What follows belongs to an exercise in optimizing a design on an open flow for small area; a production flow would make more cautious choices. In this exercise RTL edits were held to simulation tests only and were not proved equivalent to the original. Not every run is shown, and edits may drop behaviour that the tests do not exercise.

File: design/flow/config.mk
export PLATFORM = sky130hd
export DESIGN_NAME = VGA
export DESIGN_NICKNAME = VGA
export VERILOG_FILES = /design/flow/design.v
export SDC_FILE = /design/flow/constraint.sdc
export NUM_CORES = 4
export LEC_CHECK = 0
export CAP_MARGIN = 20
export CORE_MARGIN = 2
export CORE_UTILIZATION = 40
export PLACE_DENSITY = 0.6
export SLEW_MARGIN = 20
File: design/flow/constraint.sdc
create_clock -name core_clock -period 160.0 [get_ports {clk}]
set_input_delay 32.0000 -clock core_clock [delete_from_list [all_inputs] [get_ports {clk}]]
set_output_delay 32.0000 -clock core_clock [all_outputs]
set_load 0.01 [all_outputs]
File: design/flow/design.v
module hvsync_generator(
    input clk,
    input rst,
    output vga_h_sync,
    output vga_v_sync,
    output reg inDisplayArea,
    output reg [9:0] CounterX,
    output reg [9:0] CounterY
  );
    reg vga_HS, vga_VS;
    wire CounterXmaxed = (CounterX == 800);
    wire CounterYmaxed = (CounterY == 525);
    always @(posedge clk)
    if (rst)
      CounterX <= 0;
    else if (CounterXmaxed)
      CounterX <= 0;
    else
      CounterX <= CounterX + 1;
    always @(posedge clk)
    begin
      if (rst)
        CounterY <= 0;
      else if (CounterXmaxed)
      begin
        if(CounterYmaxed)
          CounterY <= 0;
        else
          CounterY <= CounterY + 1;
      end
    end
    always @(posedge clk)
    if (rst)
    begin
      vga_HS <= 0;
      vga_VS <= 0;
    end
    else
    begin
      vga_HS <= (CounterX > (640 + 16) && (CounterX < (640 + 16 + 96)));    
      vga_VS <= (CounterY > (480 + 10) && (CounterY < (480 + 10 + 2)));    
    end
    always @(posedge clk)
    if (rst)
        inDisplayArea <= 0;
    else
    begin
        inDisplayArea <= (CounterX < 640) && (CounterY < 480); 
    end
    assign vga_h_sync = ~vga_HS;
    assign vga_v_sync = ~vga_VS;
endmodule
module AccelText(
    input clk,
    input rst,
    input inDisplayArea,
    input [9:0] CounterX,
    input [9:0] CounterY,
    input [7:0] ax,
    input [7:0] ay,
    input [7:0] az,
    output reg [2:0] pixel 
);
    localparam START_X = 100;   
    localparam START_Y = 100;   
    localparam CHAR_WIDTH = 16;
    localparam CHAR_HEIGHT = 16;
    localparam CHAR_SPACE = 4;     
    localparam LINE_GAP = 4;     
    localparam LINE0_Y = START_Y;
    localparam LINE1_Y = START_Y + CHAR_HEIGHT + LINE_GAP;
    localparam LINE2_Y = START_Y + 2*(CHAR_HEIGHT + LINE_GAP);
    localparam TOTAL_CHARS = 6;
    localparam CHAR_AREA = CHAR_WIDTH + CHAR_SPACE;
    reg [3:0] xCen, xDec, xUni;
    reg [3:0] yCen, yDec, yUni;
    reg [3:0] zCen, zDec, zUni;
    reg [7:0] ax_abs, ay_abs, az_abs;
	 reg sign_x, sign_y, sign_z;
    always @(*) begin
		  if (ax[7]) begin
            sign_x = 1;
            ax_abs = (~ax) + 1;
        end else begin
            sign_x = 0;
            ax_abs = ax;
        end
        if (ay[7]) begin
            sign_y = 1;
            ay_abs = (~ay) + 1;
        end else begin
            sign_y = 0;
            ay_abs = ay;
        end
        if (az[7]) begin
            sign_z = 1;
            az_abs = (~az) + 1;
        end else begin
            sign_z = 0;
            az_abs = az;
        end
        xUni = ax_abs%10;
        xDec = (ax_abs%100)/10;
        xCen = (ax_abs%1_000)/100;
        yUni = ay_abs%10;
        yDec = (ay_abs%100)/10;
        yCen = (ay_abs%1_000)/100;
        zUni = az_abs%10;
        zDec = (az_abs%100)/10;
        zCen = (az_abs%1_000)/100;
    end
    function [15:0] pattern_x;
        input [3:0] row;
        begin
            case(row)
                0: pattern_x = 16'b0000000000000000;
                1: pattern_x = 16'b0000000000000000;
                2: pattern_x = 16'b1100000000000011;
                3: pattern_x = 16'b0110000000000110;
                4: pattern_x = 16'b0011000000001100;
                5: pattern_x = 16'b0001100000011000;
                6: pattern_x = 16'b0000110000110000;
                7: pattern_x = 16'b0000011001100000;
                8: pattern_x = 16'b0000001111000000;
                9: pattern_x = 16'b0000001111000000;
                10: pattern_x = 16'b0000011001100000;
                11: pattern_x = 16'b0000110000110000;
                12: pattern_x = 16'b0001100000011000;
                13: pattern_x = 16'b0011000000001100;
                14: pattern_x = 16'b0110000000000110;
                15: pattern_x = 16'b1100000000000011;
                default: pattern_x = 16'b0;
            endcase
        end
    endfunction
    function [15:0] pattern_y;
        input [3:0] row;
        begin
            case(row)
                0: pattern_y = 16'b0000000000000000;
                1: pattern_y = 16'b0000000000000000;
                2: pattern_y = 16'b1100000000000011;
                3: pattern_y = 16'b0110000000000110;
                4: pattern_y = 16'b0011000000001100;
                5: pattern_y = 16'b0001100000011000;
                6: pattern_y = 16'b0000110000110000;
                7: pattern_y = 16'b0000011001100000;
                8: pattern_y = 16'b0000001111000000;
                9: pattern_y = 16'b0000000110000000;
                10: pattern_y = 16'b0000000110000000;
                11: pattern_y = 16'b0000000110000000;
                12: pattern_y = 16'b0000000110000000;
                13: pattern_y = 16'b0000000110000000;
                14: pattern_y = 16'b0000000110000000;
                15: pattern_y = 16'b0000000110000000;
                default: pattern_y = 16'b0;
            endcase
        end
    endfunction
    function [15:0] pattern_z;
        input [3:0] row;
        begin
            case(row)
                0: pattern_z = 16'b0000000000000000;
                1: pattern_z = 16'b0000000000000000;
                2: pattern_z = 16'b1111111111111111;
                3: pattern_z = 16'b0000000000001111;
                4: pattern_z = 16'b0000000000011110;
                5: pattern_z = 16'b0000000000111000;
                6: pattern_z = 16'b0000000001110000;
                7: pattern_z = 16'b0000000011100000;
                8: pattern_z = 16'b0000000111000000;
                9: pattern_z = 16'b0000001110000000;
                10: pattern_z = 16'b0000011100000000;
                11: pattern_z = 16'b0000111000000000;
                12: pattern_z = 16'b0001110000000000;
                13: pattern_z = 16'b0011100000000000;
                14: pattern_z = 16'b0111000000000000;
                15: pattern_z = 16'b1111111111111111;
                default: pattern_z = 16'b0;
            endcase
        end
    endfunction
    function [15:0] pattern_equal;
        input [3:0] row;
        begin
            case(row)
                0: pattern_equal = 16'b0000000000000000;
                1: pattern_equal = 16'b0000000000000000;
                2: pattern_equal = 16'b0000000000000000;
                3: pattern_equal = 16'b0000000000000000;
                4: pattern_equal = 16'b1111111111111111;
                5: pattern_equal = 16'b1111111111111111;
                6: pattern_equal = 16'b0000000000000000;
                7: pattern_equal = 16'b0000000000000000;
                8: pattern_equal = 16'b1111111111111111;
                9: pattern_equal = 16'b1111111111111111;
                10: pattern_equal = 16'b0000000000000000;
                11: pattern_equal = 16'b0000000000000000;
                12: pattern_equal = 16'b0000000000000000;
                13: pattern_equal = 16'b0000000000000000;
                14: pattern_equal = 16'b0000000000000000;
                15: pattern_equal = 16'b0000000000000000;
                default: pattern_equal = 16'b0;
            endcase
        end
    endfunction
    function [15:0] pattern_digit;
        input [3:0] digit;
        input [3:0] row;
        begin
            case(digit)
                4'd0: case(row)
                      0:  pattern_digit = 16'b0000111111110000;
							 1:  pattern_digit = 16'b0011000000001100;
							 2:  pattern_digit = 16'b0100000000000010;
							 3:  pattern_digit = 16'b1000000000000001;
							 4:  pattern_digit = 16'b1000000000000001;
							 5:  pattern_digit = 16'b1000000000000001;
							 6:  pattern_digit = 16'b1000000000000001;
							 7:  pattern_digit = 16'b1000000000000001;
							 8:  pattern_digit = 16'b1000000000000001;
							 9:  pattern_digit = 16'b1000000000000001;
							 10: pattern_digit = 16'b1000000000000001;
							 11: pattern_digit = 16'b0100000000000010;
							 12: pattern_digit = 16'b0011000000001100;
							 13: pattern_digit = 16'b0000111111110000;
							 14: pattern_digit = 16'b0000000000000000;
							 15: pattern_digit = 16'b0000000000000000;
                      endcase
                4'd1: case(row)
                      0:  pattern_digit = 16'b0000000110000000;
							 1:  pattern_digit = 16'b0000011110000000;
							 2:  pattern_digit = 16'b0001110110000000;
							 3:  pattern_digit = 16'b0111000110000000;
							 4:  pattern_digit = 16'b0000000110000000;
							 5:  pattern_digit = 16'b0000000110000000;
							 6:  pattern_digit = 16'b0000000110000000;
							 7:  pattern_digit = 16'b0000000110000000;
							 8:  pattern_digit = 16'b0000000110000000;
							 9:  pattern_digit = 16'b0000000110000000;
							 10: pattern_digit = 16'b0000000110000000;
							 11: pattern_digit = 16'b0000000110000000;
							 12: pattern_digit = 16'b0111111111111110;
							 13: pattern_digit = 16'b0000000000000000;
							 14: pattern_digit = 16'b0000000000000000;
							 15: pattern_digit = 16'b0000000000000000;
                      endcase
                4'd2: case(row)
                      0:  pattern_digit = 16'b0000111111110000;
							 1:  pattern_digit = 16'b0011000000001100;
							 2:  pattern_digit = 16'b0100000000000010;
							 3:  pattern_digit = 16'b0000000000000010;
							 4:  pattern_digit = 16'b0000000000000100;
							 5:  pattern_digit = 16'b0000000000011000;
							 6:  pattern_digit = 16'b0000000001100000;
							 7:  pattern_digit = 16'b0000000110000000;
							 8:  pattern_digit = 16'b0000011000000000;
							 9:  pattern_digit = 16'b000011000000000;
							 10: pattern_digit = 16'b0001100000000000;
							 11: pattern_digit = 16'b0011100000000000;
							 12: pattern_digit = 16'b0011111111111110;
							 13: pattern_digit = 16'b0000000000000000;
							 14: pattern_digit = 16'b0000000000000000;
							 15: pattern_digit = 16'b0000000000000000;
                      endcase
                4'd3: case(row)
                      0:  pattern_digit = 16'b0000111111110000;
							 1:  pattern_digit = 16'b0011000000001100;
							 2:  pattern_digit = 16'b0100000000000010;
							 3:  pattern_digit = 16'b0000000000000010;
							 4:  pattern_digit = 16'b0000000000000100;
							 5:  pattern_digit = 16'b0000000111111000;
							 6:  pattern_digit = 16'b0000000000000100;
							 7:  pattern_digit = 16'b0000000000000010;
							 8:  pattern_digit = 16'b0000000000000010;
							 9:  pattern_digit = 16'b0100000000000010;
							 10: pattern_digit = 16'b0011000000000100;
							 11: pattern_digit = 16'b0001000000001000;
							 12: pattern_digit = 16'b0000111111110000;
							 13: pattern_digit = 16'b0000000000000000;
							 14: pattern_digit = 16'b0000000000000000;
							 15: pattern_digit = 16'b0000000000000000;
                      endcase
					  4'd4: case(row)
							 0:  pattern_digit = 16'b0000000001100000;
							 1:  pattern_digit = 16'b0000000011100000;
							 2:  pattern_digit = 16'b0000000111100000;
							 3:  pattern_digit = 16'b0000001101100000;
							 4:  pattern_digit = 16'b0000011001100000;
							 5:  pattern_digit = 16'b0000110001100000;
							 6:  pattern_digit = 16'b0001100001100000;
							 7:  pattern_digit = 16'b0011000001100000;
							 8:  pattern_digit = 16'b0111111111111110;
							 9:  pattern_digit = 16'b0000000001100000;
							 10: pattern_digit = 16'b0000000001100000;
							 11: pattern_digit = 16'b0000000001100000;
							 12: pattern_digit = 16'b0000000001100000;
							 13: pattern_digit = 16'b0000000000000000;
							 14: pattern_digit = 16'b0000000000000000;
							 15: pattern_digit = 16'b0000000000000000;
						    endcase
					  4'd5: case(row)
							 0:  pattern_digit = 16'b0111111111111100;
							 1:  pattern_digit = 16'b0110000000000000;
							 2:  pattern_digit = 16'b0110000000000000;
							 3:  pattern_digit = 16'b0110000000000000;
							 4:  pattern_digit = 16'b0110111111100000;
							 5:  pattern_digit = 16'b0111000000110000;
							 6:  pattern_digit = 16'b0000000000011000;
							 7:  pattern_digit = 16'b0000000000001100;
							 8:  pattern_digit = 16'b0000000000001100;
							 9:  pattern_digit = 16'b0110000000001100;
							 10: pattern_digit = 16'b0011000000011000;
							 11: pattern_digit = 16'b0001110001110000;
							 12: pattern_digit = 16'b0000011111000000;
							 13: pattern_digit = 16'b0000000000000000;
							 14: pattern_digit = 16'b0000000000000000;
							 15: pattern_digit = 16'b0000000000000000;
						    endcase
					  4'd6: case(row)
							 0:  pattern_digit = 16'b0000011111110000;
							 1:  pattern_digit = 16'b0001100000001100;
							 2:  pattern_digit = 16'b0011000000000000;
							 3:  pattern_digit = 16'b0110000000000000;
							 4:  pattern_digit = 16'b0110000000000000;
							 5:  pattern_digit = 16'b1100111111100000;
							 6:  pattern_digit = 16'b1101000000110000;
							 7:  pattern_digit = 16'b1100000000011000;
							 8:  pattern_digit = 16'b1100000000001100;
							 9:  pattern_digit = 16'b1100000000001100;
							 10: pattern_digit = 16'b0110000000001100;
							 11: pattern_digit = 16'b0011110001111000;
							 12: pattern_digit = 16'b0000011111000000;
							 13: pattern_digit = 16'b0000000000000000;
							 14: pattern_digit = 16'b0000000000000000;
							 15: pattern_digit = 16'b0000000000000000;
						    endcase
					  4'd7: case(row)
							 0:  pattern_digit = 16'b0111111111111110;
							 1:  pattern_digit = 16'b0000000000000110;
							 2:  pattern_digit = 16'b0000000000001100;
							 3:  pattern_digit = 16'b0000000000011000;
							 4:  pattern_digit = 16'b0000000000110000;
							 5:  pattern_digit = 16'b0000000001100000;
							 6:  pattern_digit = 16'b0000000011000000;
							 7:  pattern_digit = 16'b0000000110000000;
							 8:  pattern_digit = 16'b0000001100000000;
							 9:  pattern_digit = 16'b0000011000000000;
							 10: pattern_digit = 16'b0000110000000000;
							 11: pattern_digit = 16'b0001100000000000;
							 12: pattern_digit = 16'b0011000000000000;
							 13: pattern_digit = 16'b0000000000000000;
							 14: pattern_digit = 16'b0000000000000000;
							 15: pattern_digit = 16'b0000000000000000;
						    endcase
					  4'd8: case(row)
							 0:  pattern_digit = 16'b0000111111110000;
							 1:  pattern_digit = 16'b0011000000001100;
							 2:  pattern_digit = 16'b0100000000000010;
							 3:  pattern_digit = 16'b0100000000000010;
							 4:  pattern_digit = 16'b0100000000000010;
							 5:  pattern_digit = 16'b0011000000001100;
							 6:  pattern_digit = 16'b0000111111110000;
							 7:  pattern_digit = 16'b0011000000001100;
							 8:  pattern_digit = 16'b0100000000000010;
							 9:  pattern_digit = 16'b0100000000000010;
							 10: pattern_digit = 16'b0100000000000010;
							 11: pattern_digit = 16'b0011000000001100;
							 12: pattern_digit = 16'b0000111111110000;
							 13: pattern_digit = 16'b0000000000000000;
							 14: pattern_digit = 16'b0000000000000000;
							 15: pattern_digit = 16'b0000000000000000;
						    endcase
					  4'd9: case(row)
							 0:  pattern_digit = 16'b0000111111110000;
							 1:  pattern_digit = 16'b0011000000001100;
							 2:  pattern_digit = 16'b0100000000000010;
							 3:  pattern_digit = 16'b0100000000000010;
							 4:  pattern_digit = 16'b0100000000000010;
							 5:  pattern_digit = 16'b0011000000001110;
							 6:  pattern_digit = 16'b0000111111111110;
							 7:  pattern_digit = 16'b0000000000000010;
							 8:  pattern_digit = 16'b0000000000000010;
							 9:  pattern_digit = 16'b0000000000000010;
							 10: pattern_digit = 16'b0010000000000110;
							 11: pattern_digit = 16'b0001100000001100;
							 12: pattern_digit = 16'b0000011111110000;
							 13: pattern_digit = 16'b0000000000000000;
							 14: pattern_digit = 16'b0000000000000000;
							 15: pattern_digit = 16'b0000000000000000;
						    endcase
                default: pattern_digit = 8'b0;
            endcase
        end
    endfunction
    function [15:0] pattern_sign;
        input sign;  
        input [3:0] row;
        begin
            if (sign) begin
                if (row == 7)
                    pattern_sign = 16'b0000001111110000;
                else
                    pattern_sign = 16'b0000000000000000;
            end else begin
                pattern_sign = 16'b0000000000000000;
            end
        end
    endfunction
    always @(posedge clk) begin
        if (rst)
            pixel <= 3'b000;
        else if (inDisplayArea) begin
            pixel <= 3'b000;
            if (CounterY >= LINE0_Y && CounterY < LINE0_Y + CHAR_HEIGHT) begin
                if (CounterX >= START_X && CounterX < START_X + TOTAL_CHARS*CHAR_AREA - CHAR_SPACE) begin
                    integer char_index, col;
                    char_index = (CounterX - START_X) / CHAR_AREA;
                    col = (CounterX - START_X) % CHAR_AREA;
                    if (col < CHAR_WIDTH) begin
                        reg [15:0] pattern;
                        case(char_index)
                            0: pattern = pattern_x(CounterY - LINE0_Y);
                            1: pattern = pattern_equal(CounterY - LINE0_Y);
                            2: pattern = pattern_sign(sign_x, CounterY - LINE0_Y);
                            3: pattern = pattern_digit(xCen, CounterY - LINE0_Y);
                            4: pattern = pattern_digit(xDec, CounterY - LINE0_Y);
                            5: pattern = pattern_digit(xUni, CounterY - LINE0_Y);
                            default: pattern = 16'b0;
                        endcase
                        if (pattern[15 - col])
                            pixel <= 3'b101; 
                        else
                            pixel <= 3'b000;
                    end else
                        pixel <= 3'b000;
                end else
                    pixel <= 3'b000;
            end
            else if (CounterY >= LINE1_Y && CounterY < LINE1_Y + CHAR_HEIGHT) begin
                if (CounterX >= START_X && CounterX < START_X + TOTAL_CHARS*CHAR_AREA - CHAR_SPACE) begin
                    integer char_index, col;
                    char_index = (CounterX - START_X) / CHAR_AREA;
                    col = (CounterX - START_X) % CHAR_AREA;
                    if (col < CHAR_WIDTH) begin
                        reg [15:0] pattern;
                        case(char_index)
                            0: pattern = pattern_y(CounterY - LINE1_Y);
                            1: pattern = pattern_equal(CounterY - LINE1_Y);
                            2: pattern = pattern_sign(sign_y, CounterY - LINE1_Y);
                            3: pattern = pattern_digit(yCen, CounterY - LINE1_Y);
                            4: pattern = pattern_digit(yDec, CounterY - LINE1_Y);
                            5: pattern = pattern_digit(yUni, CounterY - LINE1_Y);
                            default: pattern = 16'b0;
                        endcase
                        if (pattern[15 - col])
                            pixel <= 3'b101;
                        else
                            pixel <= 3'b000;
                    end else
                        pixel <= 3'b000;
                end else
                    pixel <= 3'b000;
            end
            else if (CounterY >= LINE2_Y && CounterY < LINE2_Y + CHAR_HEIGHT) begin
                if (CounterX >= START_X && CounterX < START_X + TOTAL_CHARS*CHAR_AREA - CHAR_SPACE) begin
                    integer char_index, col;
                    char_index = (CounterX - START_X) / CHAR_AREA;
                    col = (CounterX - START_X) % CHAR_AREA;
                    if (col < CHAR_WIDTH) begin
                        reg [15:0] pattern;
                        case(char_index)
                            0: pattern = pattern_z(CounterY - LINE2_Y);
                            1: pattern = pattern_equal(CounterY - LINE2_Y);
                            2: pattern = pattern_sign(sign_z, CounterY - LINE2_Y);
                            3: pattern = pattern_digit(zCen, CounterY - LINE2_Y);
                            4: pattern = pattern_digit(zDec, CounterY - LINE2_Y);
                            5: pattern = pattern_digit(zUni, CounterY - LINE2_Y);
                            default: pattern = 16'b0;
                        endcase
                        if (pattern[15 - col])
                            pixel <= 3'b101;
                        else
                            pixel <= 3'b000;
                    end else
                        pixel <= 3'b000;
                end else
                    pixel <= 3'b000;
            end else
                pixel <= 3'b000;
        end else
            pixel <= 3'b000;
    end
endmodule
module VGA(
    input clk,
    input rst,
    input [7:0] ax, 
    input [7:0] ay, 
    input [7:0] az, 
    output [2:0] pixel,
    output hsync_out,
    output vsync_out
);
    wire inDisplayArea;
    wire [9:0] CounterX, CounterY;
    hvsync_generator hvsync (
        .clk(clk),
        .rst(rst),
        .vga_h_sync(hsync_out),
        .vga_v_sync(vsync_out),
        .CounterX(CounterX),
        .CounterY(CounterY),
        .inDisplayArea(inDisplayArea)
    );
	AccelText accel_text_inst (
		.clk(clk),
        .rst(rst),
		.inDisplayArea(inDisplayArea),
		.CounterX(CounterX),
		.CounterY(CounterY),
		.ax(ax),
		.ay(ay),
		.az(az),
		.pixel(pixel)
	);
endmodule
File: design/flow/run.sh
#!/bin/bash
# synth_recipe.tcl (not shown) runs the flow's synth.tcl, then flattens the netlist and writes it again
# the make line also repeats each setting of config.mk as NAME=value (left out here)
make -C /OpenROAD-flow-scripts/flow DESIGN_CONFIG=/design/flow/config.mk WORK_HOME=/design/flow/orfs CLKGATE_MAP_FILE= SYNTH_SCRIPT=/design/flow/synth_recipe.tcl finish
### The metal 2 layer, run 1

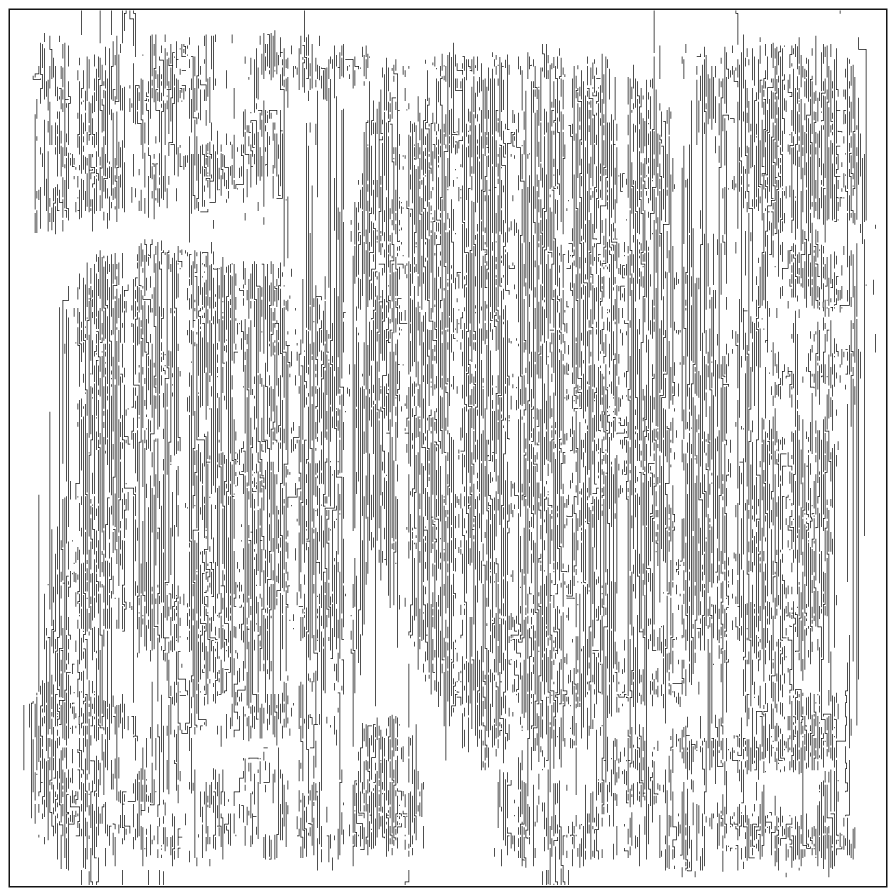
The layer holds 41% of the routed length. 2,421 nets have wire on it.

### M1 wires, run 1

Supply wires on this layer in gray.
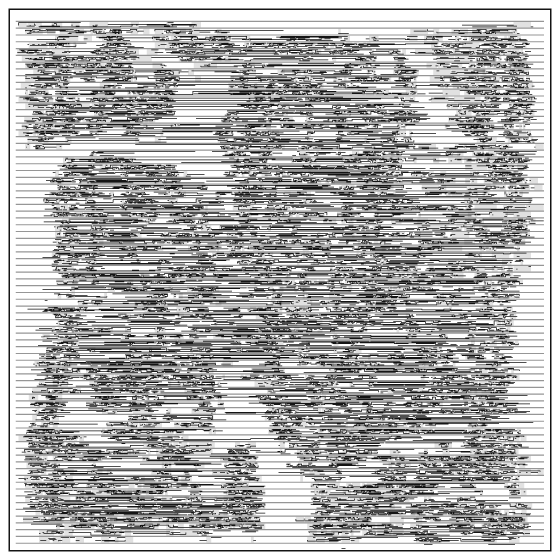
The longest straight run is 89.2 µm. The layer carries 40.9 mm of wire.

==> metrics.cfg, run 1 <==
[timing]
rsz0062_at_grt = no
final.setup_skew_ns = 0.00526
setup_tns_ns = 0
fmax_mhz = 24.0

[worst_setup_path]
crit_type = input port to flop
slowest_delay_ns = 0.81
cp_max_fo = 56
slowest_stage = a2111oi_0
required_ns = 160.15
worstRegToRegCells = 23
crit_top_cell = ha_1
path_depth = 36

[die]
core.rowCount = 77
die_h_um = 217
die_x_um = 217
core_um2 = 44400
dieArea_um2 = 47000
io_pins = 31
start_util_pct = 40.8

[logic_synthesis]
syn-cell-area_um2 = 18100
synth_top_cell_by_area = a21oi_1
syn_inst = 2956
synth_flop_cell = dfxtp_1
ys_types = 135
synth_top_area_share_pct = 7.91
yosysSeqAreaShare_pct = 2.65
synth_seq_cells = 24

[drt]
drt_wl_total_um = 105000
drtAntennaViolNets = 0
wl_per_cell_um = 30.6
drc_errors = 0
drt_first_pass_iters = 7

[cells_and_area]
final_cell_mix = nand2_1, nor2_1, a21oi_1, o21ai_0, nor3_1
drive_gt1_share_pct = 8.37
largestRegisters = hvsync.CounterX (10), hvsync.CounterY (10)

[run_status]
status = finished clean

[flow_run]
cap_violations = 0

[grt]
grt_pass1_wl_um = 155000
antenna_found_initial = 2
grt_pass1_vias = 23800
busiest_layer = met2
grt_usage_pct = 42.7
use_met3_pct = 9.77

[clock_tree]
cts_resized = 0
clock_path_buffers = 2
cts_buffers = 3
numClockSinks = 24

[worst_hold_path]
min_path_type = flop to flop

[place]
io_buffers = 29
hpwl_um = 78200

### M4 wires, run 1

Supply wires on this layer in gray.
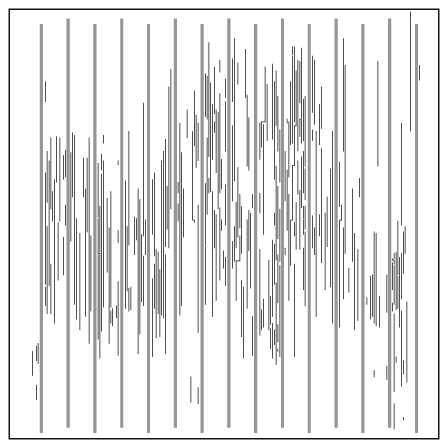
The wires run mostly vertical. The longest straight run is 104 µm. The layer holds 7.4% of the routed length.

[run 1: final cells by class]
class | instances | area [µm²] | area share, %
sequential | 24 | 485 | 2.55
tap | 592 | 741 | 3.89
inverter | 78 | 294 | 1.55
timing repair buffer | 107 | 866 | 4.55
multi-input combinational | 2644 | 16500 | 86.9
clock buffer | 3 | 75.1 | 0.395
clock inverter | 1 | 30.0 | 0.158
[run 1: layer usage]
layer / wire, µm / part of all wire [%] / vias to the layer above
met1: 40900 / 39 / 12200
met4: 7780 / 7.4 / 2
li1: - / - / 11200
met3: 13900 / 13 / 541
met5: 13 / 0.012 / -
met2: 42800 / 41 / 2312
[run 1: metrics by stage]
stage | utilization (%) | setup WS (ns) | hold slack, ns | instance area (µm²)
4_1_cts | 42.8 | 118.64 | 0.550 | 19000
5_1_grt | 42.8 | 117.85 | 0.625 | 19000
3_3_place_gp | 42.5 | 118.47 | 0.527 | 18900
2_1_floorplan | - | 119.83 | 0.488 | 18100
6_report | 42.8 | 118.35 | 0.560 | 19000
3_5_place_dp | 42.5 | 118.38 | 0.538 | 18900
[run 1: worst paths after layout]
path / slack, ns / end / start
max: 118.35 / accel_text_inst.pixel[0] / ay[0]
min: 0.56 / hvsync.CounterY[9] / hvsync.CounterY[9]
max reg2reg: 152.10 / accel_text_inst.pixel[0] / hvsync.CounterX[3]
min reg2reg: 0.56 / hvsync.CounterY[9] / hvsync.CounterY[9]
[run 1: cells by family (layout without fill, tap and decap cells)]
kind of cell | after synthesis | count (layout) | synth area share (%)
AO/OA/AOI/OAI | 1222 | 1222 | 47.0
XOR/XNOR | 52 | 52 | 2.67
adder cells (fa/ha/maj) | 60 | 60 | 4.15
buffers and inverters | 295 | 189 | 6.58
flip-flops | 24 | 24 | 2.65
multiplexers | 51 | 51 | 3.27
other | 2 | 9 | 0.0415
AND/OR/NAND/NOR | 1250 | 1250 | 33.6
### The metal 3 layer, run 1

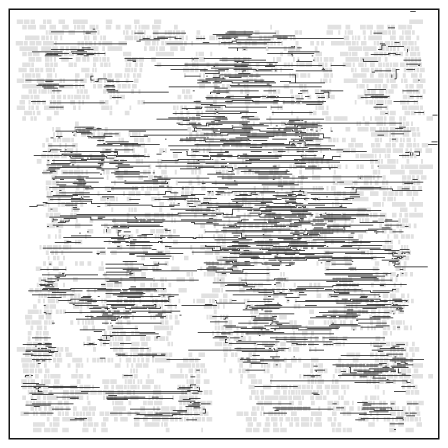

## Run 2: files that changed since run 1, shown whole
removed: design/flow/run.sh
==> design/flow/design.v <==
module hvsync_generator(
    input clk,
    input rst,
    output vga_h_sync,
    output vga_v_sync,
    output reg [4:0] rx,
    output reg [5:0] qx,
    output reg [4:0] ry,
    output reg [4:0] qy
  );
    reg vga_HS, vga_VS;
    wire rxmax = rx[4] & rx[1] & rx[0];                       
    wire xmax  = qx[5] & qx[3];                               
    wire rymax = ry[4] & ry[1] & ry[0];                       
    wire ymax  = qy[4] & qy[3] & qy[1] & ry[2] & ry[0] & ~ry[1] & ~ry[3];  
    always @(posedge clk)
      if (rst | xmax) begin
        rx <= 0;
        qx <= 0;
      end else if (rxmax) begin
        rx <= 0;
        qx <= qx + 1;
      end else
        rx <= rx + 1;
    always @(posedge clk)
      if (rst | (xmax & ymax)) begin
        ry <= 0;
        qy <= 0;
      end else if (xmax) begin
        if (rymax) begin
          ry <= 0;
          qy <= qy + 1;
        end else
          ry <= ry + 1;
      end
    wire q32 = qx == 6'd32, q37 = qx == 6'd37;
    wire q33_36 = qx[5] & ~qx[3] & (qx[2] ? ~(qx[1] | qx[0]) : (qx[1] | qx[0]));
    wire hs_n = (q32 & rx[4] & (rx[1] | rx[0])) | q33_36 | (q37 & ~rx[4] & ~(rx[3] & rx[2]));
    wire vs_n = qy[4] & qy[3] & ~qy[1] & ~qy[0] & ry[3] & ~ry[2] & ry[1] & ry[0];
    always @(posedge clk)
    if (rst) begin
      vga_HS <= 0;
      vga_VS <= 0;
    end else begin
      vga_HS <= hs_n;
      vga_VS <= vs_n;
    end
    assign vga_h_sync = ~vga_HS;
    assign vga_v_sync = ~vga_VS;
endmodule
module AccelText(
    input clk,
    input rst,
    input [1:0] lsel,       
    input [2:0] cidx,       
    input [3:0] row,        
    input [3:0] col,        
    input inText,           
    input [7:0] ax,
    input [7:0] ay,
    input [7:0] az,
    output pix
);
    localparam [4095:0] ROM = 4096'hfc00000000000000000000000000000000000000000000000000000ffffffff00000000ffffffff0000000000000000ffff000e001c0038007000e001c0038007000e001c007800f000ffff00000000018001800180018001800180018003c006600c301818300c6006c00300000000c0036006300c18180c30066003c003c006600c301818300c6006c003000000000000000000000fe0301860044000400040007ff0700c400240024002300c0ff00000000000000ff0300c400240024002300c0ff0300c400240024002300c0ff0000000000000000c00180030006000c00180030006000c001800300060007ffe00000000000003e01e3c30063003300318030c0b07f300060006000c30180fe000000000000003e00e38180c30063000300018000c0e07f60006000600063ffe00000000000006000600060006007ffe060c06180630066006c00780070006000000000000000ff01008200c40024000400020001f80200040004002300c0ff00000000000007ffc001c001800600060018006001800200040004002300c0ff00000000000007ffe01800180018001800180018001800180018e01b801e00180000000000ff0300c4002800180018001800180018001800180014002300c0ff0;
    reg [7:0] a;
    always @(*)
        case (lsel)
            2'd1: a = ax;
            2'd2: a = ay;
            default: a = az;
        endcase
    wire [7:0] v = a[7] ? (~a) + 8'd1 : a;
    wire [6:0] w = v[7:1];
    wire [3:0] q = w / 7'd5;
    wire [2:0] r = w % 7'd5;
    wire h = q >= 4'd10;                       
    wire [3:0] t = h ? q - 4'd10 : q;          
    reg [3:0] code;
    always @(*)
        case (cidx)
            3'd0: code = 4'd9 + lsel;
            3'd1: code = 4'd13;
            3'd2: code = {3'b111, ~a[7]};
            3'd3: code = {3'b000, h};
            3'd4: code = t;
            default: code = {r, v[0]};
        endcase
    reg p;
    always @(posedge clk)
        if (rst)
            p <= 1'b0;
        else
            p <= inText & ROM[{code, row, col}];
    assign pix = p;
endmodule
module VGA(
    input clk,
    input rst,
    input [7:0] ax,
    input [7:0] ay,
    input [7:0] az,
    output [2:0] pixel,
    output hsync_out,
    output vsync_out
);
    wire [4:0] rx, ry, qy;
    wire [5:0] qx;
    wire pix;
    hvsync_generator hvsync (
        .clk(clk), .rst(rst),
        .vga_h_sync(hsync_out), .vga_v_sync(vsync_out),
        .rx(rx), .qx(qx), .ry(ry), .qy(qy)
    );
    wire [2:0] cidx = qx[2:0] + 3'd3;                  
    wire qx_in = (qx[5:3] == 3'd0 & qx[2] & (qx[1] | qx[0])) | (qx[5:3] == 3'd1 & ~qx[2] & ~(qx[1] & qx[0]));
    wire qy_in = qy[4:3] == 2'd0 & qy[2] & (qy[1] | qy[0]);
    wire inText = qx_in & qy_in & ~rx[4] & ~ry[4];
    AccelText accel_text_inst (
        .clk(clk), .rst(rst),
        .lsel(qy[1:0]), .cidx(cidx), .row(ry[3:0]), .col(rx[3:0]), .inText(inText),
        .ax(ax), .ay(ay), .az(az), .pix(pix)
    );
    assign pixel = {pix, 1'b0, pix};
endmodule
==> design/flow/flow/run.sh <==
#!/bin/bash
bash standard.sh > standard.log 2>&1
==> design/flow/standard.sh <==
#!/bin/bash
# synth_recipe.tcl (not shown) runs the flow's synth.tcl, then flattens the netlist and writes it again
# the make line also repeats each setting of config.mk as NAME=value (left out here)
make -C /OpenROAD-flow-scripts/flow DESIGN_CONFIG=/design/flow/config.mk WORK_HOME=/design/flow/orfs CLKGATE_MAP_FILE= SYNTH_SCRIPT=/design/flow/synth_recipe.tcl "${@:-finish}"
==> design/flow/config.mk <==
export PLATFORM = sky130hd
export DESIGN_NAME = VGA
export DESIGN_NICKNAME = VGA
export VERILOG_FILES = /design/flow/design.v
export SDC_FILE = /design/flow/constraint.sdc
export NUM_CORES = 4
export LEC_CHECK = 0
export CAP_MARGIN = 20
export CORE_MARGIN = 2
export CORE_UTILIZATION = 70
export PLACE_DENSITY = 0.85
export SLEW_MARGIN = 20
### The metal 3 layer, run 2

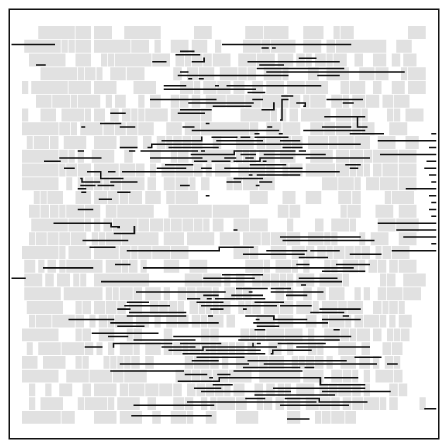
The layer holds 13% of the routed length. The longest straight run is 47.4 µm. The wires run mostly horizontal. 149 nets have wire on it. The layer carries 1,780 µm of wire.

### Final layout, run 2

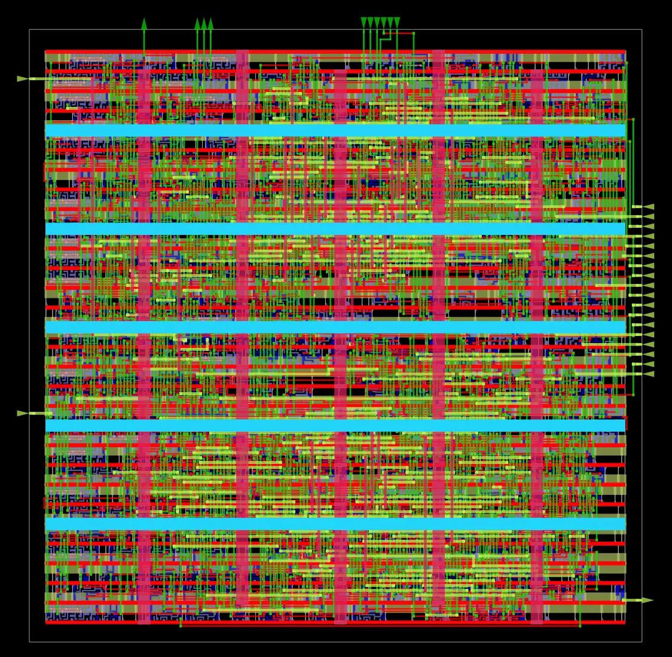
total routed wirelength: 14,000 µm
post-route insts no fill: 719

### The metal 2 layer, run 2

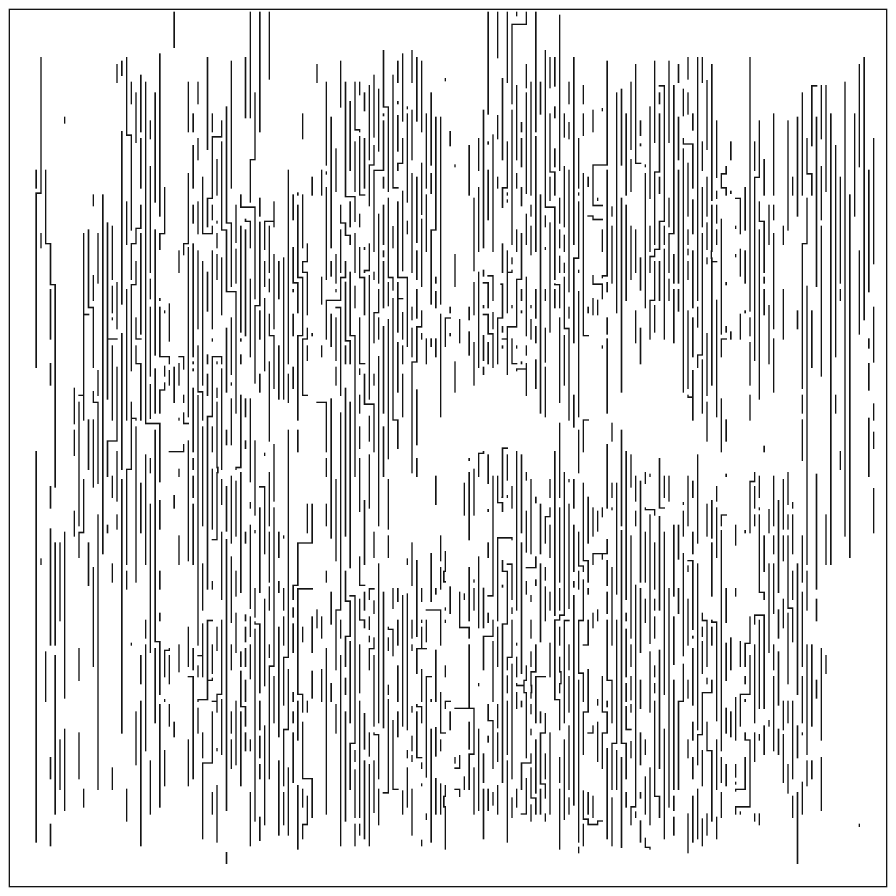
The layer carries 6,260 µm of wire. The longest straight run is 43.9 µm. 570 nets have wire on it. The layer holds 45% of the routed length.

### Signal routing as the flow saved it, run 2

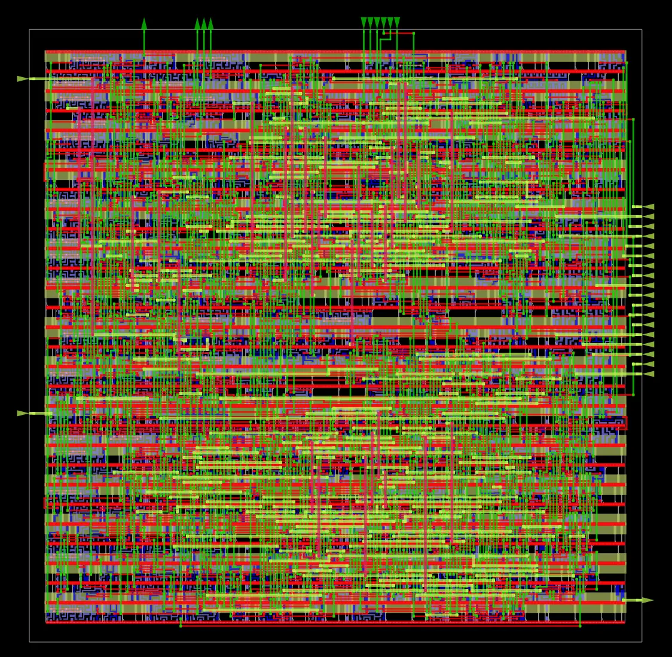
WL met3: 1780 µm
wire per inst: 19.5 µm
overall routing resource usage: 37.6%
Vias: 5,311
met2 wire length: 6260 µm

==> metrics.cfg, run 2 <==
[logic_synthesis]
synth_compound_area_share_pct = 37.5
synth_top_cell_by_area = dfxtp_1
synth_fa_ha_area_share_pct = 8.73
yosys.area_share.simple_pct = 25.5
syn_inst = 656
yosysSeqAreaShare_pct = 10.5
ys_types = 85
synth_mux_area_share_pct = 6.48
synth_seq_cells = 24
synth_flop_cell = dfxtp_1
syn-cell-area_um2 = 4560
synth-xor-area-share_pct = 4.04
synth_top_area_share_pct = 10.5
synth_top_family_by_area = compound AO/OA/AOI/OAI gates
yosysWarnings = 2

[timing]
fmax_mhz = 27.2
final.setup_skew_ns = 0.0111
setup_tns_ns = 0
rsz0062_at_grt = no

[cells_and_area]
multi_input_comb_area_um2 = 3750
seq_area_um2 = 483
drive_gt1_share_pct = 7.01
final_core_util_pct = 76.2
final_common_cell = nand2_1
fin_area_um2 = 4810
final_cell_mix = nand2_1, nor2_1, o21ai_0, a21oi_1, ha_1

[drt]
drtAntennaViolNets = 0
drc_errors = 0

[place]
io_buffers = 29
gp_congestion = 1.02
placed_area_um2 = 4740

[grt]
antenna_found_initial = 0
grt_pass1_vias = 4683
grt_pass1_wl_um = 22600
grt_max_degree = 65

[die]
dieArea_um2 = 7170
die_h_um = 84.7
io_pins = 31
start_util_pct = 72.2
core.rowCount = 29

[clock_tree]
cts_buffers = 3
clock_path_buffers = 2

[worst_setup_path]
crit_type = input port to flop
cp_max_fo = 8
required_ns = 160.15

[run_status]
status = finished clean

[flow_run]
cap_violations = 0

[worst_hold_path]
min_path_type = flop to flop

[run 2: cell types whose count changed in the layout (fill, tap and decap cells not counted), moves of 47 or more]
| cell | before | now |
|---|---|---|
| buf_4 | 78 | 6 |
| nor3_1 | 117 | 15 |
| nor2_1 | 347 | 68 |
| a21oi_1 | 285 | 53 |
| nand3_1 | 112 | 18 |
| inv_1 | 67 | 18 |
| a31oi_1 | 57 | 10 |
| o21ai_0 | 220 | 56 |
| nand2_1 | 348 | 76 |
| o211ai_1 | 58 | 8 |
[run 2: routing by layer]
layer	vias up	global-route usage (%)	part of all wire (%)
met5	-	0	0
met4	0	10.4	3.0
met3	62	5.70	13
met2	433	61.8	45
met1	2398	51.1	40
li1	2418	-	-
[run 2: cell families after synthesis]
kind of cell / Yosys count
simple gates: 238
xor+xnor: 21
buf+inv: 72
flops: 24
compound gates: 241
mux: 27
other cells: 1
fa+ha+maj: 32
[run 2: critical path, cell delays in order]
cell and delay (ns):
clkdlybuf4s50_1 0.41, a22o_1 0.25, mux2i_2 0.29, ha_1 0.30
nor3b_1 0.20, a31oi_1 0.09, or4_1 0.63, o311a_2 0.26
o21ai_1 0.34, o21ai_0 0.15, a222oi_1 0.40, o22ai_1 0.18
inv_1 0.08, ha_1 0.22, a31oi_1 0.13, o31ai_1 0.14
or3_1 0.37, nor3_1 0.37, nor4b_4 0.09
[run 2: stage by stage]
step	hold slack (ns)	cells	setup WS [ns]
global route	0.575	719	122.98
detailed placement	0.525	715	123.14
CTS	0.537	719	123.41
floorplan	0.468	656	124.06
finish	0.540	719	123.27
global placement	0.513	715	123.36
[run 2: layout make-up]
class | instances | share of cell area (%)
clock buffers | 3 | 0.858
clock inverters | 1 | 0.624
inverters | 19 | 1.48
multi-input cells | 560 | 78.0
flip-flops and latches | 24 | 10.0
well taps | 77 | 2.00
repair buffers | 35 | 6.97
[run 2: worst paths after layout]
check	startpoint	end	slack, ns	cells past startpoint
worst max-delay path	ay[1]	accel_text_inst.p	123.27	19
worst min-delay path	hvsync.ry[4]	hvsync.ry[4]	0.54	1
worst max register to register	hvsync.qy[0]	accel_text_inst.p	154.04	19
worst min register to register	hvsync.ry[4]	hvsync.ry[4]	0.54	1
==> run 3, diff against run 2 <==
==> design/flow/run.sh (new file) <==
#!/bin/bash
# synth_recipe.tcl (not shown) runs the flow's synth.tcl, then flattens the netlist and writes it again
# the make line also repeats each setting of config.mk as NAME=value (left out here)
make -C /OpenROAD-flow-scripts/flow DESIGN_CONFIG=/design/flow/config.mk WORK_HOME=/design/flow/orfs CLKGATE_MAP_FILE= SYNTH_SCRIPT=/design/flow/synth_recipe.tcl finish
removed: design/flow/flow/run.sh
removed: design/flow/standard.sh
### M4 wires, run 3

Supply wires on this layer in gray.
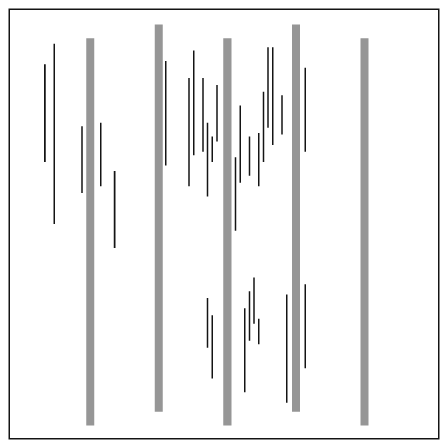
The wires run mostly vertical. The layer carries 418 µm of wire.

### M1 wires, run 3

Supply wires on this layer in gray.
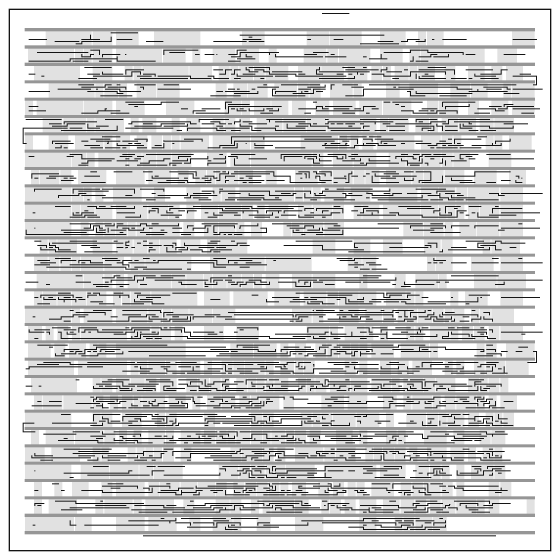
The wires run mostly horizontal. 642 nets have wire on it. The layer carries 5,540 µm of wire.

==> metrics.cfg, run 3 <==
[cells_and_area]
final_cell_mix = nand2_1, nor2_1, o21ai_0, a21oi_1, ha_1
stdcell_count = 719
drive_gt1_share_pct = 7.01
final_common_cell = nand2_1

[grt]
grt_usage_pct = 37.6
busiest_layer = met2
use_met3_pct = 5.70
grt_pass1_vias = 4683
grt_pass1_wl_um = 22600

[drt]
wl_met3_um = 1780
met2WireLength_um = 6260
drtAntennaViolNets = 0
drt_first_pass_iters = 6
top_layer_used = met4
drt_wl_total_um = 14000

[worst_setup_path]
r2r-start = hvsync.qy[0]
required_ns = 160.15

[logic_synthesis]
syn_inst = 656
yosysWarnings = 2

[die]
io_pins = 31
core.rowCount = 29
die_x_um = 84.7

[clock_tree]
numClockSinks = 24

[run_status]
status = finished clean

[timing]
final.setup_skew_ns = 0.0111

[place]
hpwl_um = 10100

## run 3: cell counts in the layout (fill, tap and decap cells not counted)
Identical to the previous run, type by type.
## run 3: area by class of cell
cell class              instances  area (µm²)  share of cell area (%)
repair buffers                 35         335                    6.97
flip-flops and latches         24         483                    10.0
inverters                      19        71.3                    1.48
clock inverters                 1        30.0                   0.624
well taps                      77        96.3                    2.00
multi-input cells             560        3750                    78.0
clock buffers                   3        41.3                   0.858
## run 3: cells by family after synthesis
family	synth area share, %
muxes	6.48
DFF	10.5
other	0.0823
AOI/OAI and AO/OA	37.5
xor gates and xnor gates	4.04
buffers and inverters	7.14
and+or+nand+nor	25.5
adders and majority gates	8.73
## run 3: worst min path at each step
| stage | start | endpoint | slack, ns | depth (start not counted) |
|---|---|---|---|---|
| global placement | hvsync.qx[5] | hvsync.qx[5] | 0.51 | 2 |
| floorplan | hvsync.qy[4] | hvsync.vga_VS | 0.47 | 2 |
| global route | hvsync.qx[4] | hvsync.qx[4] | 0.58 | 2 |
| detailed placement | hvsync.ry[4] | hvsync.ry[4] | 0.52 | 1 |
| finish | hvsync.ry[4] | hvsync.ry[4] | 0.54 | 1 |
| CTS | hvsync.ry[4] | hvsync.ry[4] | 0.54 | 1 |
## run 3: metrics by stage
| step | area [µm²] | setup WS (ns) | hold WS [ns] |
|---|---|---|---|
| detailed placement | 4740 | 123.14 | 0.525 |
| global placement | 4740 | 123.36 | 0.513 |
| finish | 4810 | 123.27 | 0.540 |
| global route | 4810 | 122.98 | 0.575 |
| floorplan | 4560 | 124.06 | 0.468 |
| CTS | 4810 | 123.41 | 0.537 |
## run 3: worst max-delay path, cell delays in order
cell and delay [ns]:
clkdlybuf4s50_1 0.41, a22o_1 0.25, mux2i_2 0.29, ha_1 0.30, nor3b_1 0.20, a31oi_1 0.09, or4_1 0.63, o311a_2 0.26
o21ai_1 0.34, o21ai_0 0.15, a222oi_1 0.40, o22ai_1 0.18, inv_1 0.08, ha_1 0.22, a31oi_1 0.13, o31ai_1 0.14
or3_1 0.37, nor3_1 0.37, nor4b_4 0.09
==> run 4, diff against run 3 <==
==> design/flow/flow/run.sh (new file) <==
#!/bin/bash
# Standard synthesis, then an area-oriented re-mapping of the combinational logic
# (registers untouched), then the standard layout steps.
set -euo pipefail
W=$PWD
R=$W/orfs/results/$FLOW_PLATFORM/VGA/base
LIB=$FLOW_HOME/platforms/$FLOW_PLATFORM/lib/sky130_fd_sc_hd__tt_025C_1v80.lib
YOSYS=$FLOW_HOME/../tools/install/yosys/bin/yosys
[ -x "$YOSYS" ] || YOSYS=yosys

bash standard.sh synth > $W/1_standard_synth.log 2>&1
cp $R/1_2_yosys.v $W/1_2_yosys_standard.v

python3 $W/flow/libmodels.py $LIB $W/1_2_yosys_standard.v $W/cells.v > $W/1_libmodels.log 2>&1
grep -v blackbox $W/cells.v > $W/cells_map.v
DU="-dont_use *probe* -dont_use *lpflow* -dont_use *clkbuf* -dont_use *clkinv* -dont_use *dly* -dont_use *_bleeder*"
$YOSYS -p "read_liberty -lib $LIB; read_verilog $W/1_2_yosys_standard.v; hierarchy -top $FLOW_TOP; \
  techmap -map $W/cells_map.v; proc; opt_expr; techmap; opt -fast; opt_clean; \
  read_liberty -lib -ignore_redef $LIB; abc -liberty $LIB $DU -script $W/flow/abc_area.script; opt_clean -purge; \
  hilomap -singleton -hicell sky130_fd_sc_hd__conb_1 HI -locell sky130_fd_sc_hd__conb_1 LO; \
  insbuf -buf sky130_fd_sc_hd__buf_1 A X; splitnets; opt_clean -purge; \
  tee -o $W/remap_stat.txt stat -liberty $LIB; check -assert; \
  write_verilog -noattr -nohex -nodec $W/1_2_yosys_remapped.v" > $W/1_remap.log 2>&1
cp $W/1_2_yosys_remapped.v $R/1_2_yosys.v
rm -f $R/1_synth.odb $R/1_synth.sdc

bash standard.sh finish "BUFFER_PORTS_ARGS=-buffer_cell sky130_fd_sc_hd__buf_1" > $W/2_standard_layout.log 2>&1
==> design/flow/flow/abc_area.script (new file) <==
strash
&get -n
&deepsyn -T 60
&put
dch
map -a
topo
==> design/flow/flow/libmodels.py (new file) <==
#!/usr/bin/env python3
# Writes Verilog models of the library cells a netlist uses: combinational cells
# as logic (from their liberty functions), every other cell as a blackbox.
# usage: libmodels.py LIB NETLIST OUT
import re, sys
lib, netlist, out = sys.argv[1:4]
used = set(re.findall(r'^\s*(sky130_fd_sc_hd__\w+)\s', open(netlist).read(), re.M))
text = open(lib).read()
starts = [(m.start(), m.group(1)) for m in re.finditer(r'^\s*cell\s*\(\s*"?(\w+)"?\s*\)\s*\{', text, re.M)]
res = []
for i, (pos, name) in enumerate(starts):
    if name not in used:
        continue
    body = text[pos: starts[i + 1][0] if i + 1 < len(starts) else len(text)]
    seq = re.search(r'^\s*(ff|latch|statetable)\s*\(', body, re.M) is not None
    pins = []
    for pm in re.finditer(r'^\s*pin\s*\(\s*"?(\w+)"?\s*\)\s*\{', body, re.M):
        seg = body[pm.end(): pm.end() + 20000]
        nxt = re.search(r'^\s*pin\s*\(', seg, re.M)
        if nxt:
            seg = seg[:nxt.start()]
        d = re.search(r'direction\s*:\s*"?(\w+)"?', seg).group(1)
        f = re.search(r'^\s*function\s*:\s*"([^"]*)"', seg, re.M)
        pins.append((pm.group(1), d, f.group(1) if f else None))
    ports = ', '.join(('input ' if d == 'input' else 'output ') + p for p, d, f in pins)
    if seq or any(d == 'output' and f is None for p, d, f in pins):
        res.append('(* blackbox *) module %s(%s); endmodule' % (name, ports))
        continue
    lines = ['module %s(%s);' % (name, ports)]
    for p, d, f in pins:
        if d == 'output':
            e = f.replace('!', '~').replace('+', '|').replace('*', '&')
            lines.append('  assign %s = %s;' % (p, e))
    lines.append('endmodule')
    res.append('\n'.join(lines))
open(out, 'w').write('\n'.join(res) + '\n')
==> design/flow/standard.sh (new file) <==
#!/bin/bash
# synth_recipe.tcl (not shown) runs the flow's synth.tcl, then flattens the netlist and writes it again
# the make line also repeats each setting of config.mk as NAME=value (left out here)
make -C /OpenROAD-flow-scripts/flow DESIGN_CONFIG=/design/flow/config.mk WORK_HOME=/design/flow/orfs CLKGATE_MAP_FILE= SYNTH_SCRIPT=/design/flow/synth_recipe.tcl "${@:-finish}"
removed: design/flow/run.sh
### The metal 2 layer, run 4

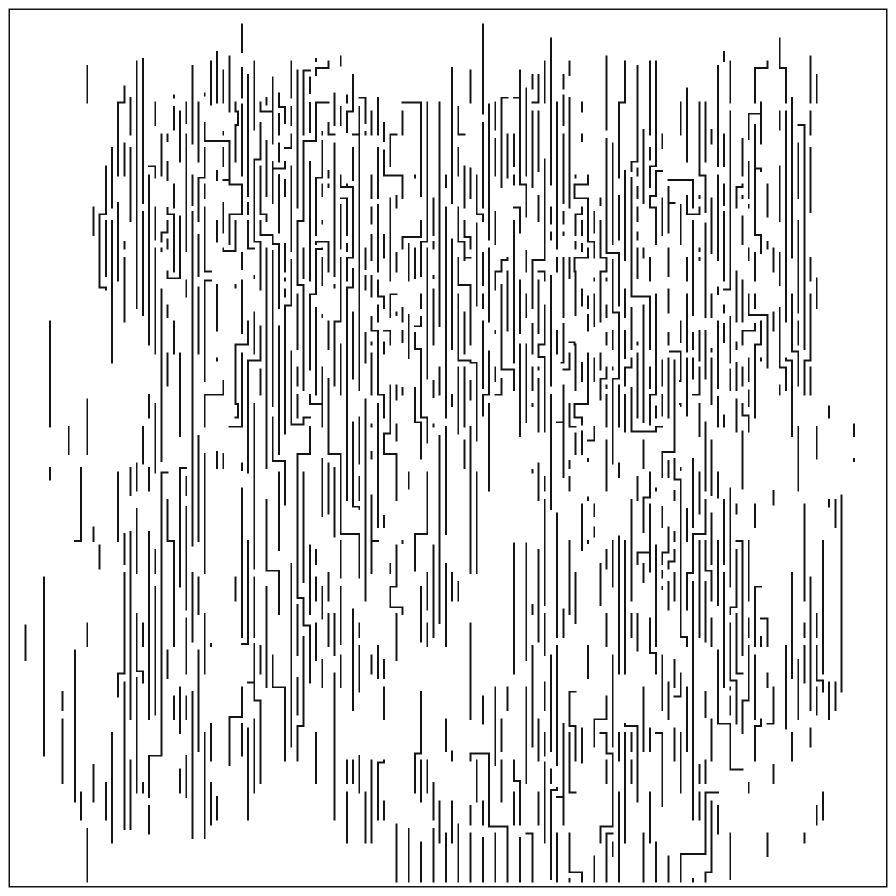
The wires run mostly vertical. The longest straight run is 24.8 µm. 453 nets have wire on it.

### The metal 3 layer, run 4

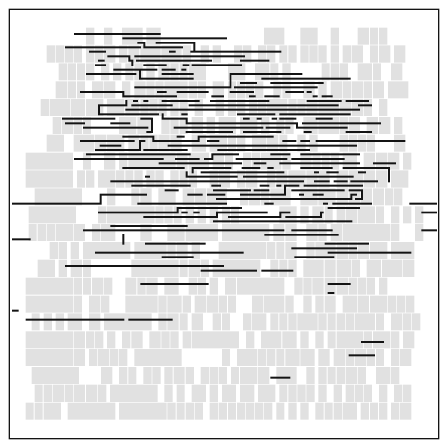
The layer carries 1,220 µm of wire. The wires run mostly horizontal.

==> metrics.cfg, run 4 <==
[place]
dp.cells = 551
io_buffers = 29
gp_congestion = 1.12

[cells_and_area]
drive_gt1_share_pct = 1.98
final_core_util_pct = 77.6
stdcell_count = 554
final_cell_mix = nor2_1, inv_1, nand2_1, a21oi_1, o21ai_0

[worst_setup_path]
r2r-start = hvsync.qy[0]
cp_max_fo = 10
slowest_stage = nor2_1
reg2reg_slack_ns = 154.69
worstRegToRegCells = 26
crit_type = input port to flop
slowest_delay_ns = 0.44

[timing]
holdWs_ns = 0.504
rsz0062_at_grt = no

[grt]
grt_pass1_vias = 2970
grt_max_degree = 17
grt_pass1_wl_um = 13800
antenna_found_initial = 0

[run_status]
status = finished clean

[flow_run]
cap_violations = 0

[die]
die_h_um = 65.2
start_util_pct = 72.1
die_x_um = 65.2

[drt]
wl_per_cell_um = 15.2
drc_errors = 0
drt_first_pass_iters = 9
drtAntennaViolNets = 0

[logic_synthesis]
yosysWarnings = 2

[worst_hold_path]
worstHoldStart = hvsync.qy[4]
min_path_cells = 1

[clock_tree]
clock_path_buffers = 2

### M1 wires, run 4

Supply wires on this layer in gray.
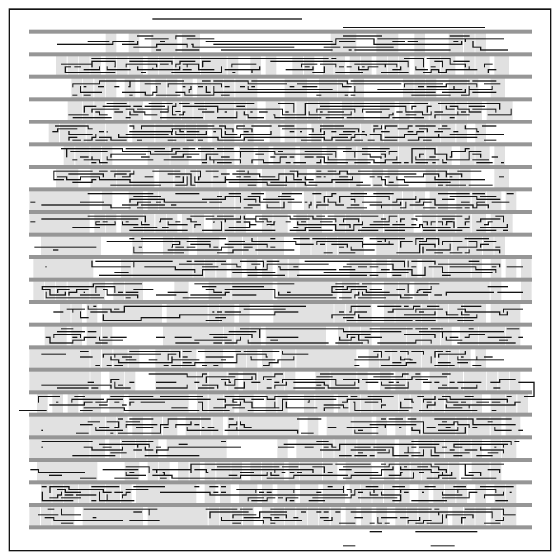
The layer carries 3,530 µm of wire. The wires run mostly horizontal. 506 nets have wire on it. The layer holds 42% of the routed length. The longest straight run is 28.5 µm.

### M4 wires, run 4

Supply wires on this layer in gray.
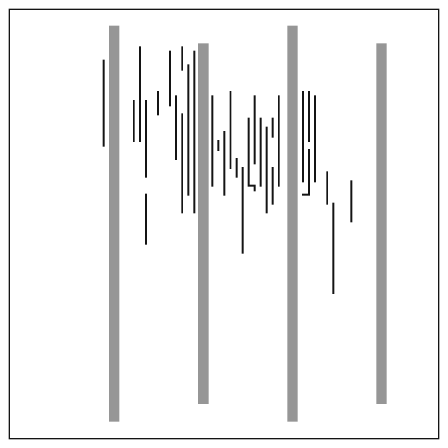
The longest straight run is 24.5 µm. The wires run mostly vertical. The layer carries 321 µm of wire. The layer holds 3.8% of the routed length.

run 4: layout make-up:
type	count	area [µm²]	share of cell area (%)
multi-input combinational	369	1820	64.7
sequential	24	480	17.0
inverter	81	304	10.8
timing repair buffer	29	109	3.86
tap	48	60.1	2.13
clock buffer	3	41.3	1.46
run 4: through the flow:
step	worst slack, ns	instance area [µm²]
2_1_floorplan	124.43	2620
3_3_place_gp	124.06	2780
3_5_place_dp	123.83	2780
4_1_cts	124.08	2820
5_1_grt	123.48	2820
6_report	123.96	2820
run 4: worst max-delay path by stage:
| stage | from | to | slack [ns] | cells past startpoint |
|---|---|---|---|---|
| floorplan | ax[1] | accel_text_inst.p | 124.43 | 23 |
| global placement | ax[1] | accel_text_inst.p | 124.06 | 24 |
| detailed placement | ax[1] | accel_text_inst.p | 123.83 | 24 |
| CTS | ax[1] | accel_text_inst.p | 124.08 | 24 |
| global route | ay[0] | accel_text_inst.p | 123.48 | 28 |
| finish | ax[1] | accel_text_inst.p | 123.96 | 24 |
run 4: routing by layer:
layer | vias to the layer above | wire [µm] | global-route usage (%)
li1 | 1674 | - | -
met1 | 1568 | 3530 | 59.4
met2 | 292 | 3360 | 57.7
met3 | 68 | 1220 | 9.59
met4 | 0 | 320 | 11.5
met5 | - | 0 | 0
run 4: worst max-delay path, delay by kind of cell:
family | cells | cell delay, ns
xor gates and xnor gates | 1 | 0.19
and+or+nand+nor | 12 | 2.13
buffers and inverters | 3 | 0.35
AOI/OAI and AO/OA | 8 | 1.51
### Signal routing as the flow saved it, run 4

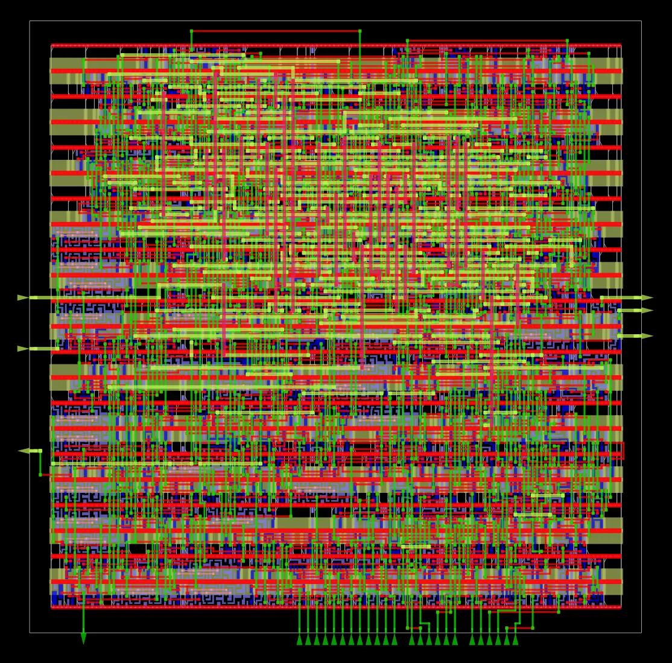

==> run 5: a larger rewrite; changed files in full <==
==> design/flow/design.v <==
module hvsync_generator(
    input clk,
    input rst,
    output vga_h_sync,
    output vga_v_sync,
    output reg [4:0] rx,
    output reg [5:0] qx,
    output reg [4:0] ry,
    output reg [4:0] qy
  );
    reg vga_VS;
    reg [4:0] rx_next, ry_next;
    always @(*) begin
        case (rx)
          5'd0: rx_next = 5'd1;
          5'd1: rx_next = 5'd2;
          5'd2: rx_next = 5'd3;
          5'd3: rx_next = 5'd4;
          5'd4: rx_next = 5'd5;
          5'd5: rx_next = 5'd6;
          5'd6: rx_next = 5'd7;
          5'd7: rx_next = 5'd15;
          5'd15: rx_next = 5'd14;
          5'd14: rx_next = 5'd13;
          5'd13: rx_next = 5'd12;
          5'd12: rx_next = 5'd11;
          5'd11: rx_next = 5'd10;
          5'd10: rx_next = 5'd9;
          5'd9: rx_next = 5'd8;
          5'd8: rx_next = 5'd16;
          5'd16: rx_next = 5'd17;
          5'd17: rx_next = 5'd18;
          5'd18: rx_next = 5'd19;
          5'd19: rx_next = 5'd0;
          default: rx_next = 5'd0;
        endcase
        case (ry)
          5'd0: ry_next = 5'd1;
          5'd1: ry_next = 5'd2;
          5'd2: ry_next = 5'd3;
          5'd3: ry_next = 5'd4;
          5'd4: ry_next = 5'd5;
          5'd5: ry_next = 5'd6;
          5'd6: ry_next = 5'd7;
          5'd7: ry_next = 5'd15;
          5'd15: ry_next = 5'd14;
          5'd14: ry_next = 5'd13;
          5'd13: ry_next = 5'd12;
          5'd12: ry_next = 5'd11;
          5'd11: ry_next = 5'd10;
          5'd10: ry_next = 5'd9;
          5'd9: ry_next = 5'd8;
          5'd8: ry_next = 5'd16;
          5'd16: ry_next = 5'd17;
          5'd17: ry_next = 5'd18;
          5'd18: ry_next = 5'd19;
          5'd19: ry_next = 5'd0;
          default: ry_next = 5'd0;
        endcase
    end
    wire rxmax = rx[4] & rx[1] & rx[0];                       
    wire xmax  = qx[5] & qx[3];                               
    wire rymax = ry[4] & ry[1] & ry[0];                       
    wire ymax  = qy[4] & qy[3] & qy[1] & (ry == 5'd5);             
    always @(posedge clk)
      if (rst | xmax) begin
        rx <= 0;
        qx <= 0;
      end else begin
        rx <= rx_next;
        if (rxmax)
          qx <= qx + 1;
      end
    always @(posedge clk)
      if (rst | (xmax & ymax)) begin
        ry <= 0;
        qy <= 0;
      end else if (xmax) begin
        ry <= ry_next;
        if (rymax)
          qy <= qy + 1;
      end
    wire q32 = qx == 6'd32, q37 = qx == 6'd37;
    wire q33_36 = qx[5] & ~qx[3] & (qx[2] ? ~(qx[1] | qx[0]) : (qx[1] | qx[0]));
    wire hs_on = (q32 & rx[4] & rx[1]) | q33_36 | (q37 & ~rx[4] & ~((rx == 5'd10) | (rx == 5'd9) | (rx == 5'd8)));
    assign vga_h_sync = ~hs_on;
    wire vs_n = qy[4] & qy[3] & ~qy[1] & ~qy[0] & (ry == 5'd12);
    always @(posedge clk)
    if (rst)
      vga_VS <= 0;
    else
      vga_VS <= vs_n;
    assign vga_v_sync = ~vga_VS;
endmodule
module AccelText(
    input clk,
    input rst,
    input [1:0] lsel,       
    input [2:0] cidx,       
    input [3:0] row,        
    input [3:0] col,        
    input inText,           
    input [7:0] ax,
    input [7:0] ay,
    input [7:0] az,
    output pix
);
    localparam [4095:0] ROM = 4096'hf0c00000000000000000000000000000ffffffff00000000000000000000000000000000ffffffff0000000000000000c08080c000e000700038001c000effffe000700038001e000f00ffff00000000c0c080808080808080808080808080806060303018180c0c0606030300000000c0c0c0c06060303018180c0c060603036060303018180c0c06060303000000000200020006040c18f0e00000000000000200fef00e0c0202020202020c0cf0f00202020202020c0cf0f00000000000000c0cf0f00c0c0202020202020c0cf0f000c0006000300018000c0000000000008080c0006000300018000c000600fefe0c030c030c06783cc0e00000000000001803300be0f300060006000c0c18f0e00c000c06180c7038c0e00000000000000c001800300ee0f6000600060006fcfefefe6000600060006000000000000000600c60186030606060c0e080e000600002000202040c0808f0f000000000000002000400f8800400020002020c0cf0f0006000600018001cfefc0000000000008080600018000400020002020c0cf0f08080808080808080fefe0000000000008080808080808080808e80b880e0808001010101010102020c0cf0f0000000000101010101010101010102020c0cf0f0;
    reg [7:0] a;
    always @(*)
        case (lsel)
            2'd1: a = ax;
            2'd2: a = ay;
            default: a = az;
        endcase
    wire [7:0] v = a[7] ? (~a) + 8'd1 : a;
    wire [3:0] q = v / 8'd10;
    wire [3:0] u = v % 8'd10;                  
    wire h = q >= 4'd10;                       
    wire [3:0] t = h ? q - 4'd10 : q;          
    reg [3:0] digit, dcode, code;
    always @(*) begin
        case (cidx)
            3'd3: digit = {3'b000, h};
            3'd4: digit = t;
            default: digit = u;
        endcase
        dcode = digit;
        case (cidx)
            3'd0: code = lsel == 2'd1 ? 4'd10 : lsel == 2'd2 ? 4'd11 : 4'd12;
            3'd1: code = 4'd13;
            3'd2: code = a[7] ? 4'd14 : 4'd15;
            default: code = dcode;
        endcase
    end
    wire [3:0] rowa = row;
    wire [3:0] cola = col;
    reg p;
    always @(posedge clk)
        if (rst)
            p <= 1'b0;
        else
            p <= inText & ROM[{code, rowa, cola}];
    assign pix = p;
endmodule
module VGA(
    input clk,
    input rst,
    input [7:0] ax,
    input [7:0] ay,
    input [7:0] az,
    output [2:0] pixel,
    output hsync_out,
    output vsync_out
);
    wire [4:0] rx, ry, qy;
    wire [5:0] qx;
    wire pix;
    hvsync_generator hvsync (
        .clk(clk), .rst(rst),
        .vga_h_sync(hsync_out), .vga_v_sync(vsync_out),
        .rx(rx), .qx(qx), .ry(ry), .qy(qy)
    );
    wire [2:0] cidx = qx[2:0] + 3'd3;                  
    wire qx_in = (qx[5:3] == 3'd0 & qx[2] & (qx[1] | qx[0])) | (qx[5:3] == 3'd1 & ~qx[2] & ~(qx[1] & qx[0]));
    wire qy_in = qy[4:3] == 2'd0 & qy[2] & (qy[1] | qy[0]);
    wire inText = qx_in & qy_in & ~rx[4] & ~ry[4];
    AccelText accel_text_inst (
        .clk(clk), .rst(rst),
        .lsel(qy[1:0]), .cidx(cidx), .row(ry[3:0]), .col(rx[3:0]), .inText(inText),
        .ax(ax), .ay(ay), .az(az), .pix(pix)
    );
    assign pixel = {pix, 1'b0, pix};
endmodule
==> design/flow/flow/run.sh <==
#!/bin/bash
# Standard synthesis, then an area-oriented re-mapping of the combinational logic
# (registers untouched): rounds of ABC &deepsyn + amap with four seeds each, each round
# starting from the best netlist so far; then the standard layout steps.
set -euo pipefail
W=$PWD
R=$W/orfs/results/$FLOW_PLATFORM/VGA/base
LIB=$FLOW_HOME/platforms/$FLOW_PLATFORM/lib/sky130_fd_sc_hd__tt_025C_1v80.lib
YOSYS=$FLOW_HOME/../tools/install/yosys/bin/yosys
[ -x "$YOSYS" ] || YOSYS=yosys
T=${REMAP_SECONDS:-200}
ROUNDS=${REMAP_ROUNDS:-4}

bash standard.sh synth > $W/1_standard_synth.log 2>&1
cp $R/1_2_yosys.v $W/1_2_yosys_standard.v

DU="-dont_use *probe* -dont_use *lpflow* -dont_use *clkbuf* -dont_use *clkinv* -dont_use *dly* -dont_use *_bleeder*"
round() {
  local in=$1 r=$2
  python3 $W/flow/libmodels.py $LIB $in $W/cells_$r.v > $W/1_libmodels_$r.log 2>&1
  grep -v blackbox $W/cells_$r.v > $W/cells_map_$r.v
  local n=${r#r}; [ $n -le 2 ] && n=0 || n=$((n - 2))
  for s in 1 2 3 4; do remap $in $r $(( (n * 4 + s) % 100 )) & done
  wait
}
# remap uses cells_map_<round>.v through its second argument's round prefix
remap() {
  local in=$1 r=$2 s=$3 tag=$2_$3
  sed -e "s/{T}/$T/" -e "s/{S}/$s/" $W/flow/abc_area.script > $W/abc_$tag.script
  $YOSYS -p "read_liberty -lib $LIB; read_verilog $in; hierarchy -top $FLOW_TOP; \
    techmap -map $W/cells_map_$r.v; proc; opt_expr; techmap; opt -fast; opt_clean; \
    read_liberty -lib -ignore_redef $LIB; abc -liberty $LIB $DU -script $W/abc_$tag.script; opt_clean -purge; \
    hilomap -singleton -hicell sky130_fd_sc_hd__conb_1 HI -locell sky130_fd_sc_hd__conb_1 LO; \
    insbuf -buf sky130_fd_sc_hd__buf_1 A X; splitnets; opt_clean -purge; \
    tee -o $W/remap_stat_$tag.txt stat -liberty $LIB; check -assert; \
    write_verilog -noattr -nohex -nodec $W/1_2_yosys_remapped_$tag.v" > $W/1_remap_$tag.log 2>&1
}
best=""; bestA=""
pick() {
  for f in $W/remap_stat_$1_*.txt; do
    local tag=${f#$W/remap_stat_}; tag=${tag%.txt}
    [ -f $W/1_2_yosys_remapped_$tag.v ] || continue
    local A=$(awk '/Chip area/ {print $NF}' $f)
    echo "$tag area $A" >> $W/1_remap_summary.log
    if [ -z "$bestA" ] || awk "BEGIN{exit !($A < $bestA)}"; then best=$tag; bestA=$A; fi
  done
}
# round N: four seeds from the best netlist so far; keep the best overall
cur=$W/1_2_yosys_standard.v
for n in $(seq 1 $ROUNDS); do
  round $cur r$n
  pick r$n
  cur=$W/1_2_yosys_remapped_$best.v
done
echo "best $best area $bestA" >> $W/1_remap_summary.log
cp $cur $R/1_2_yosys.v
rm -f $R/1_synth.odb $R/1_synth.sdc

bash standard.sh finish "BUFFER_PORTS_ARGS=-buffer_cell sky130_fd_sc_hd__buf_1" > $W/2_standard_layout.log 2>&1
==> design/flow/flow/abc_area.script <==
strash
&get -n
&deepsyn -T {T} -S {S}
&put
dch
amap -F 4 -A 6
topo
==> design/flow/config.mk <==
export PLATFORM = sky130hd
export DESIGN_NAME = VGA
export DESIGN_NICKNAME = VGA
export VERILOG_FILES = /design/flow/design.v
export SDC_FILE = /design/flow/constraint.sdc
export NUM_CORES = 4
export LEC_CHECK = 0
export CAP_MARGIN = 20
export CORE_MARGIN = 2
export CORE_UTILIZATION = 70
export CTS_BUF_LIST = sky130_fd_sc_hd__clkbuf_8
export PLACE_DENSITY = 0.85
export SLEW_MARGIN = 20
### Signal routing as the flow saved it, run 5

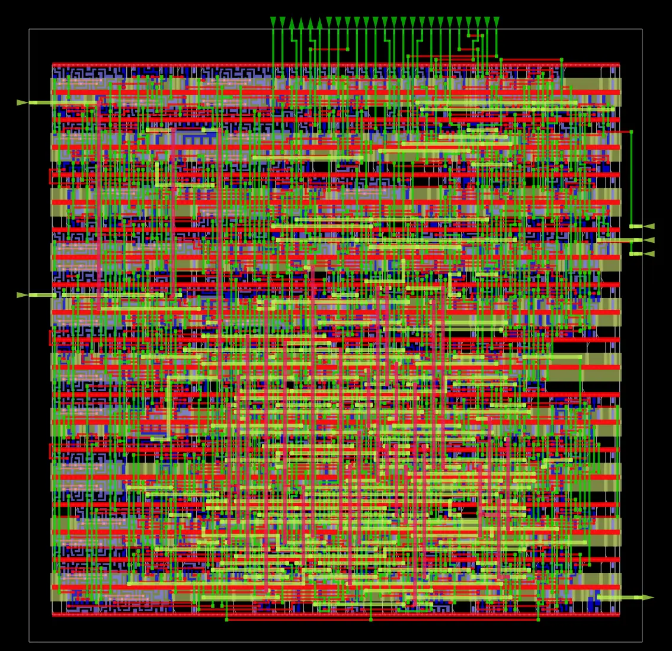
wire per inst: 16.4 µm
met2 wire length: 3250 µm
WL met3: 979 µm
Vias: 3,171
DRT met1 WL: 2840 µm

### M1 wires, run 5

Supply wires on this layer in gray.
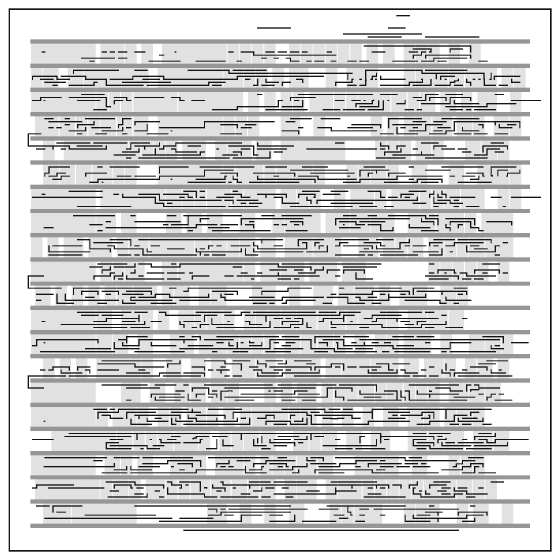
The layer holds 38% of the routed length. The wires run mostly horizontal. The layer carries 2,840 µm of wire. 411 nets have wire on it. The longest straight run is 35.0 µm.

==> metrics.cfg, run 5 <==
[timing]
worst_slack_ns = 123.84
rsz0062_at_grt = no
fmax_mhz = 27.7
setup_tns_ns = 0

[worst_setup_path]
crit_type = input port to flop
slowest_delay_ns = 0.72
crit_top_cell = nor2_1
reg2reg_slack_ns = 154.22
critPathBufInv = 3
required_ns = 160.20
cp_max_fo = 7

[place]
placed_area_um2 = 2400
hpwl_um = 5630
io_buffers = 29
dp.cells = 450
gp_congestion = 1.15

[flow_run]
cap_violations = 0

[cells_and_area]
final_cell_mix = nor2_1, inv_1, o21ai_0, a21oi_1, buf_1
drive_gt1_share_pct = 0.976
final_common_cell = nor2_1
final_core_util_pct = 80.1

[clock_tree]
clock_path_buffers = 2

[die]
core_um2 = 3050
dieArea_um2 = 3680
die_h_um = 60.7
io_pins = 31

[grt]
grt_max_degree = 18
use_met1_pct = 55.1
grt_usage_pct = 41.4
use_met3_pct = 9.17
grtUsageMet2_pct = 64.1

[run_status]
status = finished clean

[drt]
drt_first_pass_iters = 10

[logic_synthesis]
syn_inst = 380

### M4 wires, run 5

Supply wires on this layer in gray.
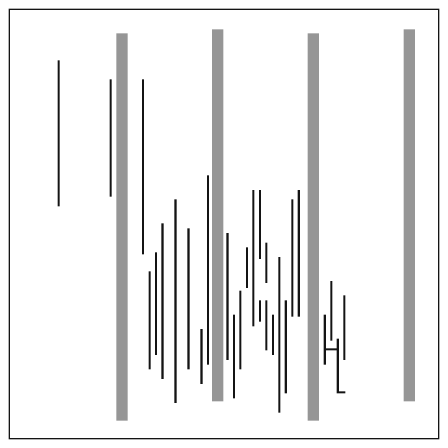
The longest straight run is 28.6 µm. The layer carries 390 µm of wire. The layer holds 5.2% of the routed length. 26 nets have wire on it.

### The metal 3 layer, run 5

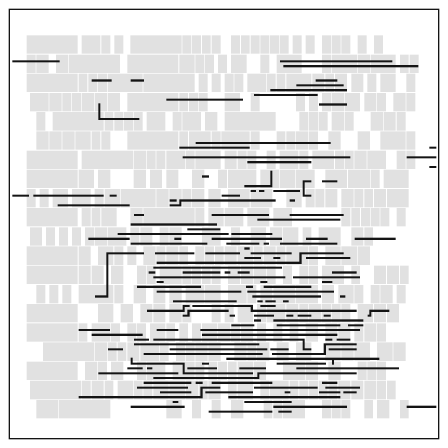
The layer holds 13% of the routed length. The longest straight run is 23.5 µm.

run 5: final timing paths:
kind | startpoint | to | cells past startpoint
min reg2reg | hvsync.qy[4] | hvsync.qy[4] | 1
max reg2reg | hvsync.ry[2] | accel_text_inst.p | 28
min | hvsync.qy[4] | hvsync.qy[4] | 1
max | ax[6] | accel_text_inst.p | 27
run 5: through the flow:
step | hold slack (ns)
5_1_grt | 0.510
2_1_floorplan | 0.437
6_report | 0.477
3_3_place_gp | 0.453
3_5_place_dp | 0.460
4_1_cts | 0.474
run 5: area by class of cell:
cell class	count	area [µm²]	share of cell area, %
Sequential cell	23	460	18.8
Clock inverter	1	5.00	0.205
Clock buffer	3	41.3	1.69
Tap cell	44	55.1	2.25
Timing Repair Buffer	29	109	4.45
Inverter	51	191	7.83
Multi-Input combinational cell	303	1580	64.8
run 5: metal layers:
metal,vias to the layer above,share of wire (%)
met5,-,0
met4,0,5.2
met3,64,13
met2,255,44
met1,1399,38
li1,1453,-
### Final layout, run 5

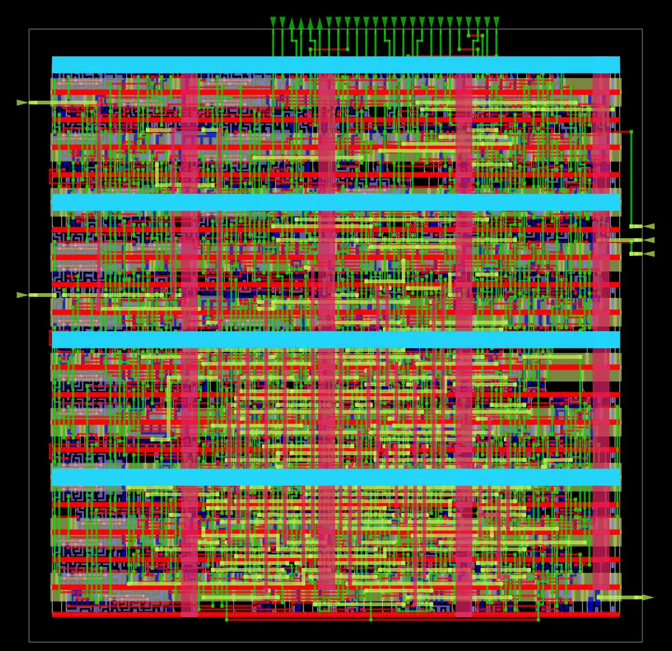

==> run 6, diff against run 5 <==
--- a/design/flow/flow/run.sh
+++ b/design/flow/flow/run.sh
@@ -11,3 +11,3 @@
 T=${REMAP_SECONDS:-200}
-ROUNDS=${REMAP_ROUNDS:-4}
+ROUNDS=${REMAP_ROUNDS:-6}
 
### Final layout, run 6

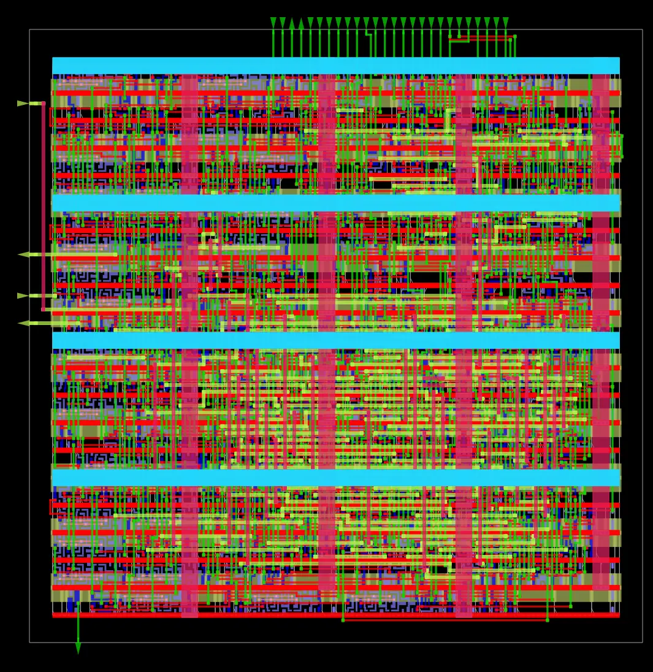
Die ar.: 3690 µm²
Ports: 31
die width: 60.7 µm

### M1 wires, run 6

Supply wires on this layer in gray.
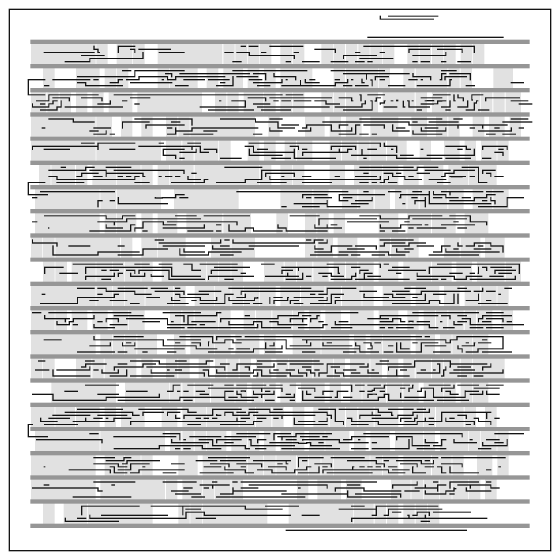
The layer carries 2,900 µm of wire. The layer holds 39% of the routed length.

==> metrics.cfg, run 6 <==
[run_status]
status = finished clean

[die]
core_um2 = 3050
core.rowCount = 20
start_util_pct = 73.7

[cells_and_area]
final_core_util_pct = 80.2
drive_gt1_share_pct = 0.750

[drt]
drt_wl_total_um = 7490
wl_per_cell_um = 16.9
drc_errors = 0
num_vias = 3067
drtAntennaViolNets = 0

[grt]
antenna_found_initial = 0
grt_pass1_vias = 2507
grtUsageMet2_pct = 60.2
use_met1_pct = 57.0
busiest_layer = met2
grt_max_degree = 18
grt_pass1_wl_um = 11500
use_met3_pct = 12.8
grt_usage_pct = 41.2

[place]
gp_congestion = 1.13
hpwl_um = 5580
io_buffers = 29

[logic_synthesis]
syn_inst = 370
syn-cell-area_um2 = 2250
yosysWarnings = 2

[worst_hold_path]
min_path_type = flop to flop
worstHoldStart = hvsync.qy[2]

[timing]
rsz0062_at_grt = no
final.setup_skew_ns = 0.00301
fmax_mhz = 27.3
setup_tns_ns = 0

[worst_setup_path]
r2r-start = hvsync.qy[1]
required_ns = 160.19
cp_max_fo = 7
startpoint = ax[7]

[clock_tree]
cts_buffers = 3
cts_resized = 0
numClockSinks = 23
clock_path_buffers = 2

[flow_run]
cap_violations = 0

### Signal routing as the flow saved it, run 6

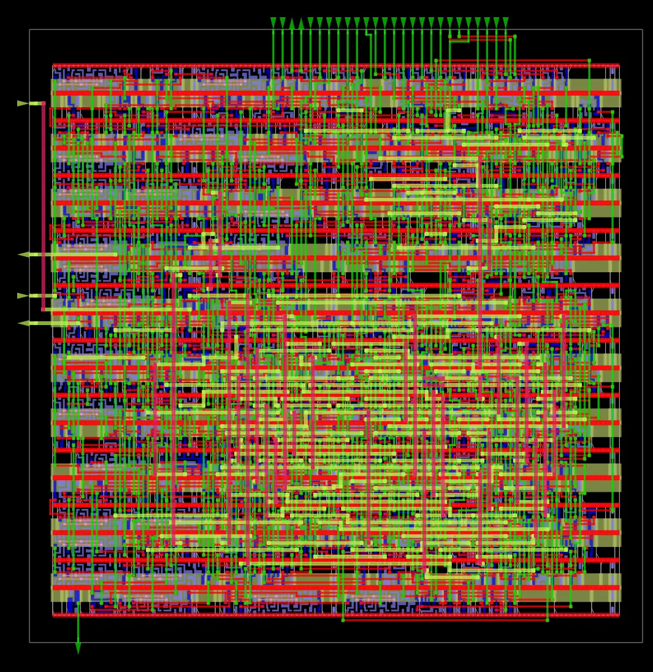
top layer in use: met4
WL met3: 1090 µm
met2 wire length: 3120 µm
DRT met1 WL: 2900 µm

### M4 wires, run 6

Supply wires on this layer in gray.
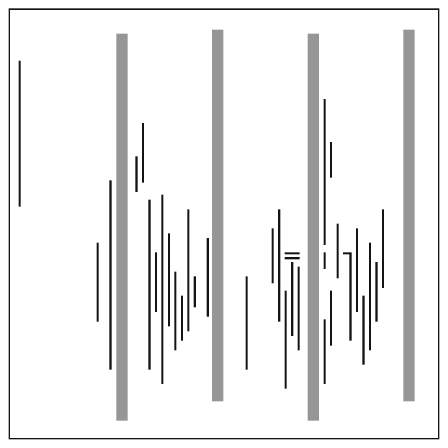
The longest straight run is 26.5 µm. 29 nets have wire on it.

==> run 6: final timing paths <==
kind                                           to  slack [ns]  cells past startpoint
worst max-delay path            accel_text_inst.p      123.38                     28
worst min-delay path                 hvsync.qy[2]        0.50                      2
worst max register to register  accel_text_inst.p      154.26                     29
worst min register to register       hvsync.qy[2]        0.50                      2
==> run 6: cell type report <==
cell class              count  area, µm²
fillers                   244        604
flip-flops and latches     23        460
clock inverters             1       3.75
inverters                  52        195
clock buffers               3       41.3
well taps                  44       55.1
repair buffers             29        109
multi-input cells         292       1580
==> run 6: worst max-delay path, stage by stage <==
cell	delay, ns
buf_1	0.07
a222oi_1	0.80
nor2_1	0.18
nor3_1	0.47
nor2_1	0.13
nand2_1	0.09
nand2_1	0.06
nor2_1	0.13
o21ai_0	0.16
inv_1	0.13
o22ai_1	0.12
a21oi_1	0.24
o21a_1	0.19
a31oi_1	0.11
a21oi_1	0.14
a31oi_1	0.09
a31oi_1	0.43
inv_1	0.16
nor2_1	0.13
a21oi_1	0.06
nor3_1	0.16
nor2_1	0.07
nor2_1	0.08
o32a_1	0.14
nor2_1	0.04
nand4b_1	0.17
nand2_1	0.08
nor3b_1	0.17
==> run 6: routing by layer <==
layer | vias to the layer above | share of wire (%)
met1 | 1307 | 39
met5 | - | 0
met3 | 73 | 15
li1 | 1432 | -
met2 | 255 | 42
met4 | 0 | 5.1
==> run 6: stage by stage <==
| step | setup slack [ns] | instance area [µm²] | instances | hold WS (ns) |
|---|---|---|---|---|
| after detailed placement | 123.35 | 2400 | 440 | 0.487 |
| after global routing | 122.86 | 2450 | 444 | 0.520 |
| after global placement | 123.67 | 2400 | 440 | 0.474 |
| after floorplan | 124.08 | 2250 | 370 | 0.451 |
| after CTS | 123.59 | 2450 | 444 | 0.502 |
| final | 123.38 | 2450 | 444 | 0.500 |
### The metal 2 layer, run 6

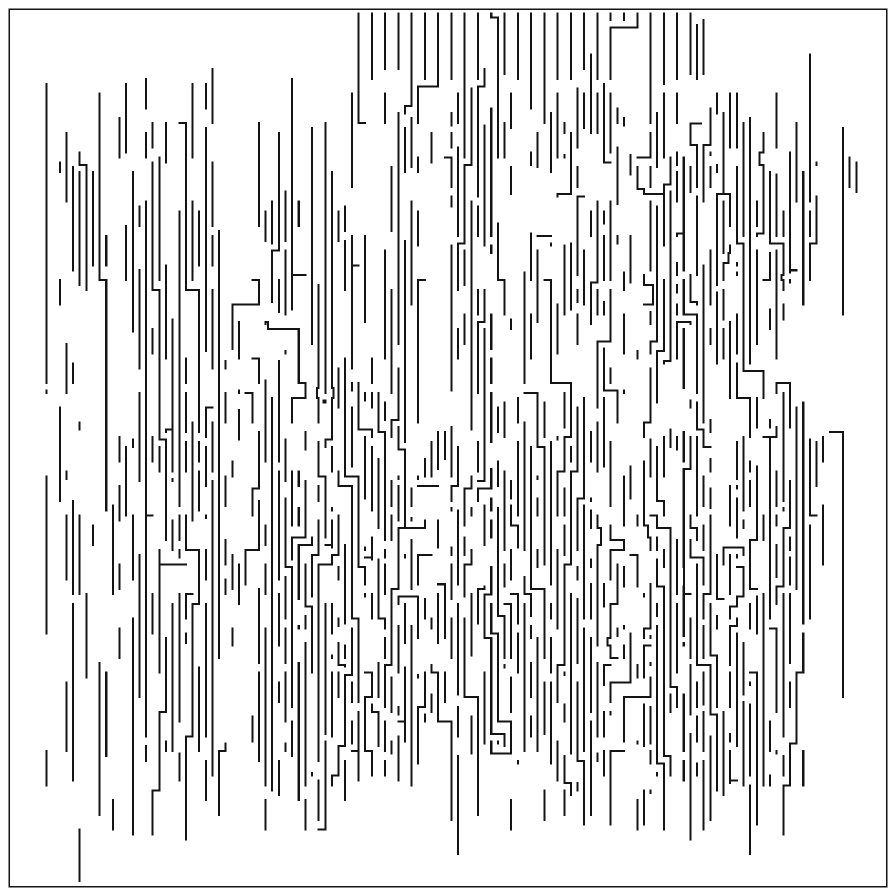

## Run 7: large edit since run 6, in outline
design/flow/design.v: 174 -> 653 lines; modules unchanged: 1
  AccelText: edited, 51 -> 25 lines
  glyph_code: new, 171 lines
  glyph_rom: new, 335 lines
  VGA: edited, 29 -> 28 lines
==> module AccelText as of run 7 <==
module AccelText(
    input clk,
    input rst,
    input [1:0] lsel,       
    input [2:0] cq,         
    input [3:0] row,        
    input [3:0] col,        
    input inText,           
    input [7:0] ax,
    input [7:0] ay,
    input [7:0] az,
    output pix
);
    wire [3:0] code;
    wire bit_on;
    glyph_code gc (.cq(cq), .lsel(lsel), .ax(ax), .ay(ay), .az(az), .code(code));
    glyph_rom gr (.code(code), .row(row), .col(col), .y(bit_on));
    reg p;
    always @(posedge clk)
        if (rst)
            p <= 1'b0;
        else
            p <= inText & bit_on;
    assign pix = p;
endmodule
==> module VGA as of run 7 <==
module VGA(
    input clk,
    input rst,
    input [7:0] ax,
    input [7:0] ay,
    input [7:0] az,
    output [2:0] pixel,
    output hsync_out,
    output vsync_out
);
    wire [4:0] rx, ry, qy;
    wire [5:0] qx;
    wire pix;
    hvsync_generator hvsync (
        .clk(clk), .rst(rst),
        .vga_h_sync(hsync_out), .vga_v_sync(vsync_out),
        .rx(rx), .qx(qx), .ry(ry), .qy(qy)
    );
    wire qx_in = (qx[5:3] == 3'd0 & qx[2] & (qx[1] | qx[0])) | (qx[5:3] == 3'd1 & ~qx[2] & ~(qx[1] & qx[0]));
    wire qy_in = qy[4:3] == 2'd0 & qy[2] & (qy[1] | qy[0]);
    wire inText = qx_in & qy_in & ~rx[4] & ~ry[4];
    AccelText accel_text_inst (
        .clk(clk), .rst(rst),
        .lsel(qy[1:0]), .cq(qx[2:0]), .row(ry[3:0]), .col(rx[3:0]), .inText(inText),
        .ax(ax), .ay(ay), .az(az), .pix(pix)
    );
    assign pixel = {pix, 1'b0, pix};
endmodule
==> module glyph_code as of run 7 <==
module glyph_code(input [2:0] cq, input [1:0] lsel, input [7:0] ax, input [7:0] ay, input [7:0] az, output [3:0] code);
  wire n34, n35, n36, n37, n38, n39, n40,
    n41, n42, n43, n44, n45, n46, n47, n48,
    n49, n50, n51, n52, n53, n54, n55, n56,
    n57, n58, n59, n60, n61, n62, n63, n64,
    n65, n66, n67, n68, n69, n70, n71, n72,
    n73, n74, n75, n76, n77, n78, n79, n80,
    n81, n82, n83, n84, n85, n86, n87, n88,
    n89, n90, n91, n92, n93, n94, n95, n96,
    n97, n98, n99, n100, n101, n102, n103,
    n104, n105, n106, n107, n108, n109, n110,
    n111, n112, n113, n114, n115, n116, n117,
    n118, n119, n120, n121, n122, n123, n124,
    n125, n126, n127, n128, n129, n130, n131,
    n132, n133, n134, n135, n136, n137, n138,
    n139, n140, n142, n143, n144, n145, n146,
    n147, n148, n149, n150, n151, n152, n153,
    n154, n155, n156, n157, n158, n159, n160,
    n161, n163, n164, n165, n166, n167, n168,
    n169, n170, n171, n172, n173, n174, n176,
    n177, n178, n179, n180, n181;
  assign n34 = ~lsel[0] & lsel[1];
  assign n35 = lsel[0] & ~lsel[1];
  assign n36 = ~n34 & ~n35;
  assign n37 = ~az[3] & n36;
  assign n38 = ~ay[3] & n34;
  assign n39 = ~ax[3] & n35;
  assign n40 = ~n38 & ~n39;
  assign n41 = ~n37 & n40;
  assign n42 = ~az[5] & n36;
  assign n43 = ~ay[5] & n34;
  assign n44 = ~ax[5] & n35;
  assign n45 = ~n43 & ~n44;
  assign n46 = ~n42 & n45;
  assign n47 = ~n41 & ~n46;
  assign n48 = n41 & n46;
  assign n49 = ~n47 & ~n48;
  assign n50 = az[6] & n36;
  assign n51 = ay[6] & n34;
  assign n52 = ax[6] & n35;
  assign n53 = ~n51 & ~n52;
  assign n54 = ~n50 & n53;
  assign n55 = ~az[4] & n36;
  assign n56 = ~ay[4] & n34;
  assign n57 = ~ax[4] & n35;
  assign n58 = ~n56 & ~n57;
  assign n59 = ~n55 & n58;
  assign n60 = n54 & n59;
  assign n61 = az[7] & n36;
  assign n62 = ay[7] & n34;
  assign n63 = ax[7] & n35;
  assign n64 = ~n62 & ~n63;
  assign n65 = ~n61 & n64;
  assign n66 = ~az[0] & n36;
  assign n67 = ~ay[0] & n34;
  assign n68 = ~ax[0] & n35;
  assign n69 = ~n67 & ~n68;
  assign n70 = ~n66 & n69;
  assign n71 = ~n65 & n70;
  assign n72 = az[1] & n36;
  assign n73 = ay[1] & n34;
  assign n74 = ax[1] & n35;
  assign n75 = ~n73 & ~n74;
  assign n76 = ~n72 & n75;
  assign n77 = ~n71 & n76;
  assign n78 = ~n65 & ~n77;
  assign n79 = az[2] & n36;
  assign n80 = ay[2] & n34;
  assign n81 = ax[2] & n35;
  assign n82 = ~n80 & ~n81;
  assign n83 = ~n79 & n82;
  assign n84 = n78 & ~n83;
  assign n85 = ~n60 & ~n84;
  assign n86 = ~n54 & ~n59;
  assign n87 = ~n78 & n83;
  assign n88 = ~n86 & ~n87;
  assign n89 = ~n85 & ~n88;
  assign n90 = ~n60 & ~n83;
  assign n91 = ~n86 & ~n90;
  assign n92 = n41 & ~n91;
  assign n93 = ~n41 & n91;
  assign n94 = ~n92 & ~n93;
  assign n95 = ~n60 & ~n86;
  assign n96 = ~n84 & ~n87;
  assign n97 = n95 & n96;
  assign n98 = n89 & ~n94;
  assign n99 = ~n95 & ~n98;
  assign n100 = ~n96 & n99;
  assign n101 = ~n97 & ~n100;
  assign n102 = n94 & n101;
  assign n103 = ~n89 & ~n102;
  assign n104 = n49 & ~n103;
  assign n105 = ~n49 & ~n89;
  assign n106 = ~n104 & ~n105;
  assign n107 = n71 & ~n76;
  assign n108 = ~n77 & ~n107;
  assign n109 = ~n46 & ~n65;
  assign n110 = n46 & n65;
  assign n111 = ~n109 & ~n110;
  assign n112 = n94 & n111;
  assign n113 = ~n94 & ~n111;
  assign n114 = ~n112 & ~n113;
  assign n115 = n108 & ~n114;
  assign n116 = n101 & n115;
  assign n117 = ~n106 & ~n116;
  assign n118 = cq[0] & ~n117;
  assign n119 = ~cq[1] & ~cq[2];
  assign n120 = ~n46 & ~n54;
  assign n121 = n46 & n54;
  assign n122 = ~n120 & ~n121;
  assign n123 = ~n111 & n122;
  assign n124 = n99 & n123;
  assign n125 = n106 & n124;
  assign n126 = ~cq[0] & n123;
  assign n127 = ~n125 & n126;
  assign n128 = n119 & ~n127;
  assign n129 = ~n118 & n128;
  assign n130 = cq[0] & ~cq[1];
  assign n131 = cq[1] & cq[2];
  assign n132 = ~n130 & ~n131;
  assign n133 = ~n119 & n132;
  assign n134 = ~n70 & n133;
  assign n135 = cq[1] & n65;
  assign n136 = cq[0] & cq[2];
  assign n137 = ~cq[1] & n34;
  assign n138 = n136 & ~n137;
  assign n139 = ~n135 & n138;
  assign n140 = ~n134 & ~n139;
  assign code[0] = ~n129 & n140;
  assign n142 = ~cq[1] & n36;
  assign n143 = n136 & ~n142;
  assign n144 = ~n108 & n133;
  assign n145 = ~n99 & ~n122;
  assign n146 = n111 & n145;
  assign n147 = ~cq[2] & ~n146;
  assign n148 = ~n125 & n147;
  assign n149 = n130 & n148;
  assign n150 = n145 & n149;
  assign n151 = ~n144 & ~n150;
  assign n152 = n106 & ~n151;
  assign n153 = ~n143 & ~n152;
  assign n154 = n108 & n133;
  assign n155 = n117 & n154;
  assign n156 = n106 & ~n111;
  assign n157 = ~n99 & ~n123;
  assign n158 = ~n124 & ~n157;
  assign n159 = ~n156 & n158;
  assign n160 = n149 & n159;
  assign n161 = ~n155 & ~n160;
  assign code[1] = ~n153 | ~n161;
  assign n163 = ~n122 & n149;
  assign n164 = ~n136 & ~n163;
  assign n165 = n153 & ~n164;
  assign n166 = n108 & ~n111;
  assign n167 = ~n108 & n111;
  assign n168 = ~n166 & ~n167;
  assign n169 = n106 & ~n168;
  assign n170 = n101 & ~n169;
  assign n171 = ~n101 & n169;
  assign n172 = n133 & ~n171;
  assign n173 = ~n170 & n172;
  assign n174 = ~n131 & ~n173;
  assign code[2] = n165 | ~n174;
  assign n176 = ~n132 & ~n148;
  assign n177 = ~n108 & ~n114;
  assign n178 = ~n106 & ~n177;
  assign n179 = ~n119 & ~n178;
  assign n180 = n153 & n179;
  assign n181 = ~code[2] & n180;
  assign code[3] = n176 | n181;
endmodule
==> design/flow/flow/run.sh (replaced) <==
#!/bin/bash
# Standard synthesis, then an area-oriented re-mapping of the combinational logic
# (registers untouched; best of several seeds), then the standard layout steps.
set -euo pipefail
W=$PWD
R=$W/orfs/results/$FLOW_PLATFORM/VGA/base
LIB=$FLOW_HOME/platforms/$FLOW_PLATFORM/lib/sky130_fd_sc_hd__tt_025C_1v80.lib
YOSYS=$FLOW_HOME/../tools/install/yosys/bin/yosys
[ -x "$YOSYS" ] || YOSYS=yosys
T=${REMAP_SECONDS:-400}

bash standard.sh synth > $W/1_standard_synth.log 2>&1
cp $R/1_2_yosys.v $W/1_2_yosys_standard.v

python3 $W/flow/libmodels.py $LIB $W/1_2_yosys_standard.v $W/cells.v > $W/1_libmodels.log 2>&1
grep -v blackbox $W/cells.v > $W/cells_map.v
DU="-dont_use *probe* -dont_use *lpflow* -dont_use *clkbuf* -dont_use *clkinv* -dont_use *dly* -dont_use *_bleeder*"
remap() {
  local s=$1
  sed -e "s/{T}/$T/" -e "s/{S}/$s/" $W/flow/abc_area.script > $W/abc_$s.script
  $YOSYS -p "read_liberty -lib $LIB; read_verilog $W/1_2_yosys_standard.v; hierarchy -top $FLOW_TOP; \
    techmap -map $W/cells_map.v; proc; opt_expr; techmap; opt -fast; opt_clean; \
    read_liberty -lib -ignore_redef $LIB; abc -liberty $LIB $DU -script $W/abc_$s.script; opt_clean -purge; \
    hilomap -singleton -hicell sky130_fd_sc_hd__conb_1 HI -locell sky130_fd_sc_hd__conb_1 LO; \
    insbuf -buf sky130_fd_sc_hd__buf_1 A X; splitnets; opt_clean -purge; \
    tee -o $W/remap_stat_$s.txt stat -liberty $LIB; check -assert; \
    write_verilog -noattr -nohex -nodec $W/1_2_yosys_remapped_$s.v" > $W/1_remap_$s.log 2>&1
}
SEEDS="1 2 3 4"
for s in $SEEDS; do remap $s & done
wait
best=""; bestA=""
for s in $SEEDS; do
  [ -f $W/1_2_yosys_remapped_$s.v ] || continue
  A=$(awk '/Chip area/ {print $NF}' $W/remap_stat_$s.txt)
  echo "seed $s area $A" >> $W/1_remap_summary.log
  if [ -z "$bestA" ] || awk "BEGIN{exit !($A < $bestA)}"; then best=$s; bestA=$A; fi
done
echo "best seed $best area $bestA" >> $W/1_remap_summary.log
cp $W/1_2_yosys_remapped_$best.v $R/1_2_yosys.v
rm -f $R/1_synth.odb $R/1_synth.sdc

bash standard.sh finish "BUFFER_PORTS_ARGS=-buffer_cell sky130_fd_sc_hd__buf_1" > $W/2_standard_layout.log 2>&1
--- a/design/flow/config.mk
+++ b/design/flow/config.mk
@@ -9,5 +9,4 @@
 export CORE_MARGIN = 2
 export CORE_UTILIZATION = 70
-export CTS_BUF_LIST = sky130_fd_sc_hd__clkbuf_8
 export PLACE_DENSITY = 0.85
 export SLEW_MARGIN = 20
### The metal 2 layer, run 7

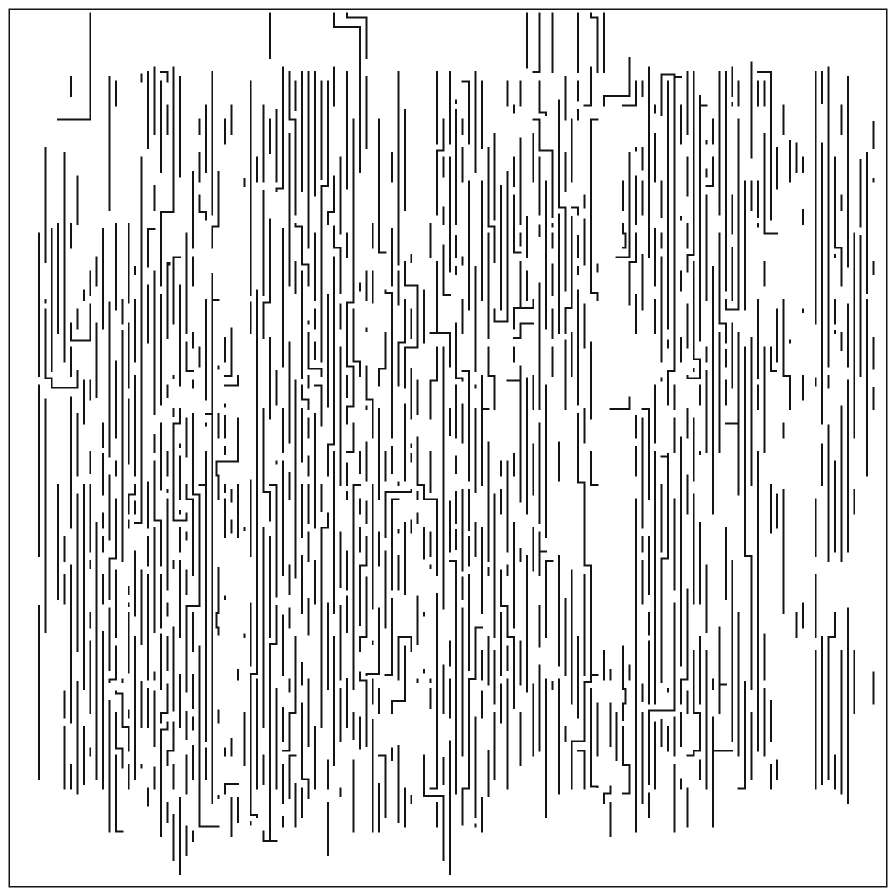
The wires run mostly vertical. The layer holds 45% of the routed length. The layer carries 3,720 µm of wire. 410 nets have wire on it. The longest straight run is 37.9 µm.

### Final layout, run 7

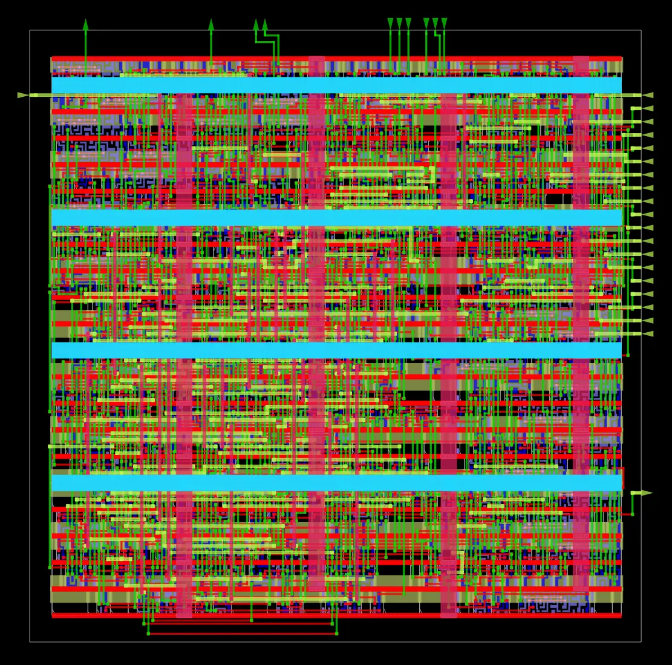
total routed wirelength: 8230 µm
die width: 62.8 µm
post-route insts no fill: 489
Final Util: 77.9%
Rows: 21

==> metrics.cfg, run 7 <==
[run_status]
status = finished clean

[grt]
grt_usage_pct = 40.9
antenna_found_initial = 0
busiest_layer = met2
grtUsageMet2_pct = 69.9
use_met3_pct = 7.75
grt_pass1_vias = 2992
grt_pass1_wl_um = 13200
grt_max_degree = 17

[die]
core_um2 = 3340
dieArea_um2 = 3940
start_util_pct = 72.4
io_pins = 31

[logic_synthesis]
syn-cell-area_um2 = 2420
yosysWarnings = 2
avgSynthCellArea_um2 = 5.85
syn_inst = 413

[drt]
drt_first_pass_iters = 7
drc_errors = 0
wl_per_cell_um = 16.8
drtAntennaViolNets = 0
num_vias = 3354

[worst_setup_path]
crit_type = input port to flop
critPathBufInv = 4
slowest_delay_ns = 0.52
start_kind = input port
critPathTopFamily = compound AO/OA/AOI/OAI gates
cp_max_fo = 5
worstRegToRegCells = 27
slowest_stage = a222oi_1
path_depth = 26

[cells_and_area]
n_fill_cell = 281
drive_gt1_share_pct = 0.677
regMostFlops = hvsync.qx
final_cell_mix = nor2_1, inv_1, o21ai_0, buf_1, nand2_1
final_common_cell = nor2_1

[timing]
setup_tns_ns = 0
fmax_mhz = 27.4
worstMarginPinSlew_ns = 0.763
rsz0062_at_grt = no

[clock_tree]
numClockSinks = 23
cts_max_level = 1
cts_setup_buffers = 0
cts_resized = 0
clock_path_buffers = 2

[worst_hold_path]
min_path_type = flop to flop
min_path_cells = 2

[place]
dp.cells = 485
io_buffers = 29
gp_congestion = 1.09
hpwl_um = 6270

[flow_run]
cap_violations = 0

### The metal 3 layer, run 7

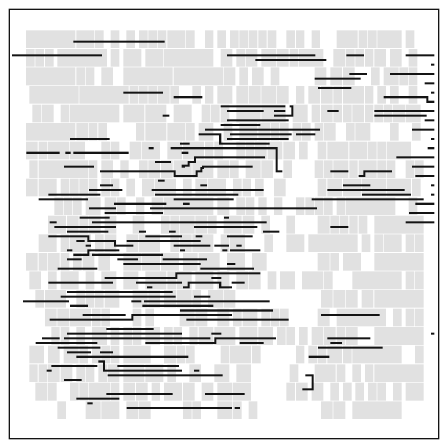
The longest straight run is 25.3 µm. The wires run mostly horizontal.

### M1 wires, run 7

Supply wires on this layer in gray.
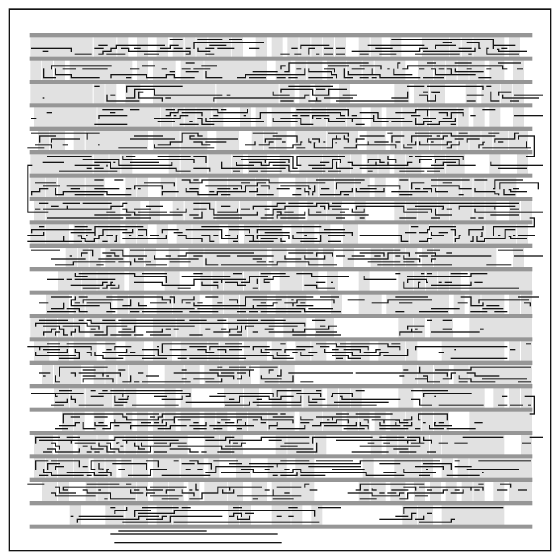
The layer holds 38% of the routed length. The wires run mostly horizontal.

run 7: per-stage QoR:
step | hold slack (ns) | instance area (µm²) | setup slack [ns]
6_report | 0.498 | 2600 | 123.55
5_1_grt | 0.539 | 2600 | 123.22
3_3_place_gp | 0.471 | 2570 | 123.68
4_1_cts | 0.501 | 2600 | 123.70
2_1_floorplan | 0.453 | 2420 | 124.07
3_5_place_dp | 0.481 | 2570 | 123.44
run 7: worst paths after layout:
path | from | slack (ns) | endpoint
setup reg to reg | hvsync.qy[1] | 154.32 | accel_text_inst.p
hold / removal | hvsync.qy[2] | 0.50 | hvsync.qy[2]
setup / recovery | ax[7] | 123.55 | accel_text_inst.p
hold reg to reg | hvsync.qy[2] | 0.50 | hvsync.qy[2]
run 7: tightest hold or removal path, stage by stage (launching register included):
cell and delay (ns):
dfxtp_1 0.31, inv_1 0.07, a211oi_1 0.07
run 7: layout make-up:
type                       count  area [µm²]  area share, %
sequential                    23         460           17.7
timing repair buffer          29         109           4.19
clock buffer                   4        26.3           1.01
tap                           46        57.6           2.21
multi-input combinational    320        1690           65.2
inverter                      67         251           9.68
run 7: metal layers:
layer	part of all wire, %	up-vias
li1	-	1546
met1	38	1479
met2	45	276
met3	12	53
met4	4.2	0
met5	0	-
### Signal routing as the flow saved it, run 7

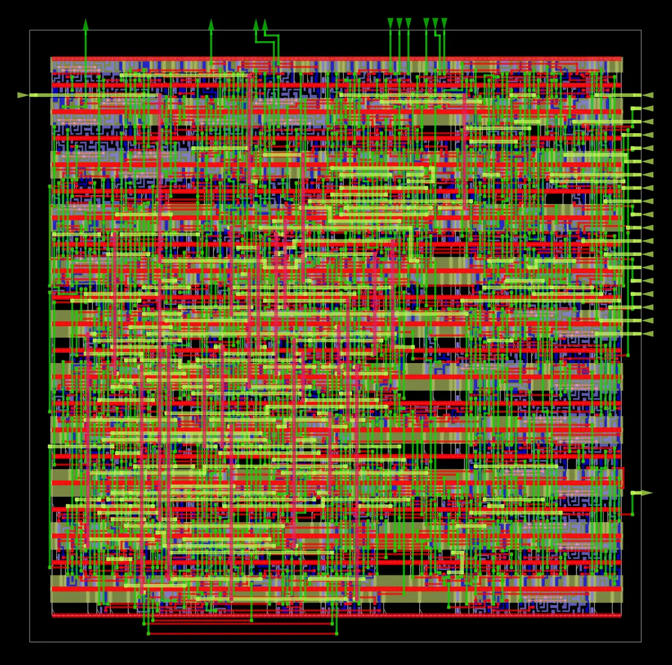

==> run 8, diff against run 7 <==
==> design/flow/flow/run.sh (replaced) <==
#!/bin/bash
# Standard synthesis, then an area-oriented re-mapping of the combinational logic
# (registers untouched): two rounds of ABC &deepsyn + amap, best of four seeds each,
# the second round starting from the first round's best; then the standard layout steps.
set -euo pipefail
W=$PWD
R=$W/orfs/results/$FLOW_PLATFORM/VGA/base
LIB=$FLOW_HOME/platforms/$FLOW_PLATFORM/lib/sky130_fd_sc_hd__tt_025C_1v80.lib
YOSYS=$FLOW_HOME/../tools/install/yosys/bin/yosys
[ -x "$YOSYS" ] || YOSYS=yosys
T=${REMAP_SECONDS:-300}

bash standard.sh synth > $W/1_standard_synth.log 2>&1
cp $R/1_2_yosys.v $W/1_2_yosys_standard.v

DU="-dont_use *probe* -dont_use *lpflow* -dont_use *clkbuf* -dont_use *clkinv* -dont_use *dly* -dont_use *_bleeder*"
round() {
  local in=$1 r=$2
  python3 $W/flow/libmodels.py $LIB $in $W/cells_$r.v > $W/1_libmodels_$r.log 2>&1
  grep -v blackbox $W/cells_$r.v > $W/cells_map_$r.v
  for s in 1 2 3 4; do remap $in $r $s & done
  wait
}
# remap uses cells_map_<round>.v through its second argument's round prefix
remap() {
  local in=$1 r=$2 s=$3 tag=$2_$3
  sed -e "s/{T}/$T/" -e "s/{S}/$s/" $W/flow/abc_area.script > $W/abc_$tag.script
  $YOSYS -p "read_liberty -lib $LIB; read_verilog $in; hierarchy -top $FLOW_TOP; \
    techmap -map $W/cells_map_$r.v; proc; opt_expr; techmap; opt -fast; opt_clean; \
    read_liberty -lib -ignore_redef $LIB; abc -liberty $LIB $DU -script $W/abc_$tag.script; opt_clean -purge; \
    hilomap -singleton -hicell sky130_fd_sc_hd__conb_1 HI -locell sky130_fd_sc_hd__conb_1 LO; \
    insbuf -buf sky130_fd_sc_hd__buf_1 A X; splitnets; opt_clean -purge; \
    tee -o $W/remap_stat_$tag.txt stat -liberty $LIB; check -assert; \
    write_verilog -noattr -nohex -nodec $W/1_2_yosys_remapped_$tag.v" > $W/1_remap_$tag.log 2>&1
}
best=""; bestA=""
pick() {
  for f in $W/remap_stat_$1_*.txt; do
    local tag=${f#$W/remap_stat_}; tag=${tag%.txt}
    [ -f $W/1_2_yosys_remapped_$tag.v ] || continue
    local A=$(awk '/Chip area/ {print $NF}' $f)
    echo "$tag area $A" >> $W/1_remap_summary.log
    if [ -z "$bestA" ] || awk "BEGIN{exit !($A < $bestA)}"; then best=$tag; bestA=$A; fi
  done
}
round $W/1_2_yosys_standard.v r1
pick r1
cp $W/1_2_yosys_remapped_$best.v $W/1_2_yosys_round1.v
round $W/1_2_yosys_round1.v r2
pick r2
echo "best $best area $bestA" >> $W/1_remap_summary.log
cp $W/1_2_yosys_remapped_$best.v $R/1_2_yosys.v
rm -f $R/1_synth.odb $R/1_synth.sdc

bash standard.sh finish "BUFFER_PORTS_ARGS=-buffer_cell sky130_fd_sc_hd__buf_1" > $W/2_standard_layout.log 2>&1
### Signal routing as the flow saved it, run 8

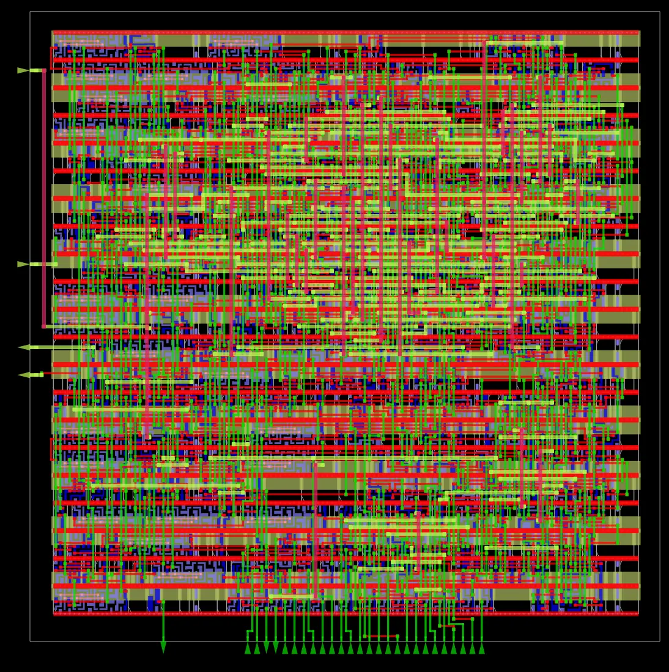
total routed wirelength: 7580 µm
wire per inst: 16.3 µm
DRT met1 WL: 2980 µm
met2 wire length: 3210 µm

### The metal 3 layer, run 8

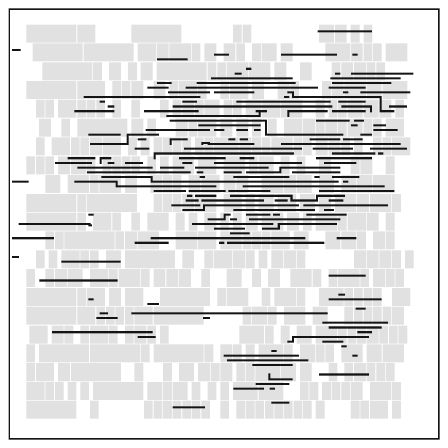
The layer carries 1,010 µm of wire. The wires run mostly horizontal. 100 nets have wire on it. The longest straight run is 28.1 µm. The layer holds 13% of the routed length.

### Final layout, run 8

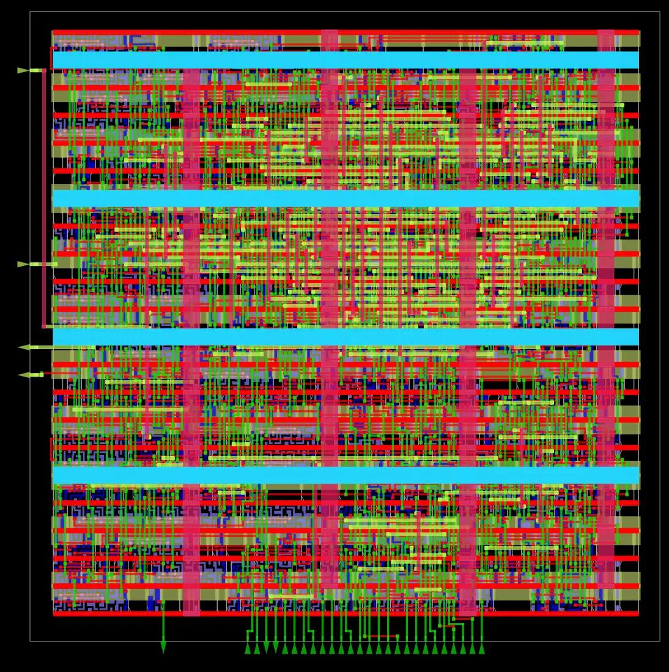
die height: 61.9 µm
fin area: 2530 µm²
Die ar.: 3830 µm²
die width: 61.9 µm
Final Util: 77.0%

### M1 wires, run 8

Supply wires on this layer in gray.
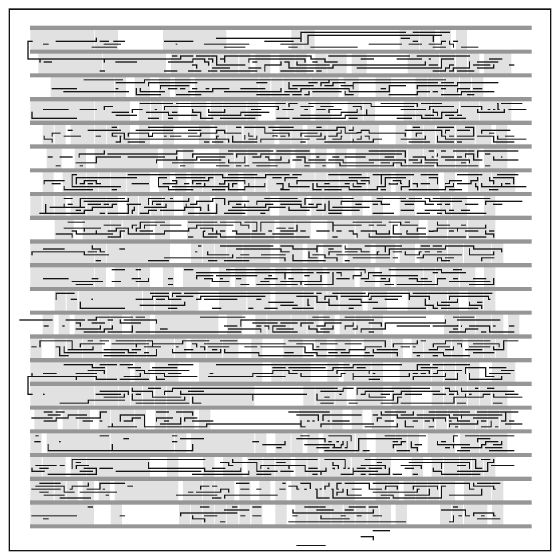
The layer holds 39% of the routed length. The longest straight run is 34.5 µm. 419 nets have wire on it. The layer carries 2,980 µm of wire. The wires run mostly horizontal.

==> metrics.cfg, run 8 <==
[run_status]
status = finished clean

[logic_synthesis]
syn-cell-area_um2 = 2350
syn_inst = 390
yosysWarnings = 2

[worst_setup_path]
crit_top_cell = nor2_1
path_cells = buf_1 > a222oi_1 > nor2_1 > nand2_1 > nor2_1 > o21ai_0 > nand2_1 > o21ai_0 > nor2_1 > nor2_1 > inv_1 > o221ai_1 > o41ai_1 > a211oi_1 > o211ai_1 > a21oi_1 > nor3_1 > o22a_1 > o21a_1 > nor3b_1 > nor2_1 > a21oi_1 > nor4b_1
required_ns = 160.20
slowest_delay_ns = 0.63
critPathTopFamily = compound AO/OA/AOI/OAI gates
slowest_stage = a211oi_1
cp_max_fo = 7
start_kind = input port

[die]
core_um2 = 3280
core.rowCount = 21
io_pins = 31

[grt]
antenna_found_initial = 0
grt_usage_pct = 39.3
grt_max_degree = 16
grt_pass1_wl_um = 11400

[clock_tree]
numClockSinks = 23
cts_max_level = 1

[timing]
fmax_mhz = 27.5
rsz0062_at_grt = no
setup_tns_ns = 0

[cells_and_area]
regMostFlops = hvsync.qx
n_fill_cell = 271
drive_gt1_share_pct = 0.714
final_common_cell = nor2_1

[place]
gp_congestion = 1.15
hpwl_um = 5750

[drt]
num_vias = 3195
drc_errors = 0

[flow_run]
cap_violations = 0

run 8: through the flow:
| step | cell area, µm² | worst slack (ns) |
|---|---|---|
| final | 2530 | 123.63 |
| after global routing | 2530 | 123.17 |
| after CTS | 2530 | 123.72 |
| after detailed placement | 2500 | 123.39 |
| after global placement | 2500 | 123.70 |
| after floorplan | 2350 | 124.08 |
run 8: worst paths after layout:
check,startpoint,cells after the start,to,slack [ns]
max reg2reg,hvsync.qy[0],24,accel_text_inst.p,154.53
min reg2reg,hvsync.qy[2],2,hvsync.qy[2],0.51
max,az[7],23,accel_text_inst.p,123.63
min,hvsync.qy[2],2,hvsync.qy[2],0.51
run 8: area by class of cell:
type	instances	area (µm²)	area share, %
well taps	46	57.6	2.28
repair buffers	29	109	4.31
inverters	67	251	9.95
flip-flops and latches	23	460	18.2
clock buffers	4	26.3	1.04
multi-input cells	297	1620	64.2
run 8: worst register-to-register path, cell delays in order (launching register included):
cell and delay, ns:
dfxtp_1 0.36, inv_1 0.24, nor2_1 0.20, a222oi_1 0.68
nor2_1 0.14, nand2_1 0.14, nor2_1 0.05, o21ai_0 0.42
nand2_1 0.15, o21ai_0 0.39, nor2_1 0.12, nor2_1 0.15
inv_1 0.05, o221ai_1 0.21, o41ai_1 0.16, a211oi_1 0.63
o211ai_1 0.21, a21oi_1 0.17, nor3_1 0.09, o22a_1 0.23
o21a_1 0.16, nor3b_1 0.16, nor2_1 0.07, a21oi_1 0.11
nor4b_1 0.06
run 8: layer usage:
metal  wire (µm)  GRT usage, %  vias to the layer above
met4         375          15.5                        0
met3        1010          7.66                       72
met2        3210          62.9                      284
met5           0             0                        -
li1            -             -                     1477
met1        2980          52.1                     1362
### The metal 2 layer, run 8

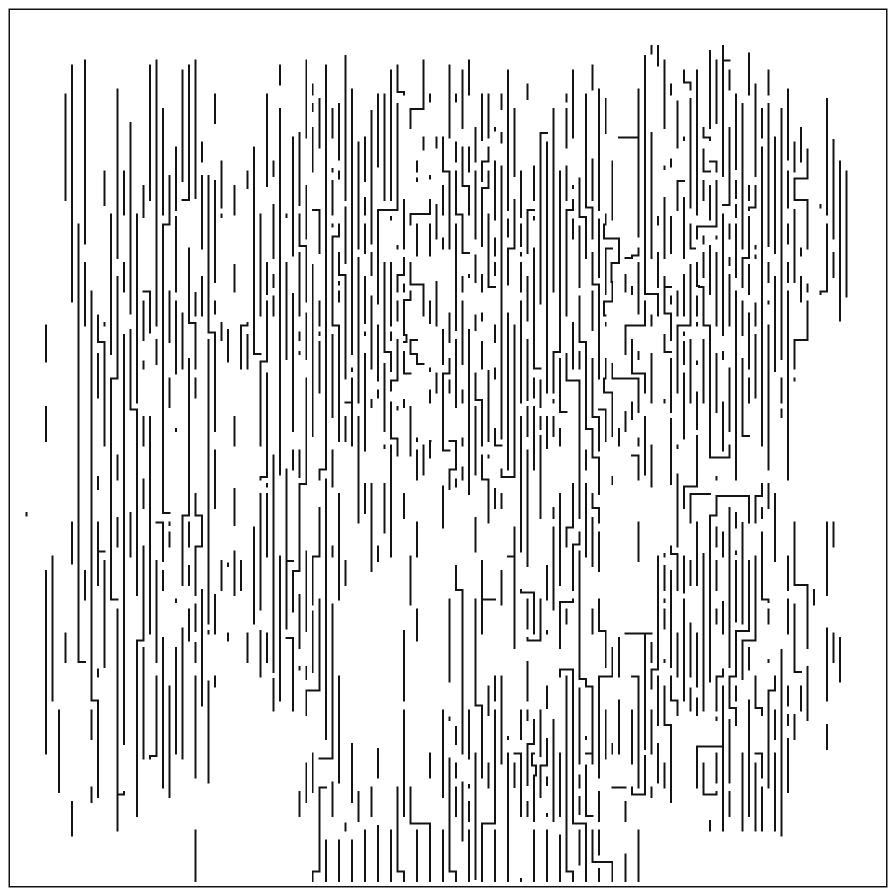

==> run 9, diff against run 8 <==
--- a/design/flow/flow/run.sh
+++ b/design/flow/flow/run.sh
@@ -2,4 +2,4 @@
 # Standard synthesis, then an area-oriented re-mapping of the combinational logic
-# (registers untouched): two rounds of ABC &deepsyn + amap, best of four seeds each,
-# the second round starting from the first round's best; then the standard layout steps.
+# (registers untouched): rounds of ABC &deepsyn + amap with four seeds each, each round
+# starting from the best netlist so far; then the standard layout steps.
 set -euo pipefail
@@ -10,3 +10,4 @@
 [ -x "$YOSYS" ] || YOSYS=yosys
-T=${REMAP_SECONDS:-300}
+T=${REMAP_SECONDS:-200}
+ROUNDS=${REMAP_ROUNDS:-4}
 
@@ -20,3 +21,4 @@
   grep -v blackbox $W/cells_$r.v > $W/cells_map_$r.v
-  for s in 1 2 3 4; do remap $in $r $s & done
+  local n=${r#r}; [ $n -le 2 ] && n=0 || n=$((n - 2))
+  for s in 1 2 3 4; do remap $in $r $(( (n * 4 + s) % 100 )) & done
   wait
@@ -45,9 +47,11 @@
 }
-round $W/1_2_yosys_standard.v r1
-pick r1
-cp $W/1_2_yosys_remapped_$best.v $W/1_2_yosys_round1.v
-round $W/1_2_yosys_round1.v r2
-pick r2
+# round N: four seeds from the best netlist so far; keep the best overall
+cur=$W/1_2_yosys_standard.v
+for n in $(seq 1 $ROUNDS); do
+  round $cur r$n
+  pick r$n
+  cur=$W/1_2_yosys_remapped_$best.v
+done
 echo "best $best area $bestA" >> $W/1_remap_summary.log
-cp $W/1_2_yosys_remapped_$best.v $R/1_2_yosys.v
+cp $cur $R/1_2_yosys.v
 rm -f $R/1_synth.odb $R/1_synth.sdc
--- a/design/flow/config.mk
+++ b/design/flow/config.mk
@@ -10,2 +10,3 @@
 export CORE_UTILIZATION = 70
+export CTS_BUF_LIST = sky130_fd_sc_hd__clkbuf_8
 export PLACE_DENSITY = 0.85
### The metal 2 layer, run 9

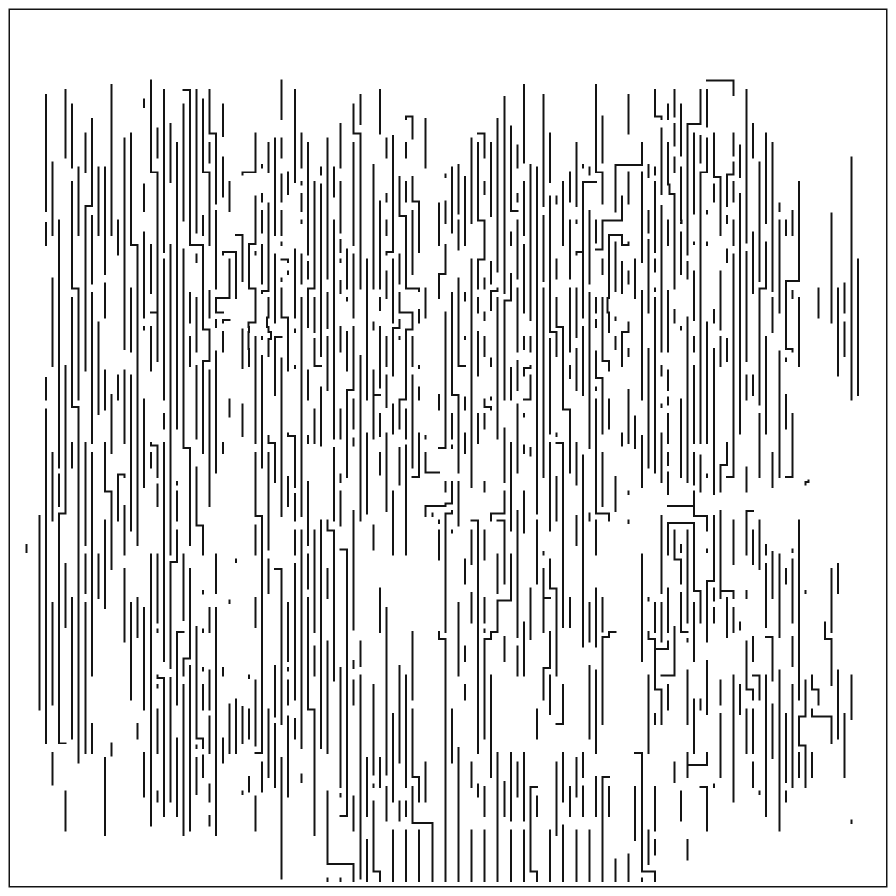
The longest straight run is 25.0 µm. The wires run mostly vertical. The layer carries 3,280 µm of wire. 380 nets have wire on it.

### M4 wires, run 9

Supply wires on this layer in gray.
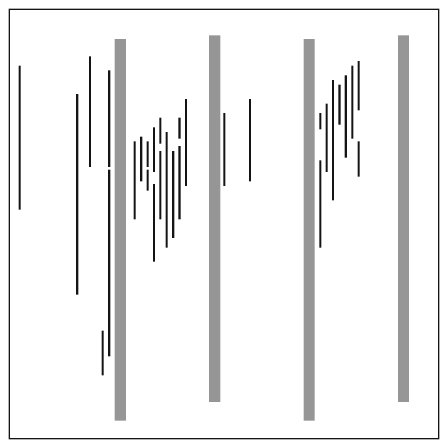
The wires run mostly vertical. The layer holds 4.1% of the routed length. The longest straight run is 28.6 µm.

==> metrics.cfg, run 9 <==
[timing]
final.setup_skew_ns = 0.00357
holdWs_ns = 0.513
fmax_mhz = 27.4

[grt]
grt_max_degree = 18
grt_pass1_wl_um = 12300

[place]
io_buffers = 29
dp.cells = 455
placed_area_um2 = 2470
hpwl_um = 5760
gp_congestion = 1.14

[logic_synthesis]
syn-cell-area_um2 = 2320
syn_inst = 385

[worst_setup_path]
crit_type = input port to flop
required_ns = 160.17
slowest_delay_ns = 0.53

[die]
dieArea_um2 = 3790
die_h_um = 61.6
core.rowCount = 20
die_x_um = 61.6

[clock_tree]
cts_resized = 0
numClockSinks = 23

[run_status]
status = finished clean

[cells_and_area]
drive_gt1_share_pct = 0.723
stdcell_count = 459

[drt]
drtAntennaViolNets = 0

### The metal 3 layer, run 9

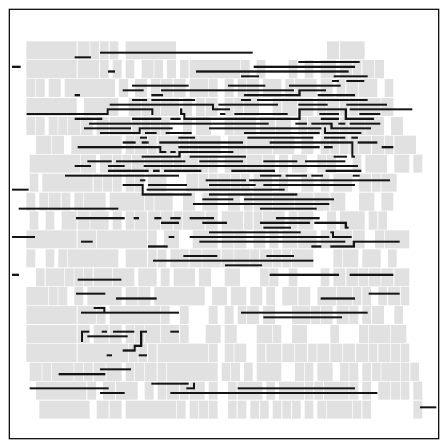
The layer holds 14% of the routed length. The longest straight run is 30.5 µm. The wires run mostly horizontal. 102 nets have wire on it. The layer carries 1,080 µm of wire.

### M1 wires, run 9

Supply wires on this layer in gray.
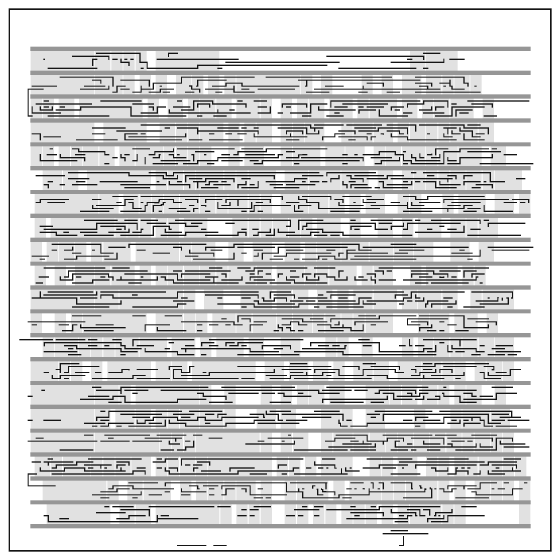
The longest straight run is 19.3 µm. The wires run mostly horizontal. The layer carries 3,060 µm of wire. 418 nets have wire on it.

run 9: layer usage:
metal / wire length [µm] / vias to the layer above / track usage [%]
li1: - / 1471 / -
met1: 3060 / 1372 / 58.5
met2: 3280 / 284 / 64.2
met3: 1080 / 62 / 10.3
met4: 318 / 0 / 18.5
met5: 0 / - / 0
run 9: path summary, 6_finish.rpt:
check / start / endpoint / slack, ns / cells after the start
min reg2reg: hvsync.qy[3] / hvsync.vga_VS / 0.51 / 2
min: hvsync.qy[3] / hvsync.vga_VS / 0.51 / 2
max reg2reg: hvsync.qy[1] / accel_text_inst.p / 154.53 / 26
max: az[7] / accel_text_inst.p / 123.56 / 25
run 9: layout make-up:
cell class | count | area [µm²] | share of cell area (%)
clock buffers | 3 | 41.3 | 1.64
clock inverters | 1 | 3.75 | 0.149
inverters | 61 | 229 | 9.10
multi-input cells | 298 | 1620 | 64.3
flip-flops and latches | 23 | 460 | 18.3
well taps | 44 | 55.1 | 2.19
repair buffers | 29 | 109 | 4.33

re-timing with driven ports:
Ports are ideal in the flow. The routed layouts listed here were re-timed in OpenROAD. Step 1 sets driving cells, clkbuf_16 on the clock port and buf_2 on the other inputs (assumed; they add their load-dependent delay and slew). Step 2 adds t to the input delays and takes it off the output delays; t is the mean of the earliest and latest rising clock arrival at the registers after step 1. Input paths then give back, and output paths get back, about the clock's delay inside the block. a / b / c = no drivers / after step 1 / after step 2; a / b = the first two.
run | t (ns) | slack for setup (ns) | worst setup path after step 2 | clock arrival spread, ns | worst register clock-pin slew, ns
run 1 | 0.306 | 118.353 / 118.369 / 118.063 | input to register | 0.005 / 0.005 | 0.07 / 0.07
run 2 | 0.294 | 123.270 / 123.267 / 122.972 | input to register | 0.011 / 0.011 | 0.09 / 0.09
run 3 | 0.294 | 123.270 / 123.267 / 122.972 | input to register | 0.011 / 0.011 | 0.09 / 0.09
run 4 | 0.283 | 123.963 / 123.968 / 123.685 | input to register | 0.005 / 0.006 | 0.08 / 0.08
run 5 | 0.290 | 123.839 / 123.841 / 123.551 | input to register | 0.004 / 0.004 | 0.08 / 0.08
run 6 | 0.284 | 123.384 / 123.388 / 123.103 | input to register | 0.003 / 0.003 | 0.07 / 0.07
run 7 | 0.336 | 123.545 / 123.548 / 123.212 | input to register | 0.009 / 0.008 | 0.12 / 0.12
run 8 | 0.327 | 123.627 / 123.627 / 123.300 | input to register | 0.003 / 0.002 | 0.12 / 0.12
run 9 | 0.290 | 123.558 / 123.562 / 123.271 | input to register | 0.004 / 0.003 | 0.08 / 0.08
After both steps setup and hold are still met in every run listed. For run 7, which loses most, drivers alone change the setup slack by +0.003 ns; drivers and shift together by -0.333 ns.
